Context: an optimization exercise on an open-source flow, tuned for small area. The choices shown serve that exercise and are no tape-out recipe. The RTL was checked by simulation tests, not by an equivalence proof against the original design. Some runs may be left out. An edit can pass the tests and still lose a function that they never use. Power is estimated from default activity; no workload was simulated.

File: run.sh
#!/bin/bash
# synth_recipe.tcl (not shown) runs the flow's synth.tcl, then flattens the netlist and writes it again
# the make line also repeats each setting of config.mk as NAME=value (left out here)
make -C /OpenROAD-flow-scripts/flow DESIGN_CONFIG=/design/flow/config.mk WORK_HOME=/design/flow/orfs CLKGATE_MAP_FILE= SYNTH_SCRIPT=/design/flow/synth_recipe.tcl finish
File: config.mk
export PLATFORM = sky130hd
export DESIGN_NAME = main
export DESIGN_NICKNAME = main
export VERILOG_FILES = /design/flow/design.v
export SDC_FILE = /design/flow/constraint.sdc
export NUM_CORES = 4
export LEC_CHECK = 0
export ABC_AREA = 1
export CAP_MARGIN = 20
export CORE_MARGIN = 2
export CORE_UTILIZATION = 45
export PLACE_DENSITY = 0.6
export SLEW_MARGIN = 20
File: constraint.sdc
create_clock -name core_clock -period 10.0 [get_ports {CLOCK_50}]
set_input_delay 2.0000 -clock core_clock [delete_from_list [all_inputs] [get_ports {CLOCK_50}]]
set_output_delay 2.0000 -clock core_clock [all_outputs]
set_load 0.01 [all_outputs]
File: design.v
module lfsr (
    input             clock,
    input             reset,
    output reg [15:0] lfsr_reg
);
    wire feedback = lfsr_reg[15] ^ lfsr_reg[13] ^ lfsr_reg[12] ^ lfsr_reg[10];
    always @(posedge clock or posedge reset) begin
        if (reset)
            lfsr_reg <= 16'hACE1;
        else
            lfsr_reg <= {lfsr_reg[14:0], feedback};
    end
endmodule
module debouncer #(
    parameter limit_timer = 5
)(
    input      clock,
    input      reset,
    input      botao_in,
    output reg out,
    output     pre
);
    function integer bits(input integer n);    
        begin bits = 1; while ((1 << bits) < n) bits = bits + 1; end
    endfunction
    localparam W = bits(limit_timer + 2);
    localparam [W-1:0] JC = limit_timer + 1;
    reg         sync_0, sync_1;
    reg         estado_estavel;
    reg [W-1:0] contador;
    wire         just = (contador == JC);
    wire [W-1:0] c    = just ? {W{1'b0}} : contador;
    assign pre = estado_estavel & just;
    always @(posedge clock) begin
        sync_0 <= botao_in;
        sync_1 <= sync_0;
        if (reset) begin
            contador       <= 0;
            estado_estavel <= 0;
            out            <= 0;
        end else begin
            out <= pre;
            if (sync_1 != estado_estavel) begin
                if (c >= limit_timer) begin
                    estado_estavel <= sync_1;
                    contador       <= JC;
                end else
                    contador <= c + 1'b1;
            end else
                contador <= 0;
        end
    end
endmodule
module driver7seg(b, d);
    input      [3:0] b;
    output reg [6:0] d;
    always @* begin
        case (b)
            4'd0: d = 7'b1000000;
            4'd1: d = 7'b1111001;
            4'd2: d = 7'b0100100;
            4'd3: d = 7'b0110000;
            4'd4: d = 7'b0011001;
            4'd5: d = 7'b0010010;
            4'd6: d = 7'b0110010;
            4'd7: d = 7'b1111000;
            4'd8: d = 7'b0000000;
            4'd9: d = 7'b0010000;
            default: d = 7'b1111111;
        endcase
    end
endmodule
module baralho (
    input            clock,
    input            reset,
    input            we,
    input      [5:0] wa,
    input      [3:0] wd,
    input      [5:0] ra,
    output reg [3:0] q
);
    reg [3:0] ram [0:51];
    function [3:0] init_val(input integer i);
        init_val = (i % 13) == 0 ? 4'd1 : (i % 13) < 10 ? (i % 13) + 1 : 4'd10;
    endfunction
    genvar g;
    generate
        for (g = 0; g < 52; g = g + 1) begin : ent
            always @(posedge clock)
                if (reset)
                    ram[g] <= init_val(g);
                else if (we && wa == g)
                    ram[g] <= wd;
        end
    endgenerate
    integer i;
    always @(*) begin
        q = 4'd0;
        for (i = 0; i < 52; i = i + 1)
            if (ra == i) q = ram[i];
    end
endmodule
module pontuacao (
    input            clock,
    input            reset,
    input            add,
    input            bonus,
    input      [3:0] v,
    output reg [1:0] tens,
    output reg [3:0] units
);
    wire [4:0] s     = units + v;
    wire       carry = (s >= 10);
    always @(posedge clock) begin
        if (reset) begin
            tens  <= 0;
            units <= 0;
        end else if (add) begin
            units <= carry ? s - 5'd10 : s;
            tens  <= tens + carry;
        end else if (bonus)
            tens  <= tens + 1'b1;
    end
endmodule
module main #(
    parameter SIM_DEBOUNCE_TIMER = 20'd5,
    parameter SIM_GAME_TIMER     = 27'd100,
    parameter SIM_SHUFFLE_LIMIT  = 128
)(
    input        CLOCK_50,
    input  [3:0] KEY,
    output [17:0] LEDR,
    output [6:0] HEX0, HEX1,
    output [6:0] HEX4, HEX5
);
    wire reset_clean, reset_pre, hit, stay;
    wire rst = reset_pre | reset_clean;
    debouncer #(.limit_timer(SIM_DEBOUNCE_TIMER)) db_rst
        (.clock(CLOCK_50), .reset(1'b0), .botao_in(~KEY[0]), .out(reset_clean), .pre(reset_pre));
    debouncer #(.limit_timer(SIM_DEBOUNCE_TIMER)) db_hit
        (.clock(CLOCK_50), .reset(rst), .botao_in(~KEY[1]), .out(hit), .pre());
    debouncer #(.limit_timer(SIM_DEBOUNCE_TIMER)) db_stay
        (.clock(CLOCK_50), .reset(rst), .botao_in(~KEY[2]), .out(stay), .pre());
    wire [15:0] lf;
    lfsr RNG (.clock(CLOCK_50), .reset(reset_clean), .lfsr_reg(lf));
    localparam [4:0] S_IDLE = 0,  S_PRE = 1,  S_G  = 2,  S_GW = 3,  S_S  = 4,
                     S_F1   = 5,  S_F2  = 6,  S_CP = 7,  S_CD = 8,  S_VJ = 9,
                     S_HJ   = 10, S_SJ  = 11, S_VD = 12, S_HD = 13, S_SD = 14,
                     S_CHK  = 15, S_FIM = 16;
    reg [4:0] st, nst;
    localparam MAXV = (SIM_SHUFFLE_LIMIT > SIM_GAME_TIMER) ? SIM_SHUFFLE_LIMIT : SIM_GAME_TIMER;
    function integer bits(input integer n);    
        begin bits = 1; while ((1 << bits) < n) bits = bits + 1; end
    endfunction
    localparam QW   = bits(MAXV / 52 + 1);
    localparam [QW+5:0] L_SHUF = (SIM_SHUFFLE_LIMIT / 52) * 64 + SIM_SHUFFLE_LIMIT % 52;
    localparam [QW+5:0] L_TIM  = (SIM_GAME_TIMER / 52) * 64 + SIM_GAME_TIMER % 52;
    localparam [QW+5:0] L_CARD = 10;
    reg  [QW+5:0] cnt;
    wire [5:0]    r    = cnt[5:0];
    wire [QW-1:0] qq   = cnt[QW+5:6];
    wire          zero = (cnt == 0);
    wire [QW+5:0] dec  = (r == 0) ? {qq - 1'b1, 6'd51} : {qq, r - 1'b1};
    wire          step_add   = (cnt == 6);
    wire          step_bonus = (cnt == 5);
    wire [1:0] pjt, pdt;
    wire [3:0] pju, pdu;
    wire [5:0] pj = {pjt, pju};
    wire [5:0] pd = {pdt, pdu};
    wire pj_over = (pjt == 3) || (pjt == 2 && pju >= 2);
    wire pj_21   = (pjt == 2) && (pju == 1);
    wire pd_over = (pdt == 3) || (pdt == 2 && pdu >= 2);
    wire pd_17   = (pdt >= 2) || (pdt == 1 && pdu >= 7);
    wire pj_le11 = (pjt == 0) || (pjt == 1 && pju <= 1);
    wire pd_le11 = (pdt == 0) || (pdt == 1 && pdu <= 1);
    reg [4:0] endereco;
    always @(*) begin
        nst = st;
        case (st)
            S_IDLE: if (hit) nst = S_PRE;
            S_PRE:  nst = S_G;
            S_G, S_GW: if (lf[10:5] < 52) nst = S_S;
                       else nst = S_G;
            S_S:    nst = zero ? S_F1 : S_GW;
            S_F1:   nst = S_F2;
            S_F2:   nst = S_CP;
            S_CP:   if (zero) nst = (endereco < 4) ? S_CD : S_VJ;
            S_CD:   if (zero) nst = (endereco < 3) ? S_CP : (endereco < 5) ? S_VJ : S_VD;
            S_VJ: begin
                if (pj_over)    nst = S_FIM;
                else if (pj_21) nst = S_VD;
                else if (hit)   nst = S_HJ;
                else if (stay)  nst = S_SJ;
            end
            S_HJ:   if (zero) nst = S_CP;
            S_SJ:   if (zero) nst = S_VD;
            S_VD:   nst = pd_over ? S_FIM : pd_17 ? S_SD : S_HD;
            S_HD:   if (zero) nst = S_CD;
            S_SD:   if (zero) nst = S_CHK;
            S_CHK:  nst = S_FIM;
            S_FIM:  nst = S_FIM;
            default: nst = S_IDLE;
        endcase
    end
    always @(posedge CLOCK_50) begin
        if (rst) st <= S_IDLE;
        else     st <= nst;
    end
    always @(posedge CLOCK_50) begin
        case (st)
            S_PRE:                    cnt <= L_SHUF;
            S_F2, S_VJ, S_VD:         cnt <= (st == S_F2) ? L_CARD : L_TIM;
            S_CP, S_CD, S_HJ, S_HD:   cnt <= zero ? L_CARD : dec;
            S_G, S_GW, S_F1:          cnt <= cnt;
            default:                  cnt <= dec;
        endcase
    end
    wire [5:0] a_s   = lf[11:6];             
    wire [5:0] a_w   = lf[12:7];             
    wire [6:0] sumab = a_s + r;
    wire [5:0] b_s   = (sumab >= 52) ? sumab - 7'd52 : sumab[5:0];
    wire       in_s  = (st == S_S);
    wire       in_w  = (st == S_GW) || (st == S_F1);
    wire       card  = (st == S_CP) || (st == S_CD);
    reg  [3:0] T;
    wire [3:0] q;
    wire [5:0] ra = in_s ? b_s : card ? {1'b0, endereco} : lf[10:5];
    baralho MEMORIA (
        .clock(CLOCK_50), .reset(rst),
        .we(in_s | in_w), .wa(in_s ? b_s : a_w), .wd(T),
        .ra(ra), .q(q)
    );
    always @(posedge CLOCK_50)
        if (!(st == S_GW && lf[10:5] == a_w))
            T <= q;
    wire is_p  = (st == S_CP);
    wire is_d  = (st == S_CD);
    wire ace   = (q == 4'd1);
    always @(posedge CLOCK_50) begin
        if (rst) endereco <= 0;
        else if (card && step_bonus) endereco <= endereco + 1'b1;
    end
    pontuacao SCORE_J (.clock(CLOCK_50), .reset(rst),
        .add(is_p && step_add), .bonus(is_p && step_bonus && ace && pj_le11),
        .v(q), .tens(pjt), .units(pju));
    pontuacao SCORE_D (.clock(CLOCK_50), .reset(rst),
        .add(is_d && step_add), .bonus(is_d && step_bonus && ace && pd_le11),
        .v(q), .tens(pdt), .units(pdu));
    wire fim = (st == S_FIM);
    assign LEDR[0]    = (st == S_HJ);
    assign LEDR[1]    = (st == S_SJ);
    assign LEDR[2]    = (st == S_HD);
    assign LEDR[3]    = (st == S_SD);
    assign LEDR[14:4] = 11'b0;
    assign LEDR[17]   = fim && !pj_over && (pd_over || pj > pd);
    assign LEDR[16]   = fim && (pj_over || (!pd_over && pd > pj));
    assign LEDR[15]   = fim && !pj_over && !pd_over && pj == pd;
    driver7seg seg_jog_u  (.b(pju),          .d(HEX0));
    driver7seg seg_jog_d  (.b({2'b0, pjt}),  .d(HEX1));
    driver7seg seg_deal_u (.b(pdu),          .d(HEX4));
    driver7seg seg_deal_d (.b({2'b0, pdt}),  .d(HEX5));
endmodule
Run 1, close-up of the layout:
Region (21, 21) to (71, 71) µm. Cells in gray, sequential cells in the stronger gray; small squares are vias.
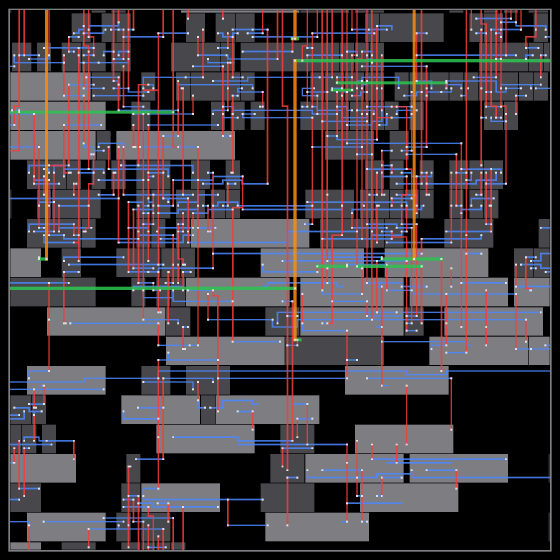
Orange marks metal 4. Green marks metal 3. Red marks metal 2. Blue marks metal 1.
Netlist names of flops here include `RNG.lfsr_reg` (16), `cnt` (7). Sequential cells in the window: 28. Most frequent: inv_1 (25), nand2_1 (21), nor2_1 (15). 153 logic cells have their middle in the window.

Run 1, cells by drive strength:
Drawn at 2 px/µm.
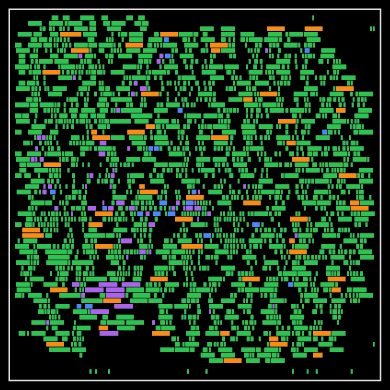
Purple marks _2 cells, cells 64. Orange marks _6 and larger, cells 55. Green marks _0 and _1 cells, cells 1946. Blue marks _3 and _4 cells, cells 20.
Layout Cell Area excl Fill: 0.0167 mm²
Non-clock buffers: 45

==> run notes, run 1 <==
CTS root buffer = clkbuf_16
die area = 0.0342 mm²
largest net degree at the start of global routing = 91
Post-DRT Antenna Nets = 0
M2 GR Usage = 39.9%
Clock Sinks = 303
Seq cells = 303
Starting Density = 45.5%
reg2reg end = HEX0[3]$_DFF_P_
Pins Over Slew Limit = 0
f_max = 113 MHz
slowest CP cell = dfstp_2
Hold Vio Cnt, Final = 0
1st-pass router iterations = 6
IO Port Bufs = 36
Crit Path Category = reg2reg
critical path fanouts, max = 16
Post-synth EDFFs = 13
met1 usage = 31.7%
worst path required time = 10.40 ns
slowest stage delay, CP = 0.58 ns
Seq/Total Area, Yosys = 42.7%
HP Class = reg2async
Via-to-Cell Ratio = 5.20
crit path launch = RNG.lfsr_reg[6]$_DFF_PP1_
worst path arrival time = 9.22 ns
clock transition at the registers of the reported paths = 0.06 ns
Cell variety after synth = 55
area grow syn2layout = 13.3%
Most common cell on crit path = nand2_1
post-CTS sizing = 0
DP Wirelength = 27700 µm
RR Startpoint = RNG.lfsr_reg[6]$_DFF_PP1_
status = no timing/DRC/antenna violations
Fill cells = 3244
post-CTS setup buffer count = 0
CTS tree = done
Peak supply drop = 0.213 mV
Async S/R FF share, synth = 5.28%
post-route minimum period = 8.82 ns
Final nets = 2106
gr ovfl total = 0
Main synth FF type = dfxtp_1
CTS Hold Buffers Added = 0
Clock Skew = 0.0226 ns
Final Cycle Share = 88.2%
share of layout cells above drive strength 1 = 6.67%
GRT Util Overall = 24.1%
crit end category = register
number of non-clock inverters = 273
Pleak = 7.45 nW
Layout clock buffers = 51
M3 GR Usage = 4.07%
Clk Latency, worst-skew pair = 0.54 ns
CTS H-tree depth = 2
PnR Total Power = 0.00572 W
Die Ht = 185 µm
num ports = 51
Run 1, placed cells, one color a class:
Drawn at 2 px/µm. Fill, decap, tap and diode cells in gray.
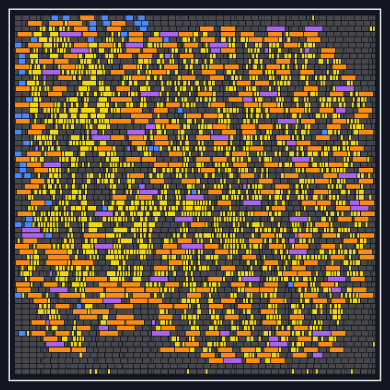
Orange marks flops, cells 303. Blue marks other buffers and delay cells, cells 45. Purple marks clock drivers and dummy loads, cells 66. Yellow marks combinational and other logic, cells 1671.
core area: 0.0324 mm²
sequential share of cell area: 37.7%
number of core rows: 66
Finished Core Util: 51.5%

Run 1, sequential cells colored by netlist name:
Drawn at 3 px/µm.
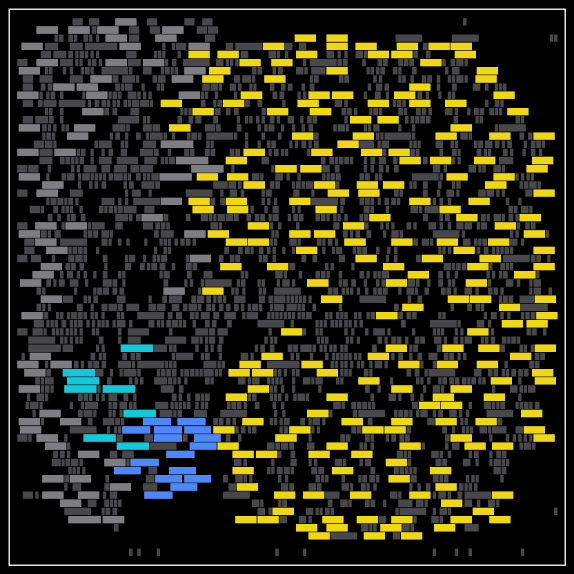
Blue marks `RNG.lfsr_reg`, sequential cells 16. Yellow marks `MEMORIA.ram`, sequential cells 208. Cyan marks `cnt`, sequential cells 8.
Another 71 sequential cells are not colored.
Power Sequential: 0.00176 W
Sequential cell area: 0.00629 mm²

-- run 1: cells in the mapped netlist (6+ instances only) --
| cell | number | area (µm²) |
|---|---|---|
| nand2_1 | 400 | 1500 |
| nor2_1 | 276 | 1040 |
| dfxtp_1 | 274 | 5490 |
| inv_1 | 254 | 953 |
| a21oi_1 | 186 | 931 |
| o21ai_0 | 140 | 701 |
| o211ai_1 | 65 | 488 |
| nand3_1 | 59 | 295 |
| a211oi_1 | 54 | 405 |
| clkbuf_1 | 48 | 180 |
| ha_1 | 41 | 513 |
| nor3_1 | 38 | 190 |
| nand4_1 | 31 | 194 |
| buf_4 | 15 | 113 |
| inv_2 | 15 | 56.3 |
| edfxtp_1 | 13 | 390 |
| xor2_1 | 12 | 105 |
| dfrtp_1 | 8 | 200 |
| dfstp_2 | 8 | 210 |
| nand2_2 | 8 | 50.1 |
| nand3_2 | 6 | 60.1 |
| nor2_2 | 6 | 37.5 |
| o21a_1 | 6 | 45.0 |
| or2_2 | 6 | 37.5 |
| xnor2_1 | 6 | 52.6 |
-- run 1: where the power goes --
| part | switching [W] | internal, W |
|---|---|---|
| logic | 0.00171 | 0.000884 |
| clock network | 0.000529 | 0.000840 |
| registers | 0.000219 | 0.00154 |
-- run 1: logic make-up (layout without fill, tap and decap cells) --
| family | count (synthesis) | after routing | synth area share (%) |
|---|---|---|---|
| and+or+nand+nor | 854 | 854 | 24.5 |
| AOI/OAI and AO/OA | 467 | 467 | 18.3 |
| buffers and inverters | 343 | 384 | 9.27 |
| DFF | 303 | 303 | 42.7 |
| adders and majority gates | 44 | 44 | 3.89 |
| xor gates and xnor gates | 19 | 19 | 1.18 |
| other | 1 | 13 | 0.0255 |
| muxes | 1 | 1 | 0.0765 |
-- run 1: worst max-delay path, delay by kind of cell (launching register included) --
kind                       cells  cell delay (ns)
AOI/OAI and AO/OA              5             0.77
DFF                            1             0.58
buffers and inverters          8             0.69
xor gates and xnor gates       2             0.36
adders and majority gates      7             1.71
and+or+nand+nor               46             4.54
-- run 1: stage by stage --
step	hold WS (ns)	setup WS [ns]
floorplan	0.206	3.14
global placement	0.296	1.30
CTS	0.310	1.21
global route	0.332	0.215
finish	0.288	1.18
detailed placement	0.303	1.26
-- run 1: metal layers --
metal	vias up	share of wire, %
li1	6725	-
met1	6005	45
met2	323	46
met3	77	5.6
met4	0	3.3
met5	-	0
==> run 2: a larger rewrite; changed files in full <==
==> design.v <==
module lfsr (
    input             clock,
    input             reset,
    output reg [15:0] lfsr_reg
);
    wire feedback = lfsr_reg[15] ^ lfsr_reg[13] ^ lfsr_reg[12] ^ lfsr_reg[10];
    always @(posedge clock or posedge reset) begin
        if (reset)
            lfsr_reg <= 16'hACE1;
        else
            lfsr_reg <= {lfsr_reg[14:0], feedback};
    end
endmodule
module debouncer #(
    parameter limit_timer = 5
)(
    input      clock,
    input      reset,
    input      botao_in,
    output reg out,
    output     pre
);
    function integer bits(input integer n);    
        begin bits = 1; while ((1 << bits) < n) bits = bits + 1; end
    endfunction
    localparam W = bits(limit_timer + 2);
    localparam [W-1:0] JC = {W{1'b1}};           
    reg         sync_0, sync_1;
    reg         estado_estavel;
    reg [W-1:0] contador;
    wire         just = (contador == JC);
    wire [W-1:0] c    = just ? {W{1'b0}} : contador;
    assign pre = estado_estavel & just;
    always @(posedge clock) begin
        sync_0 <= botao_in;
        sync_1 <= sync_0;
        if (reset) begin
            contador       <= 0;
            estado_estavel <= 0;
            out            <= 0;
        end else begin
            out <= pre;
            if (sync_1 != estado_estavel) begin
                if (c >= limit_timer) begin
                    estado_estavel <= sync_1;
                    contador       <= JC;
                end else
                    contador <= c + 1'b1;
            end else
                contador <= 0;
        end
    end
endmodule
module driver7seg(b, d);
    input  [3:0] b;
    output [6:0] d;
    localparam [111:0] TAB = {
        7'b0010000, 7'b0000000, 7'b0010000, 7'b0000000,    
        7'b0010000, 7'b0000000, 7'b0010000, 7'b0000000,    
        7'b1111000, 7'b0110010, 7'b0010010, 7'b0011001,    
        7'b0110000, 7'b0100100, 7'b1111001, 7'b1000000};   
    assign d = TAB[b * 7 +: 7];
endmodule
module baralho (
    input            clock,
    input            reset,
    input            we,
    input      [5:0] wa,
    input      [3:0] wd,
    input      [5:0] ra,
    output     [3:0] q
);
    function [3:0] init_val(input integer i);
        init_val = (i % 13) == 0 ? 4'd1 : (i % 13) < 10 ? (i % 13) + 1 : 4'd10;
    endfunction
    wire [6:0] wrow; wire [7:0] wcol;
    wire [6:0] rrow; wire [7:0] rcol;
    genvar g, b;
    generate
        for (g = 0; g < 7; g = g + 1) begin : wrows
            assign wrow[g] = reset | (we && wa[5:3] == g);
        end
        for (g = 0; g < 8; g = g + 1) begin : wcols
            assign wcol[g] = reset | (wa[2:0] == g);
        end
        for (g = 0; g < 7; g = g + 1) begin : rrows
            assign rrow[g] = (ra[5:3] == g);
        end
        for (g = 0; g < 8; g = g + 1) begin : rcols
            assign rcol[g] = (ra[2:0] == g);
        end
    endgenerate
    wire [3:0] wd0 = wd & {4{~reset}};
    wire [3:0] wd1 = wd | {4{reset}};
    wire [3:0] rv [0:51];
    generate
        for (g = 0; g < 52; g = g + 1) begin : ent
            reg  [3:0] val;
            wire       en  = wrow[g / 8] & wcol[g % 8];
            wire [3:0] iv  = init_val(g);
            for (b = 0; b < 4; b = b + 1) begin : bits
                always @(posedge clock)
                    if (en) val[b] <= iv[b] ? wd1[b] : wd0[b];
            end
            assign rv[g] = val;
        end
    endgenerate
    reg [3:0] grp [0:7];
    reg [3:0] acc;
    integer i, k;
    always @(*) begin
        for (k = 0; k < 8; k = k + 1) begin
            grp[k] = 4'd0;
            for (i = k; i < 52; i = i + 8)
                grp[k] = grp[k] | (rv[i] & {4{rrow[i/8]}});
        end
        acc = 4'd0;
        for (k = 0; k < 8; k = k + 1)
            acc = acc | (grp[k] & {4{rcol[k]}});
    end
    assign q = acc;
endmodule
module pontuacao (
    input            clock,
    input            reset,
    input            sel_d,           
    input            add_j, bonus_j,
    input            add_d, bonus_d,
    input      [3:0] v,
    output reg [1:0] tens_j, tens_d,
    output reg [3:0] units_j, units_d
);
    wire [4:0] s     = (sel_d ? units_d : units_j) + v;
    wire       carry = (s >= 10);
    wire [3:0] u     = carry ? s - 5'd10 : s;
    always @(posedge clock) begin
        if (reset) begin
            tens_j <= 0; units_j <= 0;
            tens_d <= 0; units_d <= 0;
        end else begin
            if (add_j) units_j <= u;
            if (add_d) units_d <= u;
            if ((add_j & carry) | bonus_j) tens_j <= tens_j + 1'b1;
            if ((add_d & carry) | bonus_d) tens_d <= tens_d + 1'b1;
        end
    end
endmodule
module main #(
    parameter SIM_DEBOUNCE_TIMER = 20'd5,
    parameter SIM_GAME_TIMER     = 27'd100,
    parameter SIM_SHUFFLE_LIMIT  = 128
)(
    input        CLOCK_50,
    input  [3:0] KEY,
    output [17:0] LEDR,
    output [6:0] HEX0, HEX1,
    output [6:0] HEX4, HEX5
);
    wire reset_clean, reset_pre, hit, stay;
    wire rst = reset_pre | reset_clean;
    debouncer #(.limit_timer(SIM_DEBOUNCE_TIMER)) db_rst
        (.clock(CLOCK_50), .reset(1'b0), .botao_in(~KEY[0]), .out(reset_clean), .pre(reset_pre));
    debouncer #(.limit_timer(SIM_DEBOUNCE_TIMER)) db_hit
        (.clock(CLOCK_50), .reset(rst), .botao_in(~KEY[1]), .out(hit), .pre());
    debouncer #(.limit_timer(SIM_DEBOUNCE_TIMER)) db_stay
        (.clock(CLOCK_50), .reset(rst), .botao_in(~KEY[2]), .out(stay), .pre());
    wire [15:0] lf;
    lfsr RNG (.clock(CLOCK_50), .reset(reset_clean), .lfsr_reg(lf));
    localparam [3:0] S_IDLE = 4'd0,  S_PRE = 4'd1,  S_G   = 4'd2,  S_GW  = 4'd3,
                     S_S    = 4'd6,  S_CP  = 4'd8,  S_CD  = 4'd9,  S_VJ  = 4'd10,
                     S_VD   = 4'd11, S_HJ  = 4'd12, S_HD  = 4'd13, S_SJ  = 4'd14,
                     S_SD   = 4'd15, S_CHK = 4'd4,  S_FIM = 4'd5;
    reg [3:0] st, nst;
    localparam MAXV = (SIM_SHUFFLE_LIMIT > SIM_GAME_TIMER) ? SIM_SHUFFLE_LIMIT : SIM_GAME_TIMER;
    function integer bits(input integer n);    
        begin bits = 1; while ((1 << bits) < n) bits = bits + 1; end
    endfunction
    localparam QW   = bits(MAXV / 52 + 2);     
    localparam [QW+5:0] L_SHUF = (SIM_SHUFFLE_LIMIT / 52) * 64 + SIM_SHUFFLE_LIMIT % 52;
    localparam [QW+5:0] L_TIM  = (SIM_GAME_TIMER / 52) * 64 + SIM_GAME_TIMER % 52;
    localparam [QW+5:0] L_CARD = 10;
    reg  [QW+5:0] cnt;
    wire [5:0]    r    = cnt[5:0];
    wire [QW-1:0] qq   = cnt[QW+5:6];
    wire          zero = (cnt == 0);
    wire          wrap = &qq;
    wire [QW+5:0] dec  = (r == 0) ? {qq - 1'b1, 6'd51} : {qq, r - 1'b1};
    wire          step_add   = (cnt == 6);
    wire          step_bonus = (cnt == 5);
    wire [1:0] pjt, pdt;
    wire [3:0] pju, pdu;
    wire [5:0] pj = {pjt, pju};
    wire [5:0] pd = {pdt, pdu};
    wire pj_over = (pjt == 3) || (pjt == 2 && pju >= 2);
    wire pj_21   = (pjt == 2) && (pju == 1);
    wire pd_over = (pdt == 3) || (pdt == 2 && pdu >= 2);
    wire pd_17   = (pdt >= 2) || (pdt == 1 && pdu >= 7);
    wire pj_le11 = (pjt == 0) || (pjt == 1 && pju <= 1);
    wire pd_le11 = (pdt == 0) || (pdt == 1 && pdu <= 1);
    reg [4:0] endereco;
    wire acc = (lf[10:5] < 52);
    always @(*) begin
        nst = st;
        case (st)
            S_IDLE: if (hit) nst = S_PRE;
            S_PRE:  nst = S_G;
            S_G:    nst = wrap ? S_CP : acc ? S_S : S_G;
            S_GW:   nst = (acc && !wrap) ? S_S : S_G;
            S_S:    nst = S_GW;
            S_CP:   if (zero) nst = (endereco < 4) ? S_CD : S_VJ;
            S_CD:   if (zero) nst = (endereco < 3) ? S_CP : (endereco < 5) ? S_VJ : S_VD;
            S_VJ: begin
                if (pj_over)    nst = S_FIM;
                else if (pj_21) nst = S_VD;
                else if (hit)   nst = S_HJ;
                else if (stay)  nst = S_SJ;
            end
            S_HJ:   if (zero) nst = S_CP;
            S_SJ:   if (zero) nst = S_VD;
            S_VD:   nst = pd_over ? S_FIM : pd_17 ? S_SD : S_HD;
            S_HD:   if (zero) nst = S_CD;
            S_SD:   if (zero) nst = S_CHK;
            S_CHK:  nst = S_FIM;
            S_FIM:  nst = S_FIM;
            default: nst = S_IDLE;
        endcase
    end
    always @(posedge CLOCK_50) begin
        if (rst) st <= S_IDLE;
        else     st <= nst;
    end
    always @(posedge CLOCK_50) begin
        case (st)
            S_PRE:                    cnt <= L_SHUF;
            S_G:                      cnt <= wrap ? L_CARD : cnt;
            S_GW:                     cnt <= cnt;
            S_VJ, S_VD:               cnt <= L_TIM;
            S_CP, S_CD, S_HJ, S_HD:   cnt <= zero ? L_CARD : dec;
            default:                  cnt <= dec;
        endcase
    end
    wire [5:0] a_s   = lf[11:6];             
    wire [5:0] a_w   = lf[12:7];             
    wire [6:0] sumab = a_s + r;
    wire [5:0] b_s   = (sumab >= 52) ? sumab - 7'd52 : sumab[5:0];
    wire       in_s  = (st == S_S);
    wire       in_w  = (st == S_GW);
    wire       card  = (st == S_CP) || (st == S_CD);
    reg  [3:0] T;
    wire [3:0] q;
    wire [5:0] ra = in_s ? b_s : card ? {1'b0, endereco} : lf[10:5];
    baralho MEMORIA (
        .clock(CLOCK_50), .reset(rst),
        .we(in_s | in_w), .wa(in_s ? b_s : a_w), .wd(T),
        .ra(ra), .q(q)
    );
    always @(posedge CLOCK_50)
        if (!(st == S_GW && lf[10:5] == a_w))
            T <= q;
    wire is_p  = (st == S_CP);
    wire is_d  = (st == S_CD);
    wire ace   = (q == 4'd1);
    always @(posedge CLOCK_50) begin
        if (rst) endereco <= 0;
        else if (card && step_bonus) endereco <= endereco + 1'b1;
    end
    pontuacao SCORE (.clock(CLOCK_50), .reset(rst), .sel_d(is_d),
        .add_j(is_p && step_add), .bonus_j(is_p && step_bonus && ace && pj_le11),
        .add_d(is_d && step_add), .bonus_d(is_d && step_bonus && ace && pd_le11),
        .v(q), .tens_j(pjt), .units_j(pju), .tens_d(pdt), .units_d(pdu));
    wire fim = (st == S_FIM);
    assign LEDR[0]    = (st == S_HJ);
    assign LEDR[1]    = (st == S_SJ);
    assign LEDR[2]    = (st == S_HD);
    assign LEDR[3]    = (st == S_SD);
    assign LEDR[14:4] = 11'b0;
    assign LEDR[17]   = fim && !pj_over && (pd_over || pj > pd);
    assign LEDR[16]   = fim && (pj_over || (!pd_over && pd > pj));
    assign LEDR[15]   = fim && !pj_over && !pd_over && pj == pd;
    driver7seg seg_jog_u  (.b(pju),          .d(HEX0));
    driver7seg seg_jog_d  (.b({2'b0, pjt}),  .d(HEX1));
    driver7seg seg_deal_u (.b(pdu),          .d(HEX4));
    driver7seg seg_deal_d (.b({2'b0, pdt}),  .d(HEX5));
endmodule
==> config.mk <==
export PLATFORM = sky130hd
export DESIGN_NAME = main
export DESIGN_NICKNAME = main
export VERILOG_FILES = /design/flow/design.v
export SDC_FILE = /design/flow/constraint.sdc
export NUM_CORES = 4
export LEC_CHECK = 0
export ABC_AREA = 1
export ABC_CLOCK_PERIOD_IN_PS = 10000
export CAP_MARGIN = 0
export CORE_MARGIN = 2
export CORE_UTILIZATION = 65
export CTS_BUF_LIST = sky130_fd_sc_hd__clkbuf_16
export CTS_CLUSTER_DIAMETER = 100
export CTS_CLUSTER_SIZE = 25
export PLACE_DENSITY = 0.75
export SLEW_MARGIN = 0
Run 2, placed cells, one color a class:
Drawn at 3 px/µm. Fill, decap, tap and diode cells in gray.
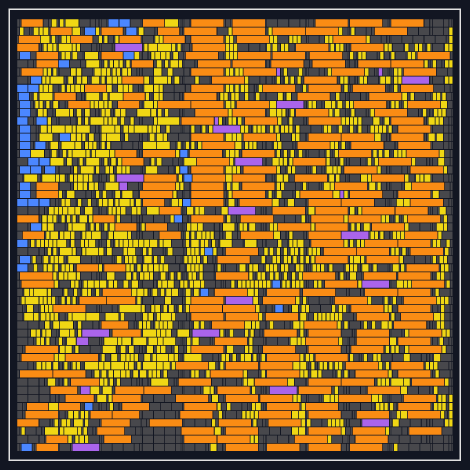
Yellow marks combinational and other logic, cells 1183. Orange marks flops, cells 278. Purple marks clock drivers and dummy loads, cells 22. Blue marks other buffers and delay cells, cells 46.
core area: 0.0210 mm²
Layout Cell Area excl Fill: 0.0147 mm²
number of core rows: 53
sequential share of cell area: 53.4%
Finished Core Util: 70.4%

Run 2, sequential cells colored by netlist name:
Drawn at 4 px/µm.
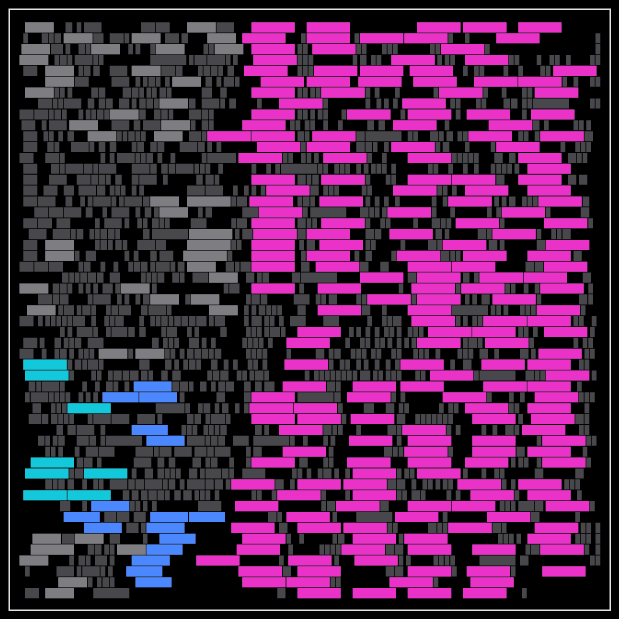
Blue marks `RNG.lfsr_reg`, sequential cells 16, where bottom left. Cyan marks `cnt`, sequential cells 8, where bottom left. Magenta marks `MEMORIA.ent.val`, sequential cells 208.
Sequential cell area: 0.00787 mm²
Power Sequential: 0.00155 W

Run 2, close-up of the layout:
Region (12, 12) to (62, 62) µm. Cells in gray, sequential cells in the stronger gray; small squares are vias.
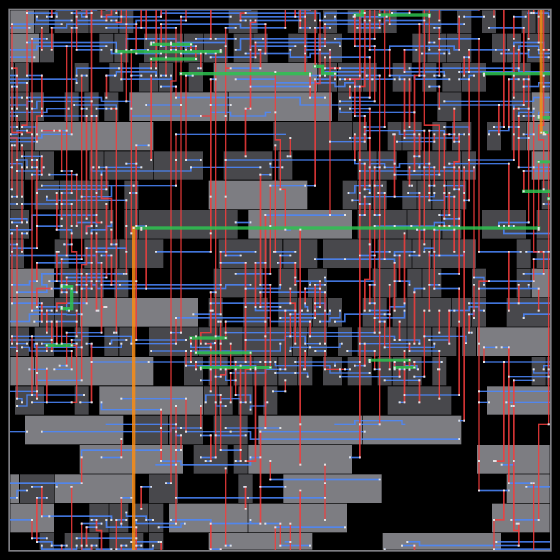
Blue marks metal 1. Red marks metal 2. Green marks metal 3. Orange marks metal 4.
Netlist names of flops here include `RNG.lfsr_reg` (14), `MEMORIA.ent.val` (4), `cnt` (3). Most frequent: inv_1 (37), nand2_1 (32), nor2_1 (22). 213 logic cells have their middle in the window. Sequential cells in the window: 23.

Run 2, cells by drive strength:
Drawn at 3 px/µm.
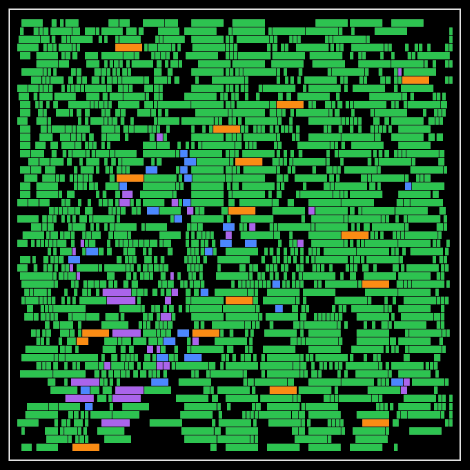
Blue marks _3 and _4 cells, cells 27. Purple marks _2 cells, cells 34. Green marks _0 and _1 cells, cells 1452. Orange marks _6 and larger, cells 16.
PnR worst setup slack: 2.94 ns
Non-clock buffers: 46
area grow syn2layout: 6.61%

==> run notes, run 2 <==
gr ovfl total = 0 (unchanged)
CP Buf/Inv Count = 6 (was 8)
HP Class = reg2async (unchanged)
CTS H-tree depth = 1 (was 2)
f_max = 142 MHz (was 113 MHz)
num ports = 51 (unchanged)
Via-to-Cell Ratio = 5.73 (was 5.20)
top sig layer = met4 (unchanged)
status = no timing/DRC/antenna violations (unchanged)
Post-synth EDFFs = 221 (was 13)
Final nets = 1580 (was 2106)
worst path arrival time = 7.46 ns (was 9.22 ns)
most instantiated cells after synthesis = nand2_1, nor2_1, edfxtp_1 (was nand2_1, nor2_1, dfxtp_1)
Hold WS = 0.259 ns (was 0.288 ns)
Clock Skew = 0.0254 ns (was 0.0226 ns)
post-synthesis mux area share = 0% (was 0.0765%)
share of layout cells above drive strength 1 = 5.04% (was 6.67%)
met3 wire length = 2970 µm (was 2270 µm)
die area = 0.0225 mm² (was 0.0342 mm²)
Async S/R FF share, synth = 5.76% (was 5.28%)
largest family of logic cells by synthesized area = simple AND/OR/NAND/NOR gates (unchanged)
Cell variety after synth = 48 (was 55)
post-CTS sizing = 0 (unchanged)
Synth top area share = 48.0% (was 37.3%)
Pleak = 6.25 nW (was 7.45 nW)
CTS root buffer = clkbuf_16 (unchanged)
Most common cell on crit path = nand2_1 (unchanged)
Main synth FF type = edfxtp_1 (was dfxtp_1)
Clock Sinks = 278 (was 303)
Crit Path Category = reg2reg (unchanged)
Hold Vio Cnt, Final = 0 (unchanged)
DP Wirelength = 21400 µm (was 27700 µm)
slowest CP cell = dfstp_2 (unchanged)
Peak supply drop = 0.155 mV (was 0.213 mV)
1st-pass router iterations = 5 (was 6)
GRT Util Overall = 29.1% (was 24.1%)
post-CTS setup buffer count = 0 (unchanged)
Fill cells = 1628 (was 3244)
largest net degree at the start of global routing = 52 (was 91)
Pins Over Slew Limit = 0 (unchanged)
Seq/Total Area, Yosys = 56.9% (was 42.7%)
Final Cycle Share = 70.6% (was 88.2%)
clock transition at the registers of the reported paths = 0.09 ns (was 0.06 ns)
## run 2: cell count changes after synthesis, sizes merged, moves of 46 or more
cell	delta
inv	-84
o211ai	-62
nand2	-50
edfxtp	+208
a21oi	-142
dfxtp	-233
nand4	+46
a211oi	-48
o21ai	-87
## run 2: kinds of logic after synthesis
group / after synthesis
AND/OR/NAND/NOR: 790
flip-flops: 278
adder cells (fa/ha/maj): 51
buffers and inverters: 239
AO/OA/AOI/OAI: 131
other: 1
XOR/XNOR: 12
## run 2: report_power, final
| group | leakage, nW | internal (W) | switching, W |
|---|---|---|---|
| registers | 2.55 | 0.00148 | 0.0000698 |
| clock network | 0.216 | 0.000279 | 0.000360 |
| logic | 3.48 | 0.000462 | 0.00114 |
| total | 6.25 | 0.00222 | 0.00157 |
## run 2: stage by stage
stage / cell area (µm²) / util (%)
after CTS: 14700 / 70.4
after global routing: 14700 / 70.4
final: 14700 / 70.4
after global placement: 14300 / 68.4
after floorplan: 13900 / -
after detailed placement: 14300 / 68.4
## run 2: layout make-up
cell class	count	area, µm²	share of cell area [%]
clock buffer	15	375	2.55
clock inverter	7	42.5	0.289
inverter	186	701	4.75
multi-input combinational	997	4980	33.8
sequential	278	7870	53.4
tap	275	344	2.33
timing repair buffer	46	435	2.95
## run 2: path summary, 6_finish.rpt
| kind | endpoint | slack [ns] | depth (start not counted) | start |
|---|---|---|---|---|
| worst max-delay path | SCORE.units_j[3]$_SDFFE_PP0P_ | 2.94 | 34 | RNG.lfsr_reg[6]$_DFF_PP1_ |
| worst min-delay path | RNG.lfsr_reg[14]$_DFF_PP0_ | 0.26 | 1 | db_rst.out$_DFF_P_ |
| worst max register to register | SCORE.units_j[3]$_SDFFE_PP0P_ | 2.94 | 34 | RNG.lfsr_reg[6]$_DFF_PP1_ |
| worst min register to register | RNG.lfsr_reg[14]$_DFF_PP0_ | 0.26 | 1 | db_rst.out$_DFF_P_ |
| max in group asynchronous | RNG.lfsr_reg[3]$_DFF_PP0_ | 9.35 | 1 | db_rst.out$_DFF_P_ |
| min in group core_clock | db_hit.sync_1$_DFF_P_ | 0.34 | 0 | db_hit.sync_0$_DFF_P_ |
## run 2: per-layer routing
metal,vias to the layer above,track usage (%)
met2,491,50.2
met4,0,9.43
met1,4791,38.1
met5,-,0
li1,4984,-
met3,62,4.02
==> run 2 -> run 3 <==
==> flow/run.sh (new file) <==
#!/bin/bash
# Own layout flow: the standard flow, except that synthesis maps the logic
# for area only (ORFS synthesis with its ABC script replaced by flow/abc_area.script
# and without full-adder extraction; the flip-flops are mapped before ABC runs, so
# the registers are the standard synthesis's), and the ports are buffered with
# the smallest buffer.
set -euo pipefail
W=$(pwd)

# ORFS scripts folder with our ABC script in place of abc_area.script
mkdir -p "$W/scripts_area"
for f in "$FLOW_HOME"/scripts/*; do
    ln -sfn "$f" "$W/scripts_area/$(basename "$f")"
done
rm -f "$W/scripts_area/abc_area.script"
cp "$W/flow/abc_area.script" "$W/scripts_area/abc_area.script"

bash standard.sh SCRIPTS_DIR="$W/scripts_area" ADDER_MAP_FILE= synth > "$W/synth.log" 2>&1

export BUFFER_PORTS_ARGS="-buffer_cell sky130_fd_sc_hd__buf_1"
bash standard.sh finish > "$W/layout.log" 2>&1
==> flow/abc_area.script (new file) <==
strash
balance
rewrite
refactor
balance
rewrite
rewrite -z
balance
refactor -z
rewrite -z
balance
dch
map -a
strash
dch
map -a
topo
dnsize -c
==> standard.sh (new file) <==
#!/bin/bash
# synth_recipe.tcl (not shown) runs the flow's synth.tcl, then flattens the netlist and writes it again
# the make line also repeats each setting of config.mk as NAME=value (left out here)
make -C /OpenROAD-flow-scripts/flow DESIGN_CONFIG=/design/flow/config.mk WORK_HOME=/design/flow/orfs CLKGATE_MAP_FILE= SYNTH_SCRIPT=/design/flow/synth_recipe.tcl "${@:-finish}"
--- a/config.mk
+++ b/config.mk
@@ -6,7 +6,6 @@
 export NUM_CORES = 4
 export LEC_CHECK = 0
 export ABC_AREA = 1
-export ABC_CLOCK_PERIOD_IN_PS = 10000
 export CAP_MARGIN = 0
 export CORE_MARGIN = 2
 export CORE_UTILIZATION = 65
removed: run.sh
Run 3, cells by drive strength:
Drawn at 3 px/µm.
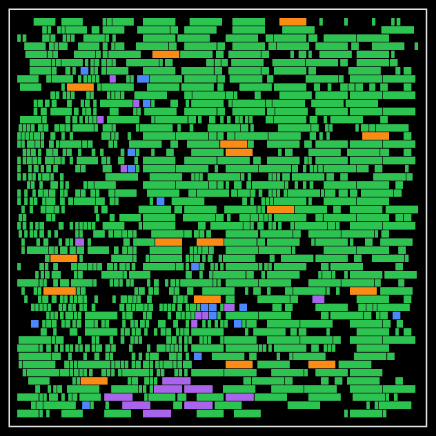
Orange marks _6 and larger, cells 16. Purple marks _2 cells, cells 18. Blue marks _3 and _4 cells, cells 16. Green marks _0 and _1 cells, cells 1075.
area grow syn2layout: 7.78%
Non-clock buffers: 51
PnR worst setup slack: 3.27 ns

Run 3, placed cells, one color a class:
Drawn at 3 px/µm. Fill, decap, tap and diode cells in gray.
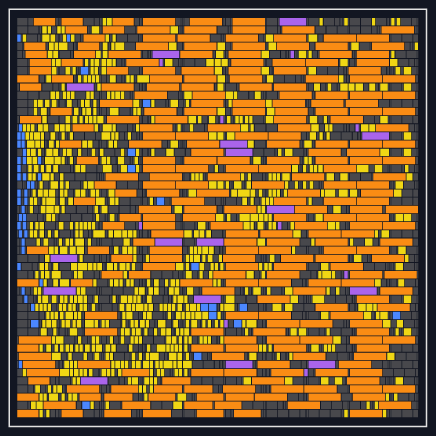
Orange marks flops, cells 278. Blue marks other buffers and delay cells, cells 51. Yellow marks combinational and other logic, cells 771. Purple marks clock drivers and dummy loads, cells 25.
sequential share of cell area: 62.0%
core area: 0.0178 mm²
number of core rows: 49
Finished Core Util: 71.1%
Layout Cell Area excl Fill: 0.0127 mm²

==> run notes, run 3 <==
Fill cells = 1308 (was 1628)
share of layout cells above drive strength 1 = 4.44% (was 5.04%)
status = no timing/DRC/antenna violations (unchanged)
CP Buf/Inv Count = 8 (was 6)
Starting Density = 66.0% (about the same)
largest net degree at the start of global routing = 37 (was 52)
Peak supply drop = 0.219 mV (was 0.155 mV)
Final Cycle Share = 67.3% (was 70.6%)
worst path arrival time = 7.11 ns (was 7.46 ns)
f_max = 149 MHz (was 142 MHz)
metal2 WL = 13600 µm (was 15600 µm)
Post-DRT Antenna Nets = 0 (unchanged)
Final nets = 1122 (was 1580)
critical path fanouts, max = 23 (was 40)
Synth top area share = 56.4% (was 48.0%)
CTS Hold Buffers Added = 0 (unchanged)
Most common cell on crit path = nor2_1 (was nand2_1)
worst path required time = 10.38 ns (was 10.40 ns)
Post-synth EDFFs = 221 (unchanged)
CTS root buffer = clkbuf_16 (unchanged)
Clock Skew = 0.0213 ns (was 0.0254 ns)
reg2reg end = SCORE.units_d[2]$_SDFFE_PP0P_ (was SCORE.units_j[3]$_SDFFE_PP0P_)
met3 wire length = 2500 µm (was 2970 µm)
largest family of logic cells by synthesized area = compound AO/OA/AOI/OAI gates (was simple AND/OR/NAND/NOR gates)
post-CTS setup buffer count = 0 (unchanged)
Clk Latency, worst-skew pair = 0.49 ns (was 0.50 ns)
CTS H-tree depth = 1 (unchanged)
Hold WS = 0.182 ns (was 0.259 ns)
1st-pass router iterations = 5 (unchanged)
CP top delay family = simple AND/OR/NAND/NOR gates (unchanged)
Async S/R FF share, synth = 5.76% (unchanged)
Die Ht = 139 µm (was 150 µm)
Via-to-Cell Ratio = 6.26 (was 5.73)
post-synthesis simple-gate area fraction = 12.4% (was 24.6%)
HP Class = reg2async (unchanged)
Pleak = 4.20 nW (was 6.25 nW)
post-synth top area cell = edfxtp_1 (unchanged)
Adder-Cell Fraction of Synth Area = 0% (was 4.72%)
R2R Setup Slk = 3.27 ns (was 2.94 ns)
Critical Path End = SCORE.units_d[2]$_SDFFE_PP0P_ (was SCORE.units_j[3]$_SDFFE_PP0P_)
Run 3, sequential cells colored by netlist name:
Drawn at 4 px/µm.
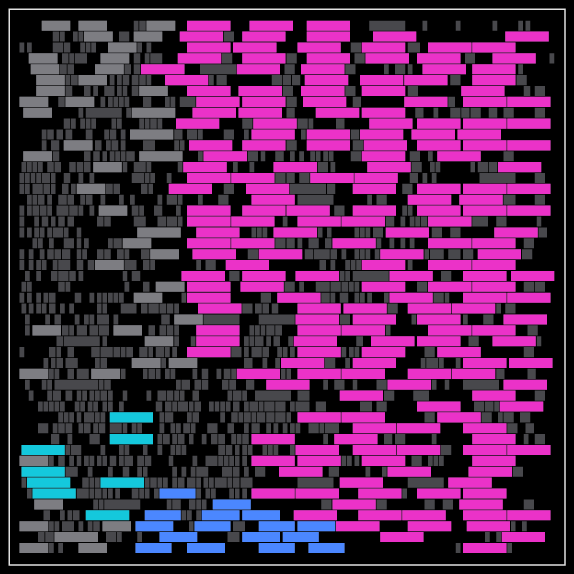
Blue marks `RNG.lfsr_reg`, sequential cells 16. Magenta marks `MEMORIA.ent.val`, sequential cells 208. Cyan marks `cnt`, sequential cells 8, where bottom left.

Run 3, close-up of the layout:
Region (10, 10) to (60, 60) µm. Cells in gray, sequential cells in the stronger gray; small squares are vias.
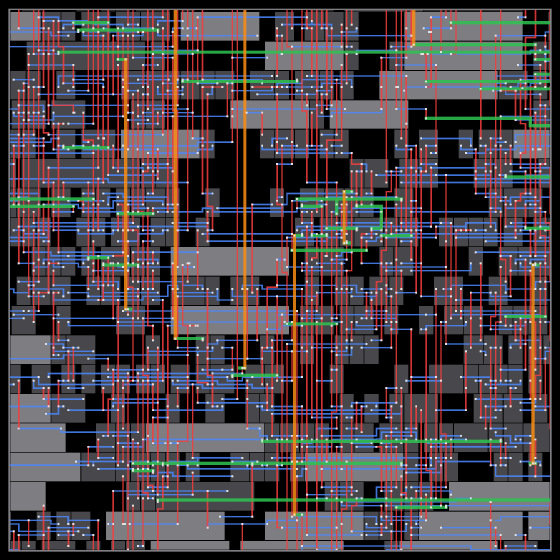
Green marks metal 3. Blue marks metal 1. Red marks metal 2. Orange marks metal 4.
Netlist names of flops here include `cnt` (5), `RNG.lfsr_reg` (4), `MEMORIA.ent.val` (3). Most frequent: nor2_1 (74), clkinv_1 (42), nand2_1 (33). 261 logic cells have their middle in the window. Sequential cells in the window: 17.

run 3: cell types whose count changed in the layout (fill, tap and decap cells not counted), sizes merged, moves of 17 or more:
cell           before  now
a22oi               0   94
ha                 49    0
clkdlybuf4s50      36    0
nand2             361  102
inv               190    9
nand4              77   13
nand3              62   14
clkinv              2  113
nor2              267  197
a31oi               6   23
buf                10   51
run 3: kinds of logic (layout without fill, tap and decap cells):
group,after synthesis,in the layout
other,1,13
XOR/XNOR,15,15
AND/OR/NAND/NOR,360,360
buffers and inverters,129,188
flip-flops,278,278
AO/OA/AOI/OAI,271,271
run 3: where the power goes:
group	leakage, nW	switching [W]	internal [W]
clock network	0.244	0.000353	0.000281
logic	1.40	0.000866	0.000358
registers	2.56	0.0000816	0.00147
run 3: layout make-up:
cell class	count	area, µm²	share of cell area, %
Multi-Input combinational cell	659	3420	27.0
Timing Repair Buffer	51	248	1.95
Inverter	112	420	3.31
Clock buffer	15	375	2.96
Clock inverter	10	63.8	0.503
Sequential cell	278	7870	62.0
Tap cell	229	287	2.26
run 3: worst min-delay path by stage:
| stage | start | endpoint | slack (ns) | cells after the start |
|---|---|---|---|---|
| 2_1_floorplan | db_rst.out$_DFF_P_ | RNG.lfsr_reg[12]$_DFF_PP0_ | 0.14 | 1 |
| 3_3_place_gp | db_rst.out$_DFF_P_ | RNG.lfsr_reg[8]$_DFF_PP0_ | 0.18 | 1 |
| 3_5_place_dp | db_rst.out$_DFF_P_ | RNG.lfsr_reg[8]$_DFF_PP0_ | 0.19 | 1 |
| 4_1_cts | db_rst.out$_DFF_P_ | RNG.lfsr_reg[2]$_DFF_PP0_ | 0.20 | 1 |
| 5_1_grt | db_rst.out$_DFF_P_ | RNG.lfsr_reg[3]$_DFF_PP0_ | 0.23 | 1 |
| 6_report | db_rst.out$_DFF_P_ | RNG.lfsr_reg[1]$_DFF_PP0_ | 0.18 | 1 |
run 3: layer usage:
metal  up-vias  GRT usage [%]
met4         0           10.2
met1      3996           39.2
met2       460           48.6
met3        66           4.35
met5         -              0
li1       3950              -
run 3: through the flow:
stage               std cells  power (W)  utilization, %  area, µm²
finish                   1354    0.00341            71.1      12700
global route             1354    0.00358            71.1      12700
CTS                      1354    0.00339            71.1      12700
detailed placement       1329    0.00277            68.6      12200
global placement         1329    0.00274            68.6      12200
floorplan                1066    0.00237               -      11800
==> run 3 -> run 4 <==
--- a/design.v
+++ b/design.v
@@ -20,36 +20,64 @@
     output reg out,
     output     pre
 );
-    function integer bits(input integer n);    
-        begin bits = 1; while ((1 << bits) < n) bits = bits + 1; end
-    endfunction
-    localparam W = bits(limit_timer + 2);
-    localparam [W-1:0] JC = {W{1'b1}};           
-    reg         sync_0, sync_1;
-    reg         estado_estavel;
-    reg [W-1:0] contador;
-    wire         just = (contador == JC);
-    wire [W-1:0] c    = just ? {W{1'b0}} : contador;
-    assign pre = estado_estavel & just;
+    reg sync_0, sync_1;
+    reg estado_estavel;
     always @(posedge clock) begin
         sync_0 <= botao_in;
         sync_1 <= sync_0;
-        if (reset) begin
-            contador       <= 0;
-            estado_estavel <= 0;
-            out            <= 0;
-        end else begin
-            out <= pre;
-            if (sync_1 != estado_estavel) begin
-                if (c >= limit_timer) begin
-                    estado_estavel <= sync_1;
-                    contador       <= JC;
+    end
+    generate if (limit_timer == 5) begin : codes
+        localparam [2:0] K0 = 3'd0, K1 = 3'd1, KJ = 3'd2;
+        localparam [23:0] SUCC = {3'd6, 3'd4, 3'd4, 3'd4, 3'd7, 3'd1, 3'd3, 3'd1};
+        reg [2:0] contador;
+        wire just = (contador == KJ);
+        wire term = contador == 3'd4 || contador == 3'd5;
+        assign pre = estado_estavel & just;
+        always @(posedge clock) begin
+            if (reset) begin
+                contador       <= K0;
+                estado_estavel <= 0;
+                out            <= 0;
+            end else begin
+                out <= pre;
+                if (sync_1 != estado_estavel) begin
+                    if (term) begin
+                        estado_estavel <= sync_1;
+                        contador       <= KJ;
+                    end else
+                        contador <= SUCC[contador * 3 +: 3];
                 end else
-                    contador <= c + 1'b1;
-            end else
-                contador <= 0;
-        end
-    end
+                    contador <= K0;
+            end
+        end
+    end else begin : counter
+        function integer bits(input integer n);    
+            begin bits = 1; while ((1 << bits) < n) bits = bits + 1; end
+        endfunction
+        localparam W = bits(limit_timer + 2);
+        localparam [W-1:0] JC = {W{1'b1}};
+        reg [W-1:0] contador;
+        wire         just = (contador == JC);
+        wire [W-1:0] c    = just ? {W{1'b0}} : contador;
+        assign pre = estado_estavel & just;
+        always @(posedge clock) begin
+            if (reset) begin
+                contador       <= 0;
+                estado_estavel <= 0;
+                out            <= 0;
+            end else begin
+                out <= pre;
+                if (sync_1 != estado_estavel) begin
+                    if (c >= limit_timer) begin
+                        estado_estavel <= sync_1;
+                        contador       <= JC;
+                    end else
+                        contador <= c + 1'b1;
+                end else
+                    contador <= 0;
+            end
+        end
+    end endgenerate
 endmodule
 module driver7seg(b, d);
     input  [3:0] b;
--- a/flow/run.sh
+++ b/flow/run.sh
@@ -18,4 +18,6 @@
 bash standard.sh SCRIPTS_DIR="$W/scripts_area" ADDER_MAP_FILE= synth > "$W/synth.log" 2>&1
 
 export BUFFER_PORTS_ARGS="-buffer_cell sky130_fd_sc_hd__buf_1"
+# the standard clock tree arguments, without dummy loads
+export CTS_ARGS="-sink_clustering_enable -repair_clock_nets -sink_clustering_size 25 -sink_clustering_max_diameter 100 -buf_list sky130_fd_sc_hd__clkbuf_16 -dont_use_dummy_load"
 bash standard.sh finish > "$W/layout.log" 2>&1
==> flow/abc_area.script (replaced) <==
strash
balance
rewrite
refactor
balance
rewrite
rewrite -z
balance
refactor -z
rewrite -z
balance
&get -n
&dch -f
&nf -R 1000 -a
&put
topo
dnsize -c
Run 4, sequential cells colored by netlist name:
Drawn at 4 px/µm.
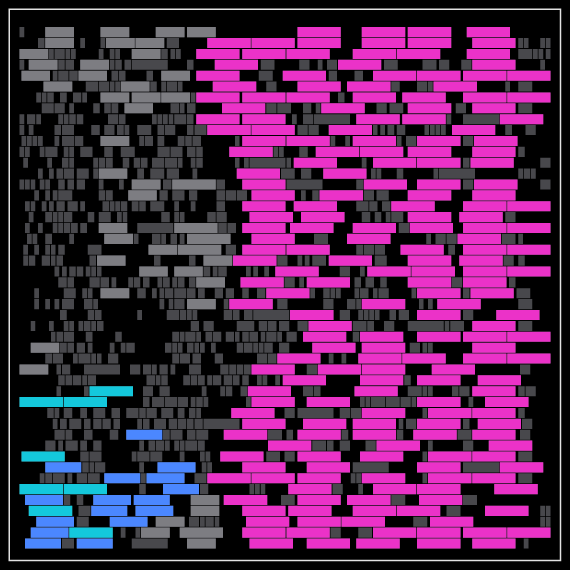
Magenta marks `MEMORIA.ent.val`, sequential cells 208. Cyan marks `cnt`, sequential cells 8, where bottom left. Blue marks `RNG.lfsr_reg`, sequential cells 16, where bottom left.
Another 46 sequential cells are not colored.
Power Sequential: 0.00154 W
sequential share of cell area: 63.4%
Finished Core Util: 71.5%

Run 4, placed cells, one color a class:
Drawn at 3 px/µm. Fill, decap, tap and diode cells in gray.
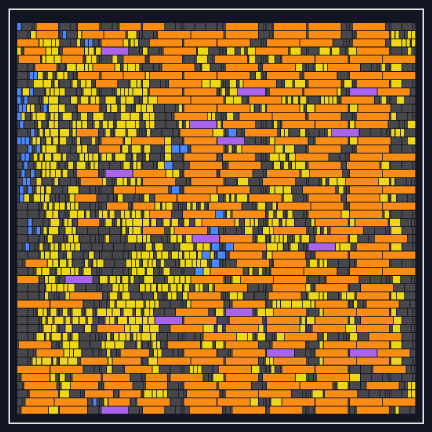
Purple marks clock drivers, cells 15. Blue marks other buffers and delay cells, cells 49. Orange marks flops, cells 278. Yellow marks combinational and other logic, cells 649.
Layout Cell Area excl Fill: 0.0124 mm²
core area: 0.0174 mm²
number of core rows: 48

Run 4, close-up of the layout:
Region (9, 9) to (59, 59) µm. Cells in gray, sequential cells in the stronger gray; small squares are vias.
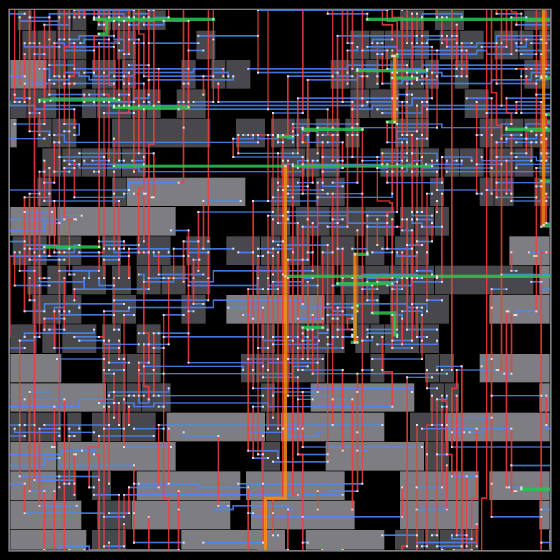
Red marks metal 2. Green marks metal 3. Orange marks metal 4. Blue marks metal 1.
Netlist names of flops here include `RNG.lfsr_reg` (12), `MEMORIA.ent.val` (4), `cnt` (4). Most frequent: nor2_1 (26), nand2_1 (22). Sequential cells in the window: 23. 196 logic cells have their middle in the window.

Run 4, cells by drive strength:
Drawn at 3 px/µm.
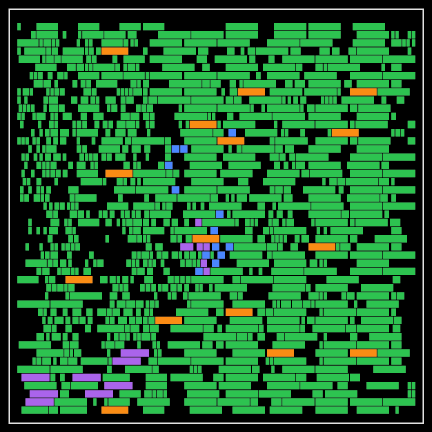
Blue marks _3 and _4 cells, cells 13. Orange marks _6 and larger, cells 15. Green marks _0 and _1 cells, cells 949. Purple marks _2 cells, cells 14.
PnR worst setup slack: 2.73 ns
area grow syn2layout: 7.12%
Non-clock buffers: 49

==> run notes, run 4 <==
worst path arrival time = 7.67 ns (was 7.11 ns)
DP Area = 0.0120 mm² (was 0.0122 mm²)
Clock Sinks = 278 (unchanged)
post-synth top area cell = edfxtp_1 (unchanged)
CP top delay family = simple AND/OR/NAND/NOR gates (unchanged)
Crit Path Category = reg2reg (unchanged)
top sig layer = met4 (unchanged)
grt peak-use layer = met2 (unchanged)
CTS Hold Buffers Added = 0 (unchanged)
share of layout cells above drive strength 1 = 4.24% (was 4.44%)
crit end category = register (unchanged)
f_max = 138 MHz (was 149 MHz)
DP Wirelength = 18400 µm (was 18500 µm)
Clock Skew = 0.0327 ns (was 0.0213 ns)
slowest CP cell = nor4_1 (was dfstp_2)
Fill cells = 1177 (was 1308)
HP Class = reg2async (unchanged)
num ports = 51 (unchanged)
GRT Util Overall = 30.8% (was 29.0%)
Hold Vio Cnt, Final = 0 (unchanged)
Post-synth EDFFs = 221 (unchanged)
Clk Latency, worst-skew pair = 0.49 ns (about the same)
post-CTS setup buffer count = 0 (unchanged)
Async S/R FF share, synth = 5.76% (unchanged)
IO Port Bufs = 36 (unchanged)
1st-pass router iterations = 8 (was 5)
critical path fanouts, max = 16 (was 23)
M2 GR Usage = 53.6% (was 48.6%)
most common cell in the netlist = edfxtp_1 (unchanged)
post-route minimum period = 7.27 ns (was 6.73 ns)
Via-to-Cell Ratio = 6.72 (was 6.26)
met3 wire length = 2550 µm (was 2500 µm)
status = no timing/DRC/antenna violations (unchanged)
CP Buf/Inv Count = 3 (was 8)
Pleak = 4.09 nW (was 4.20 nW)
Peak supply drop = 0.150 mV (was 0.219 mV)
worst path required time = 10.40 ns (was 10.38 ns)
slowest stage delay, CP = 0.85 ns (was 0.57 ns)
run 4: final timing paths:
kind / start / endpoint / slack [ns] / depth (start not counted)
worst max-delay path: RNG.lfsr_reg[7]$_DFF_PP1_ / SCORE.tens_j[1]$_SDFFE_PP0P_ / 2.73 / 30
min in group core_clock: db_rst.sync_0$_DFF_P_ / db_rst.sync_1$_DFF_P_ / 0.33 / 0
worst min-delay path: db_rst.out$_DFF_P_ / RNG.lfsr_reg[4]$_DFF_PP0_ / 0.27 / 1
max in group asynchronous: db_rst.out$_DFF_P_ / RNG.lfsr_reg[6]$_DFF_PP1_ / 9.41 / 1
worst max register to register: RNG.lfsr_reg[7]$_DFF_PP1_ / SCORE.tens_j[1]$_SDFFE_PP0P_ / 2.73 / 30
worst min register to register: db_rst.out$_DFF_P_ / RNG.lfsr_reg[4]$_DFF_PP0_ / 0.27 / 1
run 4: kinds of logic (layout without fill, tap and decap cells):
logic type,Yosys count,after routing,synth area share (%)
AND/OR/NAND/NOR,339,339,13.4
flip-flops,278,278,68.0
AO/OA/AOI/OAI,235,235,14.0
buffers and inverters,45,92,2.01
XOR/XNOR,29,29,2.19
multiplexers,4,4,0.346
adder cells (fa/ha/maj),1,1,0.0865
other,1,13,0.0324
run 4: where the power goes:
part / switching (W) / internal (W) / leakage, nW / total (W)
Combinational: 0.000480 / 0.000199 / 1.35 / 0.000679
Sequential: 0.0000725 / 0.00147 / 2.55 / 0.00154
Clock: 0.000330 / 0.000270 / 0.185 / 0.000599
Total: 0.000882 / 0.00194 / 4.09 / 0.00282
run 4: area by class of cell:
type	count	area, µm²	share of cell area (%)
clock buffers	15	375	3.03
inverters	28	105	0.847
multi-input cells	621	3540	28.5
flip-flops and latches	278	7870	63.4
well taps	225	282	2.27
repair buffers	49	233	1.88
run 4: through the flow:
stage | worst slack [ns] | cells | power (W) | hold slack, ns | utilization (%)
final | 2.73 | 1216 | 0.00282 | 0.270 | 71.5
after global routing | 1.92 | 1216 | 0.00292 | 0.317 | 71.5
after CTS | 2.91 | 1216 | 0.00280 | 0.290 | 71.5
after detailed placement | 2.97 | 1201 | 0.00223 | 0.303 | 69.3
after global placement | 3.31 | 1201 | 0.00219 | 0.280 | 69.3
after floorplan | 3.37 | 944 | 0.00198 | 0.185 | -
==> run 4 -> run 5 <==
--- a/config.mk
+++ b/config.mk
@@ -8,9 +8,9 @@
 export ABC_AREA = 1
 export CAP_MARGIN = 0
 export CORE_MARGIN = 2
-export CORE_UTILIZATION = 65
+export CORE_UTILIZATION = 75
 export CTS_BUF_LIST = sky130_fd_sc_hd__clkbuf_16
 export CTS_CLUSTER_DIAMETER = 100
 export CTS_CLUSTER_SIZE = 25
-export PLACE_DENSITY = 0.75
+export PLACE_DENSITY = 0.85
 export SLEW_MARGIN = 0
Run 5, close-up of the layout:
Region (7, 7) to (57, 57) µm. Cells in gray, sequential cells in the stronger gray; small squares are vias.
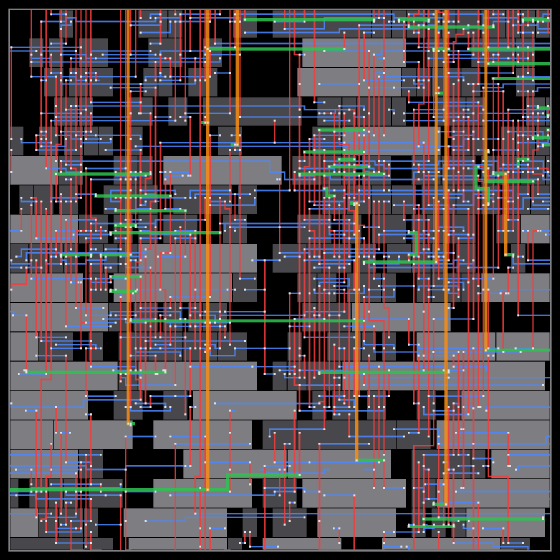
Blue marks metal 1. Green marks metal 3. Orange marks metal 4. Red marks metal 2.
Most frequent: nor2_1 (26), nand2_1 (24), o21ai_0 (16). Sequential cells in the window: 33. 209 logic cells have their middle in the window. Netlist names of flops here include `RNG.lfsr_reg` (13), `cnt` (8), `MEMORIA.ent.val` (4).

Run 5, cells by drive strength:
Drawn at 4 px/µm.
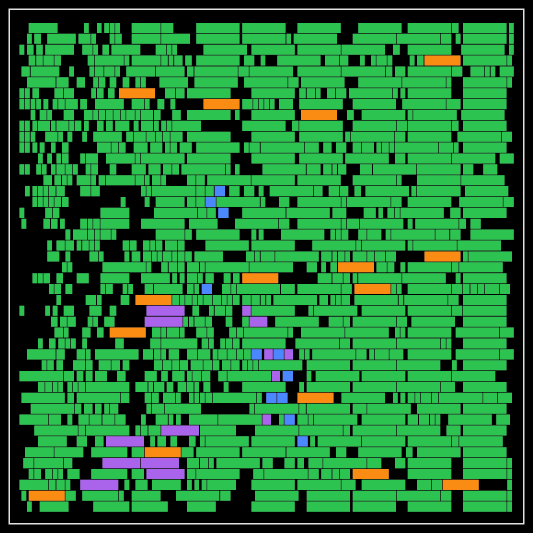
Green marks _0 and _1 cells, cells 949. Purple marks _2 cells, cells 14. Orange marks _6 and larger, cells 15. Blue marks _3 and _4 cells, cells 11.
PnR worst setup slack: 2.63 ns
Layout Cell Area excl Fill: 0.0123 mm²
Non-clock buffers: 47

==> run notes, run 5 <==
Seq/Total Area, Yosys = 68.0% (unchanged)
Peak supply drop = 0.151 mV (was 0.150 mV)
core area = 0.0151 mm² (was 0.0174 mm²)
GRT Util Overall = 34.9% (was 30.8%)
Async S/R FF share, synth = 5.76% (unchanged)
slowest stage delay, CP = 0.83 ns (was 0.85 ns)
Fill cells = 840 (was 1177)
f_max = 136 MHz (was 138 MHz)
gr ovfl total = 0 (unchanged)
Post-synth EDFFs = 221 (unchanged)
post-synthesis simple-gate area fraction = 13.4% (unchanged)
CTS Hold Buffers Added = 0 (unchanged)
R2R Setup Slk = 2.63 ns (was 2.73 ns)
XOR/XNOR share of the synthesized area = 2.19% (unchanged)
Clock Sinks = 278 (unchanged)
Compound-Gate Fraction of Synth Area = 14.0% (unchanged)
Final nets = 996 (was 998)
Post-DRT Antenna Nets = 0 (unchanged)
post-CTS setup buffer count = 0 (unchanged)
Main synth FF type = edfxtp_1 (unchanged)
clock transition at the registers of the reported paths = 0.10 ns (was 0.09 ns)
Die Ht = 128 µm (was 137 µm)
crit path launch = RNG.lfsr_reg[7]$_DFF_PP1_ (unchanged)
most common cell in the netlist = edfxtp_1 (unchanged)
CTS H-tree depth = 1 (unchanged)
Pleak = 4.08 nW (was 4.09 nW)
status = no timing/DRC/antenna violations (unchanged)
Adder-Cell Fraction of Synth Area = 0.0865% (unchanged)
PnR Total Power = 0.00282 W (about the same)
Via-to-Cell Ratio = 7.14 (was 6.72)
Run 5, placed cells, one color a class:
Drawn at 4 px/µm. Fill, decap, tap and diode cells in gray.
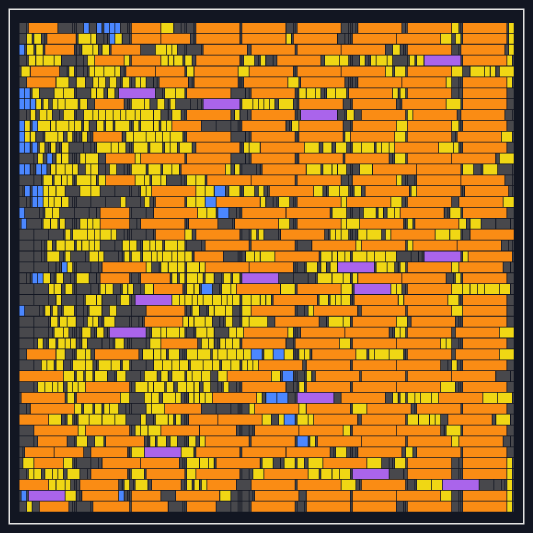
Yellow marks combinational and other logic, cells 649. Orange marks flops, cells 278. Blue marks other buffers and delay cells, cells 47. Purple marks clock drivers, cells 15.
number of core rows: 45
sequential share of cell area: 63.8%
Finished Core Util: 81.5%

Run 5, sequential cells colored by netlist name:
Drawn at 4 px/µm.
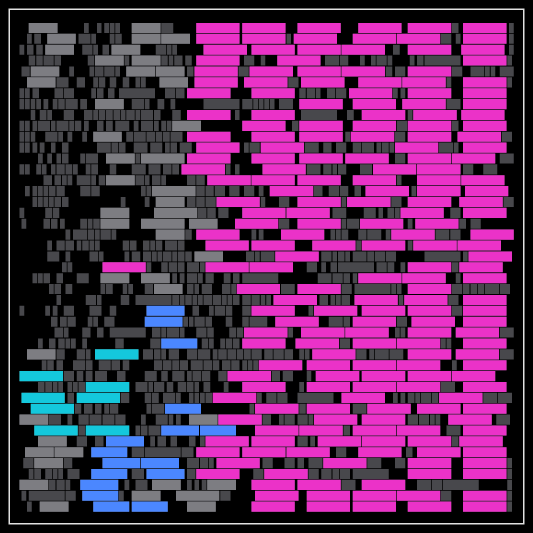
Magenta marks `MEMORIA.ent.val`, sequential cells 208. Cyan marks `cnt`, sequential cells 8, where bottom left. Blue marks `RNG.lfsr_reg`, sequential cells 16, where bottom left.
Another 46 sequential cells are not colored.

## run 5: changes by cell type in the layout (fill, tap and decap cells not counted), sizes merged
cell	previous run	this run
buf	49	47
## run 5: critical path, delay by kind of cell, from the launching register on
kind | cells | cell delay (ns)
AO/OA/AOI/OAI | 9 | 2.59
XOR/XNOR | 2 | 0.47
buffers and inverters | 3 | 0.51
flip-flops | 1 | 0.61
AND/OR/NAND/NOR | 16 | 3.11
## run 5: area by class of cell
class	count	area [µm²]	share of cell area [%]
clock buffer	15	375	3.04
inverter	28	105	0.852
tap	188	235	1.91
sequential	278	7870	63.8
timing repair buffer	47	218	1.76
multi-input combinational	621	3540	28.7
## run 5: logic make-up (layout without fill, tap and decap cells)
kind of cell	after synthesis	count (layout)
flip-flops	278	278
other	1	13
AND/OR/NAND/NOR	339	339
buffers and inverters	45	90
AO/OA/AOI/OAI	235	235
multiplexers	4	4
adder cells (fa/ha/maj)	1	1
XOR/XNOR	29	29
## run 5: power by group through the flow
stage,Clock (W),Sequential (W),Combinational (W)
global route,0.000635,0.00155,0.000720
global placement,0,0.00156,0.000620
floorplan,0,0.00154,0.000440
CTS,0.000604,0.00154,0.000651
detailed placement,0,0.00157,0.000645
finish,0.000602,0.00154,0.000672
## run 5: per-layer routing
layer	global-route usage, %	up-vias	wire (µm)
met3	5.76	117	3370
met2	58.7	703	13600
met5	0	-	0
met4	16.3	0	1520
met1	44.9	3905	9630
li1	-	3681	-
## run 5: stage by stage
step,util (%),hold WS [ns],instances,cell area [µm²],setup slack [ns]
finish,81.5,0.224,1177,12300,2.63
floorplan,-,0.185,944,11600,3.37
detailed placement,79.0,0.267,1162,12000,2.95
global placement,79.0,0.254,1162,12000,3.36
CTS,81.5,0.249,1177,12300,2.91
global route,81.5,0.263,1177,12300,1.96
==> run 5 -> run 6 <==
--- a/flow/run.sh
+++ b/flow/run.sh
@@ -18,6 +18,4 @@
 bash standard.sh SCRIPTS_DIR="$W/scripts_area" ADDER_MAP_FILE= synth > "$W/synth.log" 2>&1
 
 export BUFFER_PORTS_ARGS="-buffer_cell sky130_fd_sc_hd__buf_1"
-# the standard clock tree arguments, without dummy loads
-export CTS_ARGS="-sink_clustering_enable -repair_clock_nets -sink_clustering_size 25 -sink_clustering_max_diameter 100 -buf_list sky130_fd_sc_hd__clkbuf_16 -dont_use_dummy_load"
 bash standard.sh finish > "$W/layout.log" 2>&1
--- a/config.mk
+++ b/config.mk
@@ -8,9 +8,9 @@
 export ABC_AREA = 1
 export CAP_MARGIN = 0
 export CORE_MARGIN = 2
-export CORE_UTILIZATION = 75
+export CORE_UTILIZATION = 65
 export CTS_BUF_LIST = sky130_fd_sc_hd__clkbuf_16
 export CTS_CLUSTER_DIAMETER = 100
 export CTS_CLUSTER_SIZE = 25
-export PLACE_DENSITY = 0.85
+export PLACE_DENSITY = 0.75
 export SLEW_MARGIN = 0
Run 6, placed cells, one color a class:
Drawn at 3 px/µm. Fill, decap, tap and diode cells in gray.
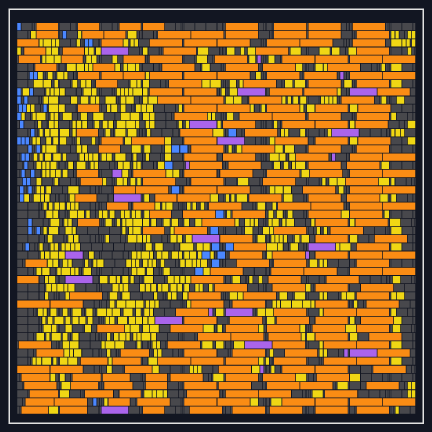
Purple marks clock drivers and dummy loads, cells 25. Blue marks other buffers and delay cells, cells 49. Yellow marks combinational and other logic, cells 649. Orange marks flops, cells 278.
Finished Core Util: 71.8%
number of core rows: 48
sequential share of cell area: 63.2%

Run 6, close-up of the layout:
Region (9, 9) to (59, 59) µm. Cells in gray, sequential cells in the stronger gray; small squares are vias.
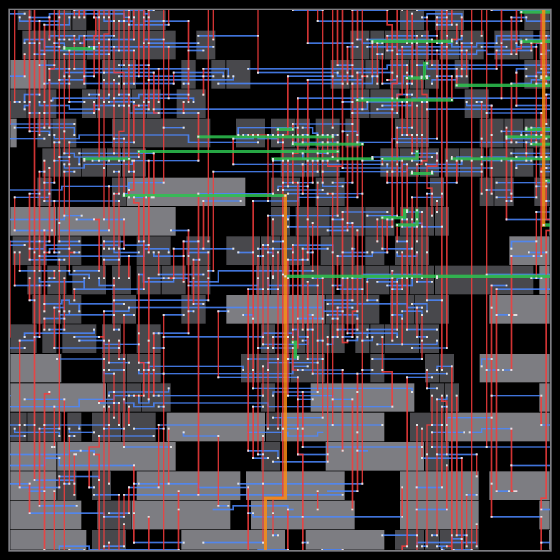
Blue marks metal 1. Orange marks metal 4. Red marks metal 2. Green marks metal 3.
197 logic cells have their middle in the window. Sequential cells in the window: 23. Netlist names of flops here include `RNG.lfsr_reg` (12), `MEMORIA.ent.val` (4), `cnt` (4). Most frequent: nor2_1 (26), nand2_1 (22), o21ai_0 (16).

==> run notes, run 6 <==
Clk Latency, worst-skew pair = 0.49 ns (was 0.46 ns)
met1 usage = 41.6% (was 44.9%)
CTS root buffer = clkbuf_16 (unchanged)
most common cell in the netlist = edfxtp_1 (unchanged)
Post-DRT Antenna Nets = 0 (unchanged)
slowest CP cell = nor4_1 (unchanged)
post-route minimum period = 7.37 ns (about the same)
post-synth top area cell = edfxtp_1 (unchanged)
share of layout cells above drive strength 1 = 4.40% (was 4.04%)
HP Class = reg2async (unchanged)
CTS Hold Buffers Added = 0 (unchanged)
clock transition at the registers of the reported paths = 0.09 ns (was 0.10 ns)
DP Area = 0.0120 mm² (about the same)
Seq/Total Area, Yosys = 68.0% (unchanged)
Hold Vio Cnt, Final = 0 (unchanged)
worst path required time = 10.41 ns (was 10.40 ns)
die area = 0.0189 mm² (was 0.0164 mm²)
core area = 0.0174 mm² (was 0.0151 mm²)
Async S/R FF share, synth = 5.76% (unchanged)
Via-to-Cell Ratio = 6.67 (was 7.14)
Peak supply drop = 0.155 mV (was 0.151 mV)
M3 GR Usage = 3.24% (was 5.76%)
1st-pass router iterations = 9 (was 13)
crit end category = register (unchanged)
Fill cells = 1169 (was 840)
grt peak-use layer = met2 (unchanged)
Final nets = 998 (was 996)
Die Ht = 137 µm (was 128 µm)
DP Wirelength = 18400 µm (was 18200 µm)
most instantiated cells after synthesis = edfxtp_1, nor2_1, nand2_1 (unchanged)
status = no timing/DRC/antenna violations (unchanged)
Run 6, cells by drive strength:
Drawn at 3 px/µm.
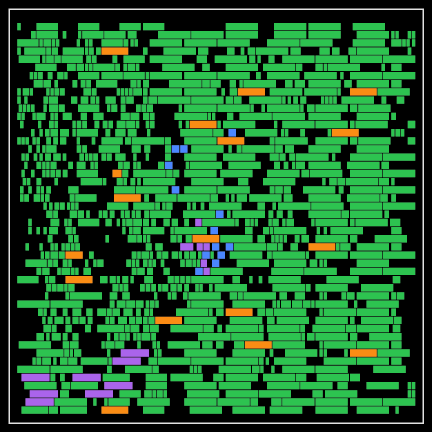
Orange marks _6 and larger, cells 17. Purple marks _2 cells, cells 14. Green marks _0 and _1 cells, cells 957. Blue marks _3 and _4 cells, cells 13.
Non-clock buffers: 49
Layout Cell Area excl Fill: 0.0125 mm²
PnR worst setup slack: 2.63 ns
area grow syn2layout: 7.60%

Run 6, sequential cells colored by netlist name:
Drawn at 4 px/µm.
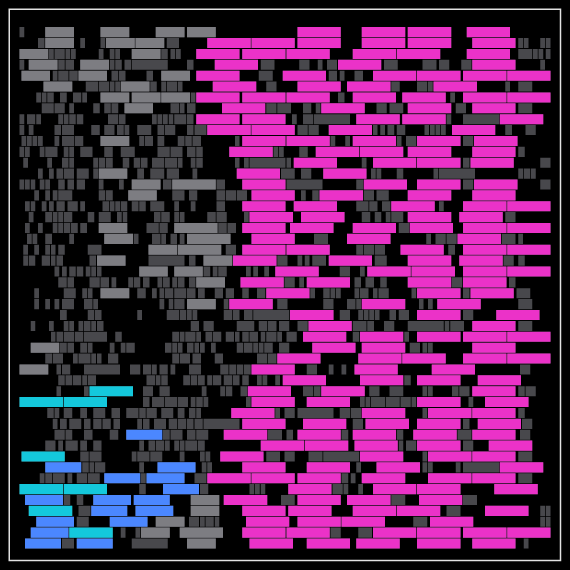
Cyan marks `cnt`, sequential cells 8, where bottom left. Blue marks `RNG.lfsr_reg`, sequential cells 16, where bottom left. Magenta marks `MEMORIA.ent.val`, sequential cells 208.

-- run 6: cell count changes in the layout (fill, tap and decap cells not counted), sizes merged --
cell  previous run  this run
buf             47        49
inv              0        10
-- run 6: metal layers --
metal  vias up  routed length, µm
met5         -                  0
met4         0                739
met3        57               2290
met2       450              14100
met1      3971              10900
li1       3704                  -
-- run 6: worst max-delay path: cells and delay by family, from the launching register on --
family / cells / cell delay (ns)
xor+xnor: 2 / 0.45
compound gates: 9 / 2.66
flops: 1 / 0.63
simple gates: 16 / 3.08
buf+inv: 3 / 0.45
-- run 6: area by class of cell --
| cell class | instances | area (µm²) | share of cell area [%] |
|---|---|---|---|
| multi-input combinational | 621 | 3540 | 28.4 |
| inverter | 28 | 105 | 0.844 |
| tap | 225 | 282 | 2.26 |
| clock inverter | 10 | 55.1 | 0.442 |
| clock buffer | 15 | 375 | 3.01 |
| sequential | 278 | 7870 | 63.2 |
| timing repair buffer | 49 | 233 | 1.87 |
-- run 6: path summary, 6_finish.rpt --
kind,slack (ns),endpoint,cells past startpoint,startpoint
hold / removal,0.29,RNG.lfsr_reg[4]$_DFF_PP0_,1,db_rst.out$_DFF_P_
max in group asynchronous,9.39,RNG.lfsr_reg[6]$_DFF_PP1_,1,db_rst.out$_DFF_P_
setup reg to reg,2.63,SCORE.tens_j[1]$_SDFFE_PP0P_,30,RNG.lfsr_reg[7]$_DFF_PP1_
hold reg to reg,0.29,RNG.lfsr_reg[4]$_DFF_PP0_,1,db_rst.out$_DFF_P_
setup / recovery,2.63,SCORE.tens_j[1]$_SDFFE_PP0P_,30,RNG.lfsr_reg[7]$_DFF_PP1_
min in group core_clock,0.33,db_rst.sync_1$_DFF_P_,0,db_rst.sync_0$_DFF_P_
-- run 6: report_power, final --
group          internal, W  switching, W
Clock             0.000281      0.000351
Combinational     0.000199      0.000477
Sequential         0.00147     0.0000723
-- run 6: per-stage QoR --
stage          worst slack, ns  total power [W]  cells
2_1_floorplan             3.37          0.00198    944
3_3_place_gp              3.31          0.00219   1201
3_5_place_dp              2.97          0.00223   1201
4_1_cts                   2.92          0.00284   1226
5_1_grt                   1.94          0.00296   1226
6_report                  2.63          0.00285   1226
-- run 6: kinds of logic after synthesis --
group | share of synthesized area, %
fa+ha+maj | 0.0865
buf+inv | 2.01
other cells | 0.0324
simple gates | 13.4
flops | 68.0
mux | 0.346
compound gates | 14.0
xor+xnor | 2.19
==> run 6 -> run 7 <==
--- a/flow/run.sh
+++ b/flow/run.sh
@@ -18,4 +18,6 @@
 bash standard.sh SCRIPTS_DIR="$W/scripts_area" ADDER_MAP_FILE= synth > "$W/synth.log" 2>&1
 
 export BUFFER_PORTS_ARGS="-buffer_cell sky130_fd_sc_hd__buf_1"
+# the standard clock tree arguments, without dummy loads
+export CTS_ARGS="-sink_clustering_enable -repair_clock_nets -sink_clustering_size 32 -sink_clustering_max_diameter 100 -buf_list sky130_fd_sc_hd__clkbuf_16 -dont_use_dummy_load"
 bash standard.sh finish > "$W/layout.log" 2>&1
--- a/config.mk
+++ b/config.mk
@@ -8,9 +8,9 @@
 export ABC_AREA = 1
 export CAP_MARGIN = 0
 export CORE_MARGIN = 2
-export CORE_UTILIZATION = 65
+export CORE_UTILIZATION = 75
 export CTS_BUF_LIST = sky130_fd_sc_hd__clkbuf_16
 export CTS_CLUSTER_DIAMETER = 100
-export CTS_CLUSTER_SIZE = 25
-export PLACE_DENSITY = 0.75
+export CTS_CLUSTER_SIZE = 32
+export PLACE_DENSITY = 0.85
 export SLEW_MARGIN = 0
Run 7, sequential cells colored by netlist name:
Drawn at 4 px/µm.
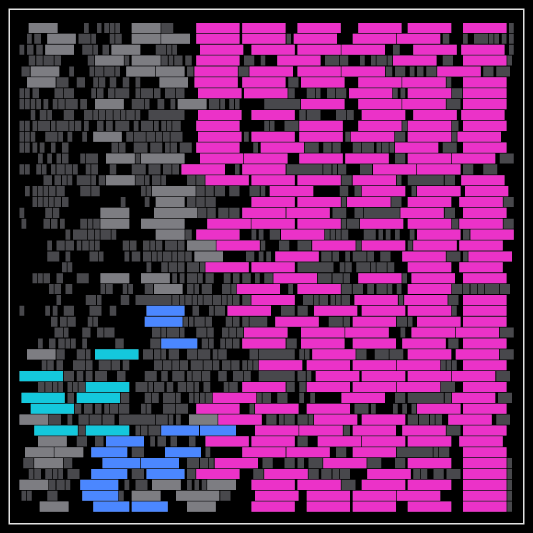
Cyan marks `cnt`, sequential cells 8, where bottom left. Magenta marks `MEMORIA.ent.val`, sequential cells 208. Blue marks `RNG.lfsr_reg`, sequential cells 16, where bottom left.
Finished Core Util: 81.0%
sequential share of cell area: 64.1%

Run 7, close-up of the layout:
Region (7, 7) to (57, 57) µm. Cells in gray, sequential cells in the stronger gray; small squares are vias.
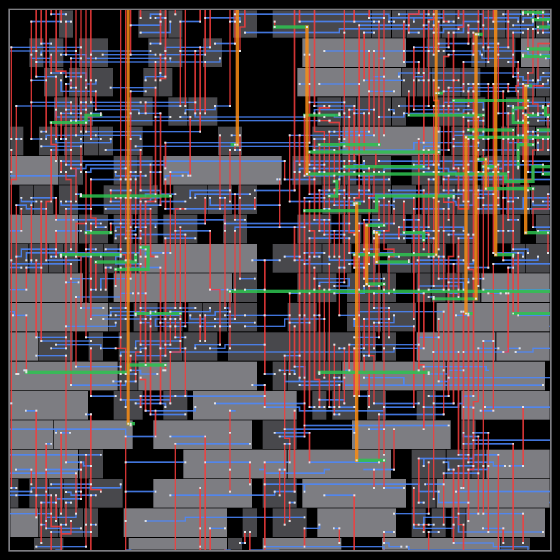
Green marks metal 3. Blue marks metal 1. Red marks metal 2. Orange marks metal 4.
210 logic cells have their middle in the window. Most frequent: nor2_1 (26), nand2_1 (24), o21ai_0 (16). Netlist names of flops here include `RNG.lfsr_reg` (13), `cnt` (8), `MEMORIA.ent.val` (5). Sequential cells in the window: 34.

Run 7, placed cells, one color a class:
Drawn at 4 px/µm. Fill, decap, tap and diode cells in gray.
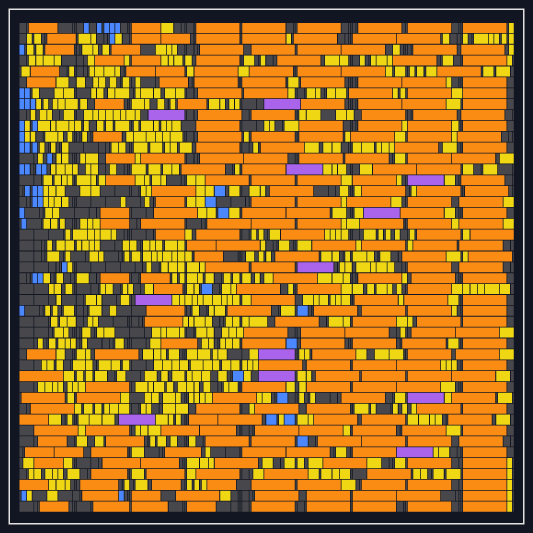
Blue marks other buffers and delay cells, cells 47. Purple marks clock drivers, cells 12. Yellow marks combinational and other logic, cells 649. Orange marks flops, cells 278.
Layout Cell Area excl Fill: 0.0123 mm²
core area: 0.0151 mm²

Run 7, cells by drive strength:
Drawn at 4 px/µm.
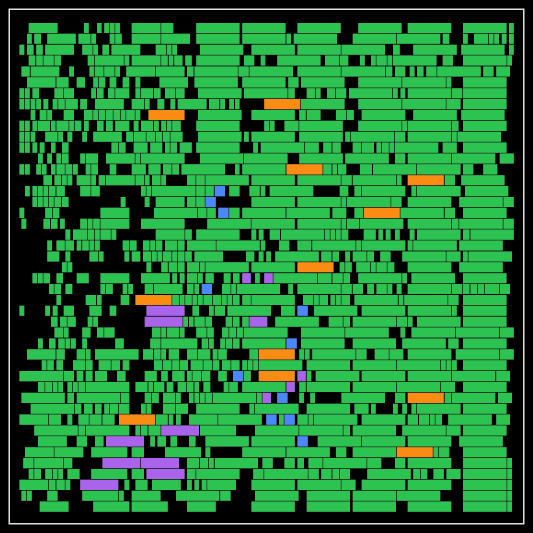
Green marks _0 and _1 cells, cells 949. Blue marks _3 and _4 cells, cells 11. Orange marks _6 and larger, cells 12. Purple marks _2 cells, cells 14.
Non-clock buffers: 47
PnR worst setup slack: 2.56 ns
area grow syn2layout: 5.94%

==> run notes, run 7 <==
Clk Latency, worst-skew pair = 0.49 ns (about the same)
Reg2Reg Depth = 30 (unchanged)
Clock Sinks = 278 (unchanged)
die area = 0.0164 mm² (was 0.0189 mm²)
Post-DRT Antenna Nets = 0 (unchanged)
worst path arrival time = 7.85 ns (was 7.78 ns)
CP top delay family = simple AND/OR/NAND/NOR gates (unchanged)
Via-to-Cell Ratio = 7.16 (was 6.67)
gr ovfl total = 0 (unchanged)
Starting Density = 76.4% (was 66.7%)
status = no timing/DRC/antenna violations (unchanged)
CTS H-tree depth = 1 (unchanged)
IO Port Bufs = 36 (unchanged)
R2R Setup Slk = 2.56 ns (was 2.63 ns)
Peak supply drop = 0.161 mV (was 0.155 mV)
slowest CP cell = nor4_1 (unchanged)
post-synth top area cell = edfxtp_1 (unchanged)
Main synth FF type = edfxtp_1 (unchanged)
most instantiated cells after synthesis = edfxtp_1, nor2_1, nand2_1 (unchanged)
post-route minimum period = 7.44 ns (was 7.37 ns)
Hold Vio Cnt, Final = 0 (unchanged)
post-CTS sizing = 0 (unchanged)
most common cell in the netlist = edfxtp_1 (unchanged)
Die Ht = 128 µm (was 137 µm)
synth top area cells = edfxtp_1, dfxtp_1, nor2_1 (unchanged)
post-CTS setup buffer count = 0 (unchanged)
largest net degree at the start of global routing = 37 (unchanged)
slowest stage delay, CP = 0.85 ns (was 0.86 ns)
Pins Over Slew Limit = 0 (unchanged)
Post-synth EDFFs = 221 (unchanged)
Cell variety after synth = 51 (unchanged)
Critical Path Stages = 30 (unchanged)
## run 7: cell counts after synthesis
No cell type changed its count.
## run 7: final cells by class
cell class | count | area [µm²] | area share (%)
Clock buffer | 12 | 300 | 2.45
Inverter | 28 | 105 | 0.857
Multi-Input combinational cell | 621 | 3540 | 28.9
Sequential cell | 278 | 7870 | 64.1
Tap cell | 188 | 235 | 1.92
Timing Repair Buffer | 47 | 218 | 1.77
## run 7: cells by family after synthesis
logic type / synth area share [%]
simple gates: 13.4
flops: 68.0
compound gates: 14.0
buf+inv: 2.01
xor+xnor: 2.19
mux: 0.346
fa+ha+maj: 0.0865
other cells: 0.0324
## run 7: per-stage QoR
stage / area [µm²] / cells / hold WS [ns] / total power [W]
2_1_floorplan: 11600 / 944 / 0.185 / 0.00198
3_3_place_gp: 12000 / 1162 / 0.254 / 0.00218
3_5_place_dp: 12000 / 1162 / 0.267 / 0.00221
4_1_cts: 12300 / 1174 / 0.251 / 0.00272
5_1_grt: 12300 / 1174 / 0.293 / 0.00283
6_report: 12300 / 1174 / 0.232 / 0.00275
## run 7: worst paths after layout
kind | start | endpoint
max | RNG.lfsr_reg[7]$_DFF_PP1_ | SCORE.tens_j[1]$_SDFFE_PP0P_
min | db_rst.out$_DFF_P_ | RNG.lfsr_reg[9]$_DFF_PP0_
max reg2reg | RNG.lfsr_reg[7]$_DFF_PP1_ | SCORE.tens_j[1]$_SDFFE_PP0P_
min reg2reg | db_rst.out$_DFF_P_ | RNG.lfsr_reg[9]$_DFF_PP0_
max in group asynchronous | db_rst.out$_DFF_P_ | RNG.lfsr_reg[6]$_DFF_PP1_
min in group core_clock | db_rst.sync_0$_DFF_P_ | db_rst.sync_1$_DFF_P_
## run 7: power by group
part	switching [W]	total (W)	internal, W
logic	0.000476	0.000671	0.000195
clock network	0.000316	0.000534	0.000219
registers	0.0000738	0.00154	0.00147
total	0.000866	0.00275	0.00188
## run 7: per-layer routing
| metal | up-vias | wire length, µm | global-route usage [%] |
|---|---|---|---|
| met5 | - | 0 | 0 |
| met4 | 0 | 1260 | 14.2 |
| met3 | 132 | 3120 | 5.01 |
| met2 | 680 | 13700 | 58.7 |
| met1 | 3911 | 9890 | 45.4 |
| li1 | 3677 | - | - |
==> run 7 -> run 8 <==
--- a/design.v
+++ b/design.v
@@ -20,6 +20,9 @@
     output reg out,
     output     pre
 );
+    function integer bits(input integer n);    
+        begin bits = 1; while ((1 << bits) < n) bits = bits + 1; end
+    endfunction
     reg sync_0, sync_1;
     reg estado_estavel;
     always @(posedge clock) begin
@@ -51,9 +54,6 @@
             end
         end
     end else begin : counter
-        function integer bits(input integer n);    
-            begin bits = 1; while ((1 << bits) < n) bits = bits + 1; end
-        endfunction
         localparam W = bits(limit_timer + 2);
         localparam [W-1:0] JC = {W{1'b1}};
         reg [W-1:0] contador;
--- a/flow/run.sh
+++ b/flow/run.sh
@@ -19,5 +19,5 @@
 
 export BUFFER_PORTS_ARGS="-buffer_cell sky130_fd_sc_hd__buf_1"
 # the standard clock tree arguments, without dummy loads
-export CTS_ARGS="-sink_clustering_enable -repair_clock_nets -sink_clustering_size 32 -sink_clustering_max_diameter 100 -buf_list sky130_fd_sc_hd__clkbuf_16 -dont_use_dummy_load"
+export CTS_ARGS="-sink_clustering_enable -repair_clock_nets -sink_clustering_size 30 -sink_clustering_max_diameter 100 -buf_list sky130_fd_sc_hd__clkbuf_16 -dont_use_dummy_load"
 bash standard.sh finish > "$W/layout.log" 2>&1
==> flow/abc_area.script (replaced) <==
strash
balance
rewrite
refactor
balance
rewrite
rewrite -z
balance
refactor -z
rewrite -z
balance
&get -n
&dc2
&dch
&nf -R 2000 -a
&put
topo
dnsize -c
--- a/config.mk
+++ b/config.mk
@@ -11,6 +11,6 @@
 export CORE_UTILIZATION = 75
 export CTS_BUF_LIST = sky130_fd_sc_hd__clkbuf_16
 export CTS_CLUSTER_DIAMETER = 100
-export CTS_CLUSTER_SIZE = 32
+export CTS_CLUSTER_SIZE = 30
 export PLACE_DENSITY = 0.85
 export SLEW_MARGIN = 0
Run 8, placed cells, one color a class:
Drawn at 4 px/µm. Fill, decap, tap and diode cells in gray.
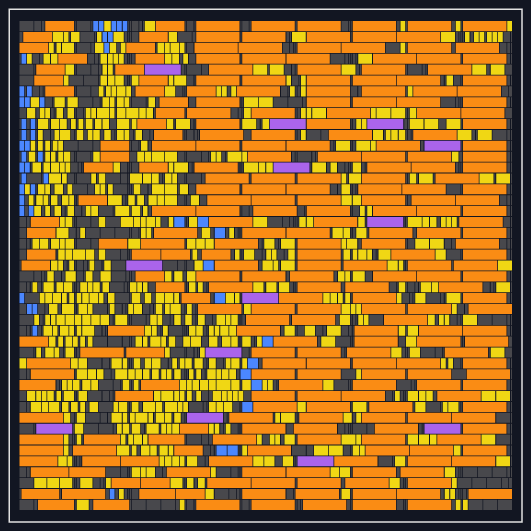
Orange marks flops, cells 278. Purple marks clock drivers, cells 13. Blue marks other buffers and delay cells, cells 48. Yellow marks combinational and other logic, cells 640.
sequential share of cell area: 64.4%
number of core rows: 45
Finished Core Util: 80.9%

Run 8, cells by drive strength:
Drawn at 4 px/µm.
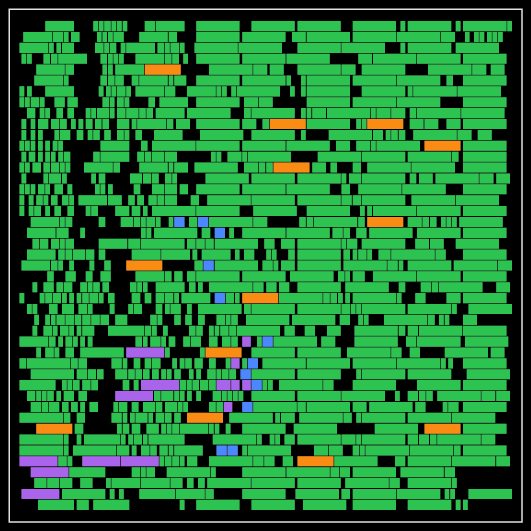
Orange marks _6 and larger, cells 13. Blue marks _3 and _4 cells, cells 12. Green marks _0 and _1 cells, cells 940. Purple marks _2 cells, cells 14.
Layout Cell Area excl Fill: 0.0122 mm²
PnR worst setup slack: 2.85 ns
area grow syn2layout: 6.27%
Non-clock buffers: 48

==> run notes, run 8 <==
Post-synth EDFFs = 221 (unchanged)
post-CTS setup buffer count = 0 (unchanged)
Hold WS = 0.272 ns (was 0.232 ns)
post-synth top area cell = edfxtp_1 (unchanged)
Final nets = 986 (was 993)
DP Area = 0.0119 mm² (was 0.0120 mm²)
Post-DRT Antenna Nets = 0 (unchanged)
XOR/XNOR share of the synthesized area = 1.68% (was 2.19%)
worst path arrival time = 7.53 ns (was 7.85 ns)
num ports = 51 (unchanged)
die area = 0.0163 mm² (was 0.0164 mm²)
CTS root buffer = clkbuf_16 (unchanged)
Async S/R FF share, synth = 5.76% (unchanged)
Pins Over Slew Limit = 0 (unchanged)
CTS H-tree depth = 1 (unchanged)
critical path fanouts, max = 32 (was 16)
slowest stage delay, CP = 0.64 ns (was 0.85 ns)
Main synth FF type = edfxtp_1 (unchanged)
share of layout cells above drive strength 1 = 3.98% (was 3.75%)
IO Port Bufs = 36 (unchanged)
status = no timing/DRC/antenna violations (unchanged)
Synth top area share = 57.7% (was 57.3%)
Post-Layout Cell Count = 1167 (was 1174)
Peak supply drop = 0.194 mV (was 0.161 mV)
crit path launch = RNG.lfsr_reg[7]$_DFF_PP1_ (unchanged)
Cell variety after synth = 46 (was 51)
1st-pass router iterations = 9 (was 10)
post-CTS sizing = 0 (unchanged)
post-synthesis mux area share = 0.348% (was 0.346%)
post-synthesis simple-gate area fraction = 12.9% (was 13.4%)
HP Class = reg2async (unchanged)
Clock Sinks = 278 (unchanged)
worst path required time = 10.38 ns (was 10.41 ns)
RR Startpoint = RNG.lfsr_reg[7]$_DFF_PP1_ (unchanged)
CTS tree = done (unchanged)
most common cell in the netlist = edfxtp_1 (unchanged)
crit end category = register (unchanged)
core area = 0.0151 mm² (about the same)
Run 8, sequential cells colored by netlist name:
Drawn at 4 px/µm.
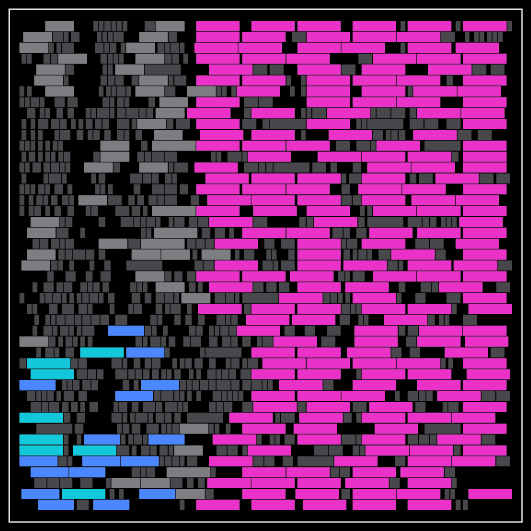
Cyan marks `cnt`, sequential cells 8, where bottom left. Magenta marks `MEMORIA.ent.val`, sequential cells 208. Blue marks `RNG.lfsr_reg`, sequential cells 16, where bottom left.
Another 46 sequential cells are not colored.
Power Sequential: 0.00155 W

Run 8, close-up of the layout:
Region (7, 7) to (57, 57) µm. Cells in gray, sequential cells in the stronger gray; small squares are vias.
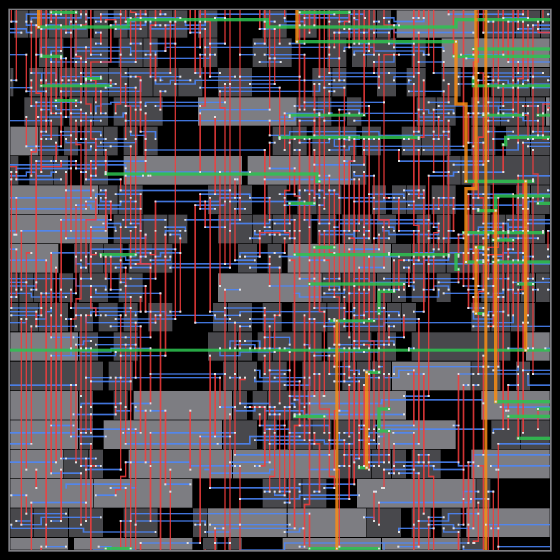
Blue marks metal 1. Red marks metal 2. Orange marks metal 4. Green marks metal 3.
Most frequent: nand2_1 (39), nor2_1 (37), a21oi_1 (26). Netlist names of flops here include `RNG.lfsr_reg` (11), `cnt` (7), `MEMORIA.ent.val` (4). 247 logic cells have their middle in the window. Sequential cells in the window: 28.

==> run 8: cell types whose count changed after synthesis, moves of 4 or more <==
cell and delta:
nor4_1 -4, a222oi_1 +16, nor2_1 +5, o21ai_0 +5, a21oi_1 +19, a22oi_1 -22, and2_0 +5, a21o_1 -4
nand3_1 -13, xor2_1 -5
==> run 8: path summary, 6_finish.rpt <==
check                                                    end  slack, ns  cells past startpoint
worst max-delay path            SCORE.tens_d[1]$_SDFFE_PP0P_       2.85                     30
worst min-delay path               RNG.lfsr_reg[8]$_DFF_PP0_       0.27                      1
worst max register to register  SCORE.tens_d[1]$_SDFFE_PP0P_       2.85                     30
worst min register to register     RNG.lfsr_reg[8]$_DFF_PP0_       0.27                      1
max in group asynchronous         RNG.lfsr_reg[15]$_DFF_PP1_       9.32                      1
min in group core_clock            RNG.lfsr_reg[2]$_DFF_PP0_       0.30                      0
==> run 8: final cells by class <==
class                      instances  area [µm²]  area share (%)
sequential                       278        7870            64.4
multi-input combinational        611        3450            28.3
clock buffer                      13         325            2.66
tap                              188         235            1.93
timing repair buffer              48         225            1.84
inverter                          29         109           0.891
==> run 8: layer usage <==
layer	wire (µm)	up-vias	track usage, %	share of wire (%)
met5	0	-	0	0
met4	1150	0	14.0	4.1
met3	2890	100	5.55	10
met2	14000	556	59.9	50
met1	9730	3910	44.0	35
li1	-	3648	-	-
==> run 8: cell families (layout without fill, tap and decap cells) <==
group                  after synthesis  after routing
AND/OR/NAND/NOR                    328            328
flip-flops                         278            278
AO/OA/AOI/OAI                      244            244
buffers and inverters               46             90
XOR/XNOR                            22             22
multiplexers                         4              4
other                                1             13
==> run 8: critical path, delay by kind of cell, from the launching register on <==
| family | cells | cell delay, ns |
|---|---|---|
| and+or+nand+nor | 9 | 1.27 |
| AOI/OAI and AO/OA | 13 | 3.56 |
| xor gates and xnor gates | 4 | 0.84 |
| buffers and inverters | 4 | 0.69 |
| DFF | 1 | 0.64 |
==> run 8: power by group <==
group / leakage, nW / switching (W) / internal (W)
sequential: 2.56 / 0.0000777 / 0.00147
clock: 0.160 / 0.000323 / 0.000236
combinational: 1.27 / 0.000613 / 0.000243
total: 3.99 / 0.00101 / 0.00195
==> run 8 -> run 9 <==
--- a/flow/run.sh
+++ b/flow/run.sh
@@ -17,6 +17,8 @@
 
 bash standard.sh SCRIPTS_DIR="$W/scripts_area" ADDER_MAP_FILE= synth > "$W/synth.log" 2>&1
 
+# one tie cell for all constant outputs
+export SKIP_REPAIR_TIE_FANOUT=1
 export BUFFER_PORTS_ARGS="-buffer_cell sky130_fd_sc_hd__buf_1"
 # the standard clock tree arguments, without dummy loads
 export CTS_ARGS="-sink_clustering_enable -repair_clock_nets -sink_clustering_size 30 -sink_clustering_max_diameter 100 -buf_list sky130_fd_sc_hd__clkbuf_16 -dont_use_dummy_load"
Run 9, close-up of the layout:
Region (7, 7) to (57, 57) µm. Cells in gray, sequential cells in the stronger gray; small squares are vias.
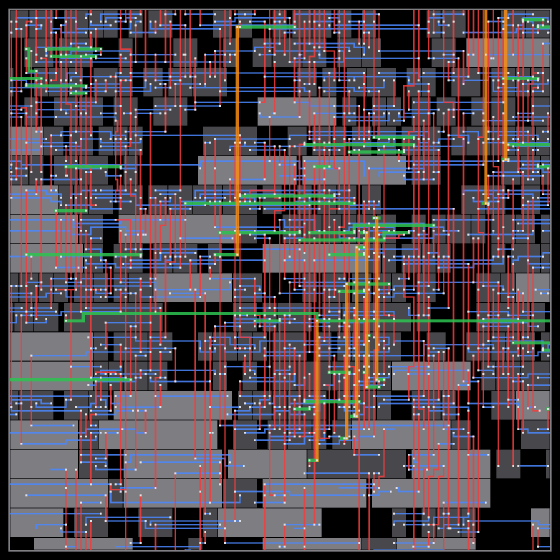
Blue marks metal 1. Green marks metal 3. Orange marks metal 4. Red marks metal 2.
Most frequent: nor2_1 (40), nand2_1 (37), a21oi_1 (24). 254 logic cells have their middle in the window. Sequential cells in the window: 27. Netlist names of flops here include `RNG.lfsr_reg` (11), `cnt` (8), `db_rst.codes.contador` (2).

Run 9, placed cells, one color a class:
Drawn at 4 px/µm. Fill, decap, tap and diode cells in gray.
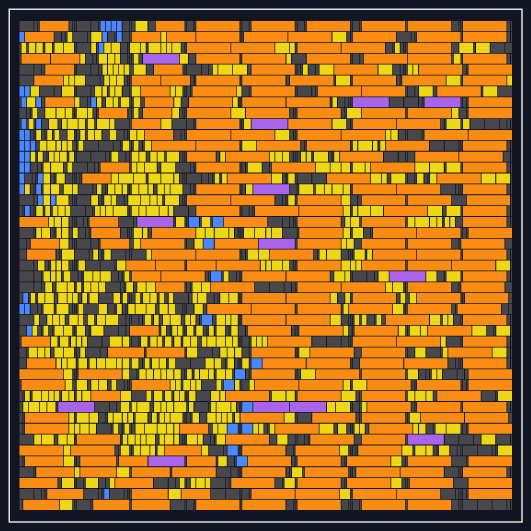
Orange marks flops, cells 278. Yellow marks combinational and other logic, cells 628. Blue marks other buffers and delay cells, cells 49. Purple marks clock drivers, cells 13.
core area: 0.0151 mm²
Finished Core Util: 80.7%

==> run notes, run 9 <==
Clock Sinks = 278 (unchanged)
critical path fanouts, max = 32 (unchanged)
Via-to-Cell Ratio = 7.14 (was 7.04)
reg2reg end = SCORE.tens_d[1]$_SDFFE_PP0P_ (unchanged)
Crit Path Category = reg2reg (unchanged)
Pins Over Slew Limit = 0 (unchanged)
vias in the first global route = 8135 (was 8125)
Post-DRT Antenna Nets = 0 (unchanged)
CTS root buffer = clkbuf_16 (unchanged)
max reg flops = 208 (unchanged)
most instantiated cells after synthesis = edfxtp_1, nor2_1, nand2_1 (unchanged)
gr ovfl total = 0 (unchanged)
worst path arrival time = 7.57 ns (was 7.53 ns)
status = no timing/DRC/antenna violations (unchanged)
Seq/Total Area, Yosys = 68.5% (unchanged)
met3 wire length = 2820 µm (was 2890 µm)
Routed met1 length = 10000 µm (was 9730 µm)
Peak supply drop = 0.181 mV (was 0.194 mV)
share of layout cells above drive strength 1 = 4.13% (was 3.98%)
slowest stage delay, CP = 0.63 ns (was 0.64 ns)
DP Area = 0.0119 mm² (about the same)
Final Cycle Share = 71.8% (was 71.5%)
Clk Latency, worst-skew pair = 0.49 ns (about the same)
Post-Layout Cell Count = 1156 (was 1167)
most common cell in the netlist = edfxtp_1 (unchanged)
CTS H-tree depth = 1 (unchanged)
R2R Setup Slk = 2.82 ns (was 2.85 ns)
Async S/R FF share, synth = 5.76% (unchanged)
GRT Util Overall = 34.5% (about the same)
Final nets = 975 (was 986)
CTS tree = done (unchanged)
post-CTS setup buffer count = 0 (unchanged)
synth top area cells = edfxtp_1, dfxtp_1, nor2_1 (unchanged)
Post-synth EDFFs = 221 (unchanged)
IO Port Bufs = 36 (unchanged)
number of core rows = 45 (unchanged)
post-CTS sizing = 0 (unchanged)
Place WS = 3.19 ns (was 3.02 ns)
Synth top area share = 57.7% (unchanged)
DP Wirelength = 18100 µm (was 18000 µm)
Hold Vio Cnt, Final = 0 (unchanged)
Reg2Reg Depth = 30 (unchanged)
1st-pass router iterations = 9 (unchanged)
Hold WS = 0.264 ns (was 0.272 ns)
Clock Skew = 0.0527 ns (was 0.0547 ns)
worst path required time = 10.39 ns (was 10.38 ns)
num ports = 51 (unchanged)
slowest CP cell = dfstp_2 (unchanged)
post-route minimum period = 7.18 ns (was 7.15 ns)
CTS Hold Buffers Added = 0 (unchanged)
RR Startpoint = RNG.lfsr_reg[7]$_DFF_PP1_ (unchanged)
top sig layer = met4 (unchanged)
PnR Total Power = 0.00295 W (was 0.00296 W)
Die Ht = 128 µm (unchanged)
HP Class = reg2async (unchanged)
die area = 0.0163 mm² (unchanged)
post-synth top area cell = edfxtp_1 (unchanged)
largest net degree at the start of global routing = 37 (unchanged)
Run 9, sequential cells colored by netlist name:
Drawn at 4 px/µm.
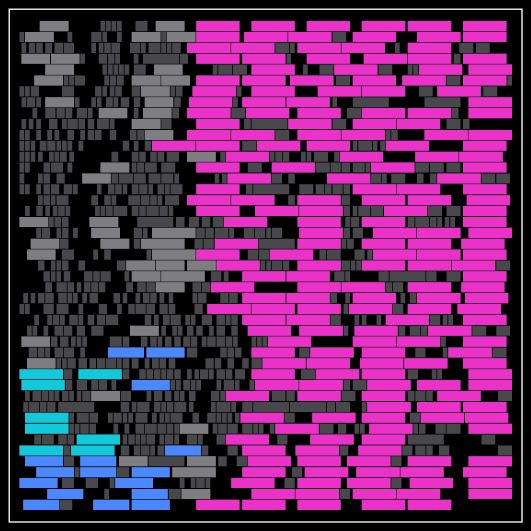
Blue marks `RNG.lfsr_reg`, sequential cells 16, where bottom left. Cyan marks `cnt`, sequential cells 8, where bottom left. Magenta marks `MEMORIA.ent.val`, sequential cells 208.
Another 46 sequential cells are not colored.
sequential share of cell area: 64.6%

Run 9, cells by drive strength:
Drawn at 4 px/µm.
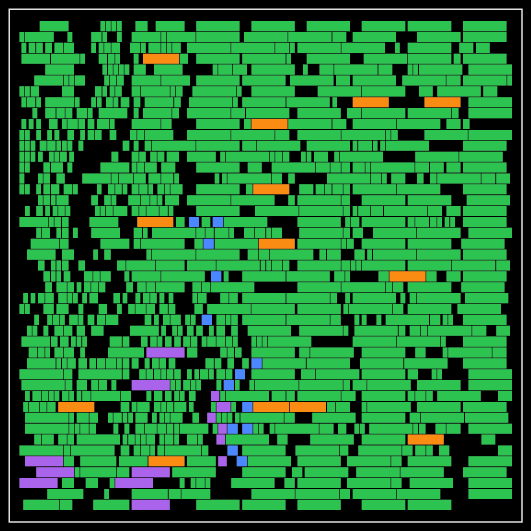
Purple marks _2 cells, cells 14. Orange marks _6 and larger, cells 13. Green marks _0 and _1 cells, cells 928. Blue marks _3 and _4 cells, cells 13.
area grow syn2layout: 5.94%
PnR worst setup slack: 2.82 ns
Layout Cell Area excl Fill: 0.0122 mm²

[run 9: cell families (layout without fill, tap and decap cells)]
family                 Yosys count  count (layout)  synth area share (%)
AO/OA/AOI/OAI                  244             244                  14.5
XOR/XNOR                        22              22                  1.68
buffers and inverters           46              91                  2.06
flip-flops                     278             278                  68.5
multiplexers                     4               4                 0.348
other                            1               1                0.0326
AND/OR/NAND/NOR                328             328                  12.9
[run 9: report_power, final]
| part | total [W] | switching (W) | internal, W | leakage (nW) |
|---|---|---|---|---|
| logic | 0.000848 | 0.000603 | 0.000245 | 1.23 |
| clock network | 0.000557 | 0.000321 | 0.000236 | 0.160 |
| registers | 0.00155 | 0.0000783 | 0.00147 | 2.56 |
| total | 0.00295 | 0.00100 | 0.00195 | 3.95 |
[run 9: metal layers]
| metal | global-route usage, % | vias to the layer above |
|---|---|---|
| li1 | - | 3643 |
| met1 | 43.3 | 3920 |
| met2 | 60.4 | 590 |
| met3 | 5.93 | 102 |
| met4 | 13.7 | 0 |
| met5 | 0 | - |
[run 9: worst max path at each step]
stage,start,endpoint,slack [ns]
floorplan,RNG.lfsr_reg[7]$_DFF_PP1_,SCORE.tens_d[1]$_SDFFE_PP0P_,3.54
global placement,RNG.lfsr_reg[7]$_DFF_PP1_,SCORE.tens_d[1]$_SDFFE_PP0P_,3.70
detailed placement,RNG.lfsr_reg[7]$_DFF_PP1_,SCORE.tens_d[1]$_SDFFE_PP0P_,3.19
CTS,RNG.lfsr_reg[7]$_DFF_PP1_,SCORE.tens_d[1]$_SDFFE_PP0P_,3.07
global route,RNG.lfsr_reg[7]$_DFF_PP1_,SCORE.tens_d[1]$_SDFFE_PP0P_,2.47
finish,RNG.lfsr_reg[7]$_DFF_PP1_,SCORE.tens_d[1]$_SDFFE_PP0P_,2.82
[run 9: critical path, delay by kind of cell, from the launching register on]
family	cells	cell delay (ns)
AO/OA/AOI/OAI	13	3.58
XOR/XNOR	4	0.84
buffers and inverters	4	0.71
flip-flops	1	0.63
AND/OR/NAND/NOR	9	1.31
[run 9: area by class of cell]
cell class	instances	area, µm²
fill	875	2910
tap	188	235
clock buffer	13	325
sequential	278	7870
multi-input combinational	599	3410
timing repair buffer	49	233
inverter	29	109
==> run 9 -> run 10 <==
--- a/flow/run.sh
+++ b/flow/run.sh
@@ -17,8 +17,9 @@
 
 bash standard.sh SCRIPTS_DIR="$W/scripts_area" ADDER_MAP_FILE= synth > "$W/synth.log" 2>&1
 
-# one tie cell for all constant outputs
-export SKIP_REPAIR_TIE_FANOUT=1
+# remove the buffers synthesis left on pass-through nets (placement is not
+# timing driven, so global placement does not remove them)
+export REMOVE_ABC_BUFFERS=1
 export BUFFER_PORTS_ARGS="-buffer_cell sky130_fd_sc_hd__buf_1"
 # the standard clock tree arguments, without dummy loads
 export CTS_ARGS="-sink_clustering_enable -repair_clock_nets -sink_clustering_size 30 -sink_clustering_max_diameter 100 -buf_list sky130_fd_sc_hd__clkbuf_16 -dont_use_dummy_load"
--- a/config.mk
+++ b/config.mk
@@ -12,5 +12,6 @@
 export CTS_BUF_LIST = sky130_fd_sc_hd__clkbuf_16
 export CTS_CLUSTER_DIAMETER = 100
 export CTS_CLUSTER_SIZE = 30
+export GPL_TIMING_DRIVEN = 0
 export PLACE_DENSITY = 0.85
 export SLEW_MARGIN = 0
Run 10, cells by drive strength:
Drawn at 4 px/µm.
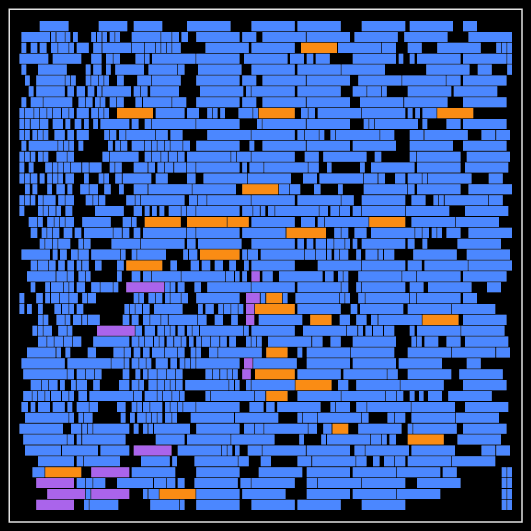
Blue marks _0 and _1 cells, cells 940. Orange marks _6 and larger, cells 24. Purple marks _2 cells, cells 14.
Non-clock buffers: 47
area grow syn2layout: 7.40%
Layout Cell Area excl Fill: 0.0123 mm²
PnR worst setup slack: 2.90 ns

Run 10, sequential cells colored by netlist name:
Drawn at 4 px/µm.
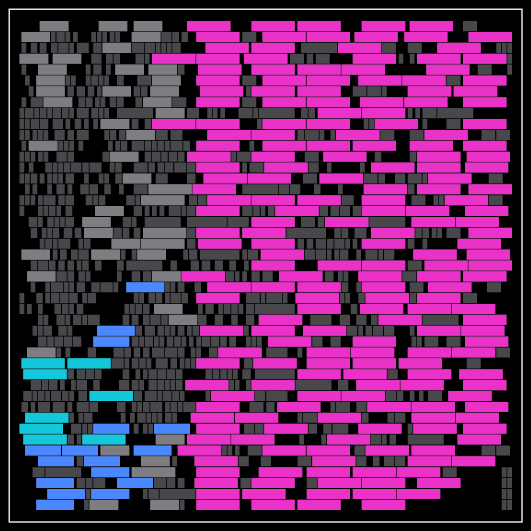
Blue marks `RNG.lfsr_reg`, sequential cells 16, where bottom left. Magenta marks `MEMORIA.ent.val`, sequential cells 208. Cyan marks `cnt`, sequential cells 8, where bottom left.
Another 46 sequential cells are not colored.
Finished Core Util: 81.8%
sequential share of cell area: 63.7%
Power Sequential: 0.00154 W

==> run notes, run 10 <==
1st-pass router iterations = 6 (was 9)
Clock Sinks = 278 (unchanged)
Pins Over Slew Limit = 0 (unchanged)
metal2 WL = 13400 µm (was 13900 µm)
Critical Path Stages = 29 (was 30)
Fill cells = 833 (was 875)
DP Wirelength = 18900 µm (was 18100 µm)
Die Ht = 128 µm (unchanged)
Hold Vio Cnt, Final = 0 (unchanged)
XOR/XNOR share of the synthesized area = 1.68% (unchanged)
slowest stage delay, CP = 0.73 ns (was 0.63 ns)
slowest CP cell = nor2_2 (was dfstp_2)
largest family of logic cells by synthesized area = compound AO/OA/AOI/OAI gates (unchanged)
R2R Setup Slk = 2.90 ns (was 2.82 ns)
Peak supply drop = 0.210 mV (was 0.181 mV)
synth top area cells = edfxtp_1, dfxtp_1, nor2_1 (unchanged)
CTS tree = done (unchanged)
share of layout cells above drive strength 1 = 3.89% (was 4.13%)
Reg2Reg Depth = 29 (was 30)
Cell variety after synth = 46 (unchanged)
status = no timing/DRC/antenna violations (unchanged)
Post-DRT Antenna Nets = 0 (unchanged)
largest net degree at the start of global routing = 33 (was 37)
CP top delay family = compound AO/OA/AOI/OAI gates (unchanged)
core area = 0.0151 mm² (unchanged)
multi-input logic area = 0.00345 mm² (was 0.00341 mm²)
num ports = 51 (unchanged)
Final nets = 985 (was 975)
HP Class = reg2async (unchanged)
Run 10, close-up of the layout:
Region (7, 7) to (57, 57) µm. Cells in gray, sequential cells in the stronger gray; small squares are vias.
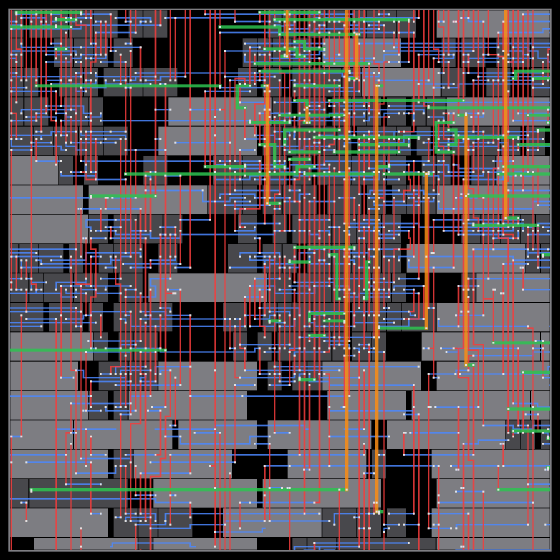
Green marks metal 3. Red marks metal 2. Orange marks metal 4. Blue marks metal 1.
228 logic cells have their middle in the window. Sequential cells in the window: 40. Netlist names of flops here include `MEMORIA.ent.val` (13), `RNG.lfsr_reg` (12), `cnt` (8). Most frequent: nor2_1 (36), nand2_1 (33), a21oi_1 (24).

Run 10, placed cells, one color a class:
Drawn at 4 px/µm. Fill, decap, tap and diode cells in gray.
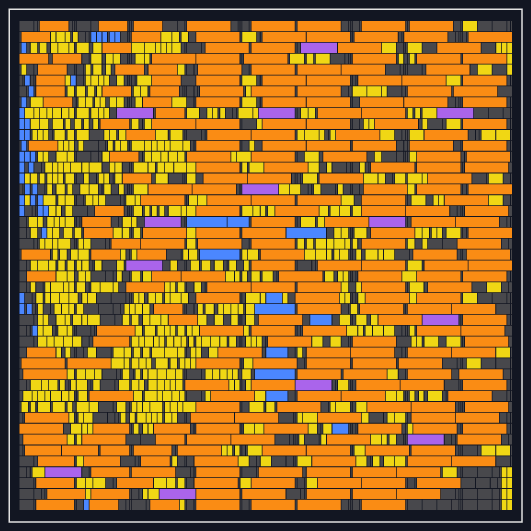
Purple marks clock drivers, cells 13. Blue marks other buffers and delay cells, cells 47. Orange marks flops, cells 278. Yellow marks combinational and other logic, cells 640.

[run 10: power breakdown]
part / total [W] / internal [W] / leakage, nW / switching [W]
registers: 0.00154 / 0.00147 / 2.56 / 0.0000765
clock network: 0.000559 / 0.000236 / 0.160 / 0.000323
logic: 0.000871 / 0.000262 / 1.31 / 0.000609
total: 0.00298 / 0.00197 / 4.03 / 0.00101
[run 10: worst register-to-register path, delay by kind of cell (launching register included)]
kind                      cells  cell delay (ns)
buffers and inverters         3             0.57
xor gates and xnor gates      4             0.96
AOI/OAI and AO/OA            12             2.63
DFF                           1             0.64
and+or+nand+nor              10             2.17
[run 10: per-layer routing]
| layer | track usage (%) | up-vias |
|---|---|---|
| met3 | 5.72 | 117 |
| met2 | 57.1 | 644 |
| met5 | 0 | - |
| li1 | - | 3653 |
| met1 | 44.8 | 3949 |
| met4 | 13.1 | 0 |
[run 10: cell type report]
| type | count | area share [%] |
|---|---|---|
| Clock buffer | 13 | 2.64 |
| Timing Repair Buffer | 47 | 2.88 |
| Multi-Input combinational cell | 611 | 28.0 |
| Tap cell | 188 | 1.91 |
| Inverter | 29 | 0.882 |
| Sequential cell | 278 | 63.7 |
[run 10: cell families after synthesis]
| kind of cell | count (synthesis) |
|---|---|
| buf+inv | 46 |
| mux | 4 |
| other cells | 1 |
| xor+xnor | 22 |
| simple gates | 328 |
| compound gates | 244 |
| flops | 278 |
[run 10: through the flow]
step	cell area (µm²)	instances	total power, W	setup slack (ns)	util (%)
floorplan	11400	918	0.00211	3.54	-
global placement	11800	1142	0.00233	1.48	78.1
detailed placement	12000	1153	0.00241	3.15	79.7
CTS	12300	1166	0.00294	3.11	81.8
global route	12300	1166	0.00309	2.38	81.8
finish	12300	1166	0.00298	2.90	81.8
==> run 10 -> run 11 <==
--- a/flow/run.sh
+++ b/flow/run.sh
@@ -17,10 +17,9 @@
 
 bash standard.sh SCRIPTS_DIR="$W/scripts_area" ADDER_MAP_FILE= synth > "$W/synth.log" 2>&1
 
-# remove the buffers synthesis left on pass-through nets (placement is not
-# timing driven, so global placement does not remove them)
-export REMOVE_ABC_BUFFERS=1
+# one tie cell for all constant outputs
+export SKIP_REPAIR_TIE_FANOUT=1
 export BUFFER_PORTS_ARGS="-buffer_cell sky130_fd_sc_hd__buf_1"
 # the standard clock tree arguments, without dummy loads
-export CTS_ARGS="-sink_clustering_enable -repair_clock_nets -sink_clustering_size 30 -sink_clustering_max_diameter 100 -buf_list sky130_fd_sc_hd__clkbuf_16 -dont_use_dummy_load"
+export CTS_ARGS="-sink_clustering_enable -repair_clock_nets -sink_clustering_size 30 -sink_clustering_max_diameter 100 -buf_list sky130_fd_sc_hd__clkbuf_16 -root_buf sky130_fd_sc_hd__clkbuf_8 -tree_buf sky130_fd_sc_hd__clkbuf_8 -sink_clustering_buffer sky130_fd_sc_hd__clkbuf_16 -dont_use_dummy_load"
 bash standard.sh finish > "$W/layout.log" 2>&1
--- a/config.mk
+++ b/config.mk
@@ -12,6 +12,5 @@
 export CTS_BUF_LIST = sky130_fd_sc_hd__clkbuf_16
 export CTS_CLUSTER_DIAMETER = 100
 export CTS_CLUSTER_SIZE = 30
-export GPL_TIMING_DRIVEN = 0
 export PLACE_DENSITY = 0.85
 export SLEW_MARGIN = 0
Run 11, cells by drive strength:
Drawn at 4 px/µm.
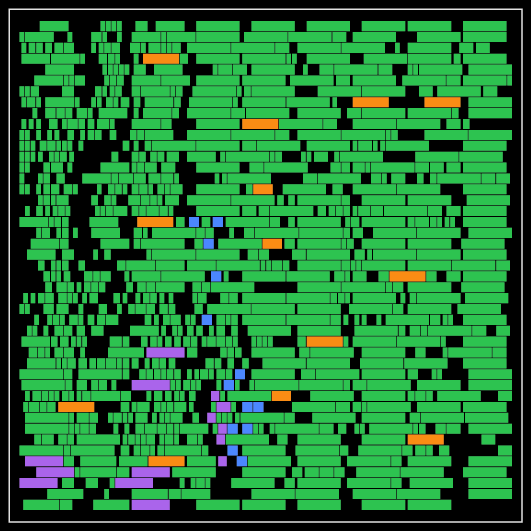
Blue marks _3 and _4 cells, cells 13. Purple marks _2 cells, cells 14. Green marks _0 and _1 cells, cells 928. Orange marks _6 and larger, cells 13.
Non-clock buffers: 49
PnR worst setup slack: 3.00 ns
area grow syn2layout: 5.65%

Run 11, close-up of the layout:
Region (7, 7) to (57, 57) µm. Cells in gray, sequential cells in the stronger gray; small squares are vias.
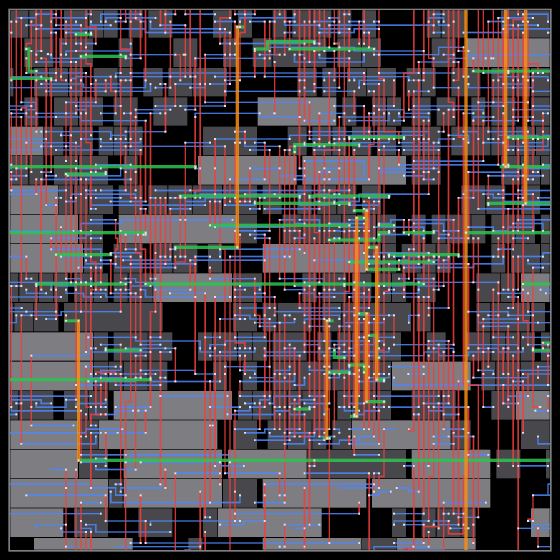
Orange marks metal 4. Blue marks metal 1. Red marks metal 2. Green marks metal 3.
Most frequent: nor2_1 (40), nand2_1 (37), a21oi_1 (24). 254 logic cells have their middle in the window. Sequential cells in the window: 27. Netlist names of flops here include `RNG.lfsr_reg` (11), `cnt` (8), `db_rst.codes.contador` (2).

==> run notes, run 11 <==
Mapped Cells = 923 (unchanged)
RR Startpoint = RNG.lfsr_reg[7]$_DFF_PP1_ (unchanged)
crit end category = register (unchanged)
Final Cycle Share = 70.0% (was 71.0%)
Place WS = 3.19 ns (was 3.15 ns)
Post-synth EDFFs = 221 (unchanged)
post-route minimum period = 7.00 ns (was 7.10 ns)
gr ovfl total = 0 (unchanged)
Hold Vio Cnt, Final = 0 (unchanged)
worst path required time = 10.43 ns (was 10.36 ns)
core area = 0.0151 mm² (unchanged)
synth top area cells = edfxtp_1, dfxtp_1, nor2_1 (unchanged)
most instantiated cells after synthesis = edfxtp_1, nor2_1, nand2_1 (unchanged)
Antenna Cells = 0 (unchanged)
most frequent cells in the layout = edfxtp_1, nor2_1, nand2_1 (unchanged)
CTS Hold Buffers Added = 0 (unchanged)
post-CTS setup buffer count = 0 (unchanged)
Crit Path Category = reg2reg (unchanged)
share of layout cells above drive strength 1 = 4.13% (was 3.89%)
cell total after placement = 1143 (was 1153)
slowest CP cell = dfstp_2 (was nor2_2)
post-synth top area cell = edfxtp_1 (unchanged)
Die Ht = 128 µm (unchanged)
1st-pass router iterations = 8 (was 6)
Clock Sinks = 278 (unchanged)
Seq/Total Area, Yosys = 68.5% (unchanged)
number of core rows = 45 (unchanged)
Peak supply drop = 0.175 mV (was 0.210 mV)
Main synth FF type = edfxtp_1 (unchanged)
CTS tree = done (unchanged)
Pleak = 3.94 nW (was 4.03 nW)
Die X = 128 µm (unchanged)
Pins Over Slew Limit = 0 (unchanged)
Post-Layout Cell Count = 1156 (was 1166)
post-CTS sizing = 0 (unchanged)
Synth top area share = 57.7% (unchanged)
Starting Density = 76.2% (unchanged)
worst path arrival time = 7.43 ns (was 7.46 ns)
status = no timing/DRC/antenna violations (unchanged)
Clk Latency, worst-skew pair = 0.53 ns (was 0.49 ns)
most common cell in the netlist = edfxtp_1 (unchanged)
GRT Util Overall = 34.4% (was 33.8%)
CTS root buffer = clkbuf_8 (was clkbuf_16)
max reg flops = 208 (unchanged)
Fill cells = 886 (was 833)
Clock Skew = 0.0518 ns (was 0.0612 ns)
Via-to-Cell Ratio = 7.08 (was 7.17)
num ports = 51 (unchanged)
CTS H-tree depth = 1 (unchanged)
f_max = 143 MHz (was 141 MHz)
die area = 0.0163 mm² (unchanged)
drt initial violations = 1102 (was 1223)
IO Port Bufs = 36 (unchanged)
largest net degree at the start of global routing = 37 (was 33)
HP Class = reg2async (unchanged)
Final nets = 975 (was 985)
slowest stage delay, CP = 0.63 ns (was 0.73 ns)
Post-DRT Antenna Nets = 0 (unchanged)
clock transition at the registers of the reported paths = 0.11 ns (about the same)
Run 11, placed cells, one color a class:
Drawn at 4 px/µm. Fill, decap, tap and diode cells in gray.
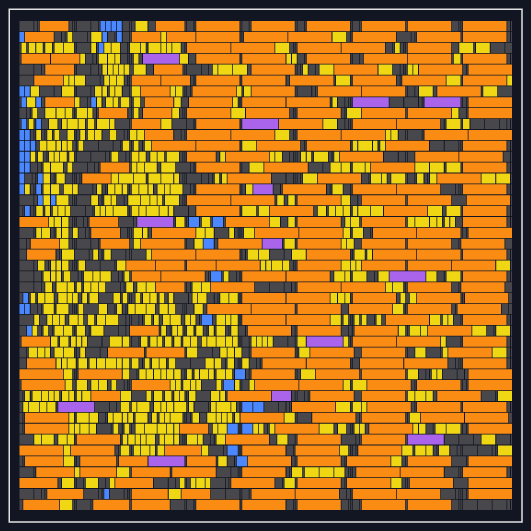
Purple marks clock drivers, cells 13. Blue marks other buffers and delay cells, cells 49. Yellow marks combinational and other logic, cells 628. Orange marks flops, cells 278.
Layout Cell Area excl Fill: 0.0121 mm²
sequential share of cell area: 64.8%
Finished Core Util: 80.5%

Run 11, sequential cells colored by netlist name:
Drawn at 4 px/µm.
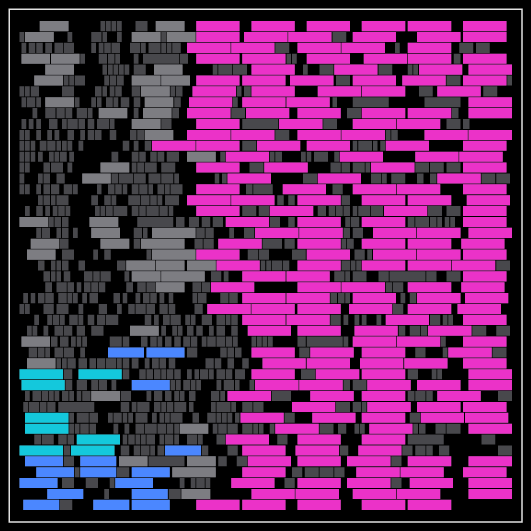
Cyan marks `cnt`, sequential cells 8, where bottom left. Magenta marks `MEMORIA.ent.val`, sequential cells 208. Blue marks `RNG.lfsr_reg`, sequential cells 16, where bottom left.
Another 46 sequential cells are not colored.
Power Sequential: 0.00155 W

-- run 11: changes by cell type in the layout (fill, tap and decap cells not counted), moves of 4 or more --
cell,delta
conb_1,-12
buf_4,+13
buf_8,-4
buf_16,-5
-- run 11: worst paths after layout --
path / to / slack, ns / cells past startpoint
hold / removal: RNG.lfsr_reg[8]$_DFF_PP0_ / 0.27 / 1
setup / recovery: SCORE.tens_d[1]$_SDFFE_PP0P_ / 3.00 / 30
min in group core_clock: db_rst.sync_1$_DFF_P_ / 0.29 / 0
setup reg to reg: SCORE.tens_d[1]$_SDFFE_PP0P_ / 3.00 / 30
hold reg to reg: RNG.lfsr_reg[8]$_DFF_PP0_ / 0.27 / 1
max in group asynchronous: RNG.lfsr_reg[6]$_DFF_PP1_ / 9.35 / 1
-- run 11: per-layer routing --
metal,GRT usage (%),share of wire (%),vias to the layer above
li1,-,-,3650
met1,42.7,35,3875
met2,60.2,50,571
met3,6.64,11,94
met4,13.7,3.7,0
met5,0,0,-
-- run 11: kinds of logic after synthesis --
| logic type | share of synthesized area [%] |
|---|---|
| and+or+nand+nor | 12.9 |
| DFF | 68.5 |
| AOI/OAI and AO/OA | 14.5 |
| buffers and inverters | 2.06 |
| xor gates and xnor gates | 1.68 |
| muxes | 0.348 |
| other | 0.0326 |
-- run 11: report_power, final --
group          leakage [nW]  internal, W  switching, W
clock network         0.145     0.000208      0.000319
registers              2.56      0.00147     0.0000784
logic                  1.23     0.000245      0.000599
-- run 11: cell type report --
| cell class | count | area, µm² | area share, % |
|---|---|---|---|
| flip-flops and latches | 278 | 7870 | 64.8 |
| multi-input cells | 599 | 3410 | 28.1 |
| clock buffers | 13 | 292 | 2.40 |
| well taps | 188 | 235 | 1.94 |
| repair buffers | 49 | 233 | 1.92 |
| inverters | 29 | 109 | 0.896 |
-- run 11: stage by stage --
stage	power (W)	hold WS, ns
finish	0.00292	0.266
global route	0.00303	0.289
CTS	0.00289	0.276
detailed placement	0.00238	0.265
global placement	0.00233	0.247
floorplan	0.00211	0.185
-- run 11: critical path, delay by kind of cell (launching register included) --
kind	cells	cell delay [ns]
AO/OA/AOI/OAI	13	3.41
flip-flops	1	0.63
buffers and inverters	4	0.69
AND/OR/NAND/NOR	9	1.29
XOR/XNOR	4	0.85

re-timing with driven ports:
In the flow no input, the clock included, has a driving cell. The finished layouts below were timed again as built, in two steps. Step 1: set_driving_cell puts a clkbuf_16 on CLOCK_50 and a buf_2 on each other input, an assumption about the parent block. Step 2 also shifts input and output timing later by t, the mid clock arrival at the registers, as if the neighbouring blocks saw the same clock. a / b / c = ideal ports / drivers / drivers and shift; a / b = the first two.
run | shift t [ns] | setup slack, ns | worst setup path after step 2 | clock arrival spread, ns | slew at the worst register clock pin (ns)
run 1 | 0.583 | 1.181 / 1.181 / 1.181 | register to register | 0.024 / 0.025 | 0.06 / 0.06
run 2 | 0.536 | 2.936 / 2.936 / 2.936 | register to register | 0.027 / 0.027 | 0.10 / 0.10
run 3 | 0.524 | 3.274 / 3.274 / 3.274 | register to register | 0.021 / 0.021 | 0.10 / 0.10
run 4 | 0.520 | 2.729 / 2.729 / 2.729 | register to register | 0.033 / 0.033 | 0.09 / 0.09
run 5 | 0.504 | 2.629 / 2.629 / 2.629 | register to register | 0.095 / 0.095 | 0.11 / 0.11
run 6 | 0.527 | 2.632 / 2.632 / 2.632 | register to register | 0.014 / 0.014 | 0.10 / 0.10
run 7 | 0.520 | 2.561 / 2.561 / 2.561 | register to register | 0.031 / 0.030 | 0.12 / 0.12
run 8 | 0.508 | 2.852 / 2.852 / 2.852 | register to register | 0.055 / 0.055 | 0.11 / 0.11
run 9 | 0.505 | 2.818 / 2.818 / 2.818 | register to register | 0.053 / 0.052 | 0.11 / 0.11
run 10 | 0.500 | 2.899 / 2.899 / 2.899 | register to register | 0.061 / 0.062 | 0.11 / 0.11
run 11 | 0.544 | 2.996 / 2.996 / 2.996 | register to register | 0.052 / 0.051 | 0.11 / 0.11
After both steps every run listed still meets setup and hold.
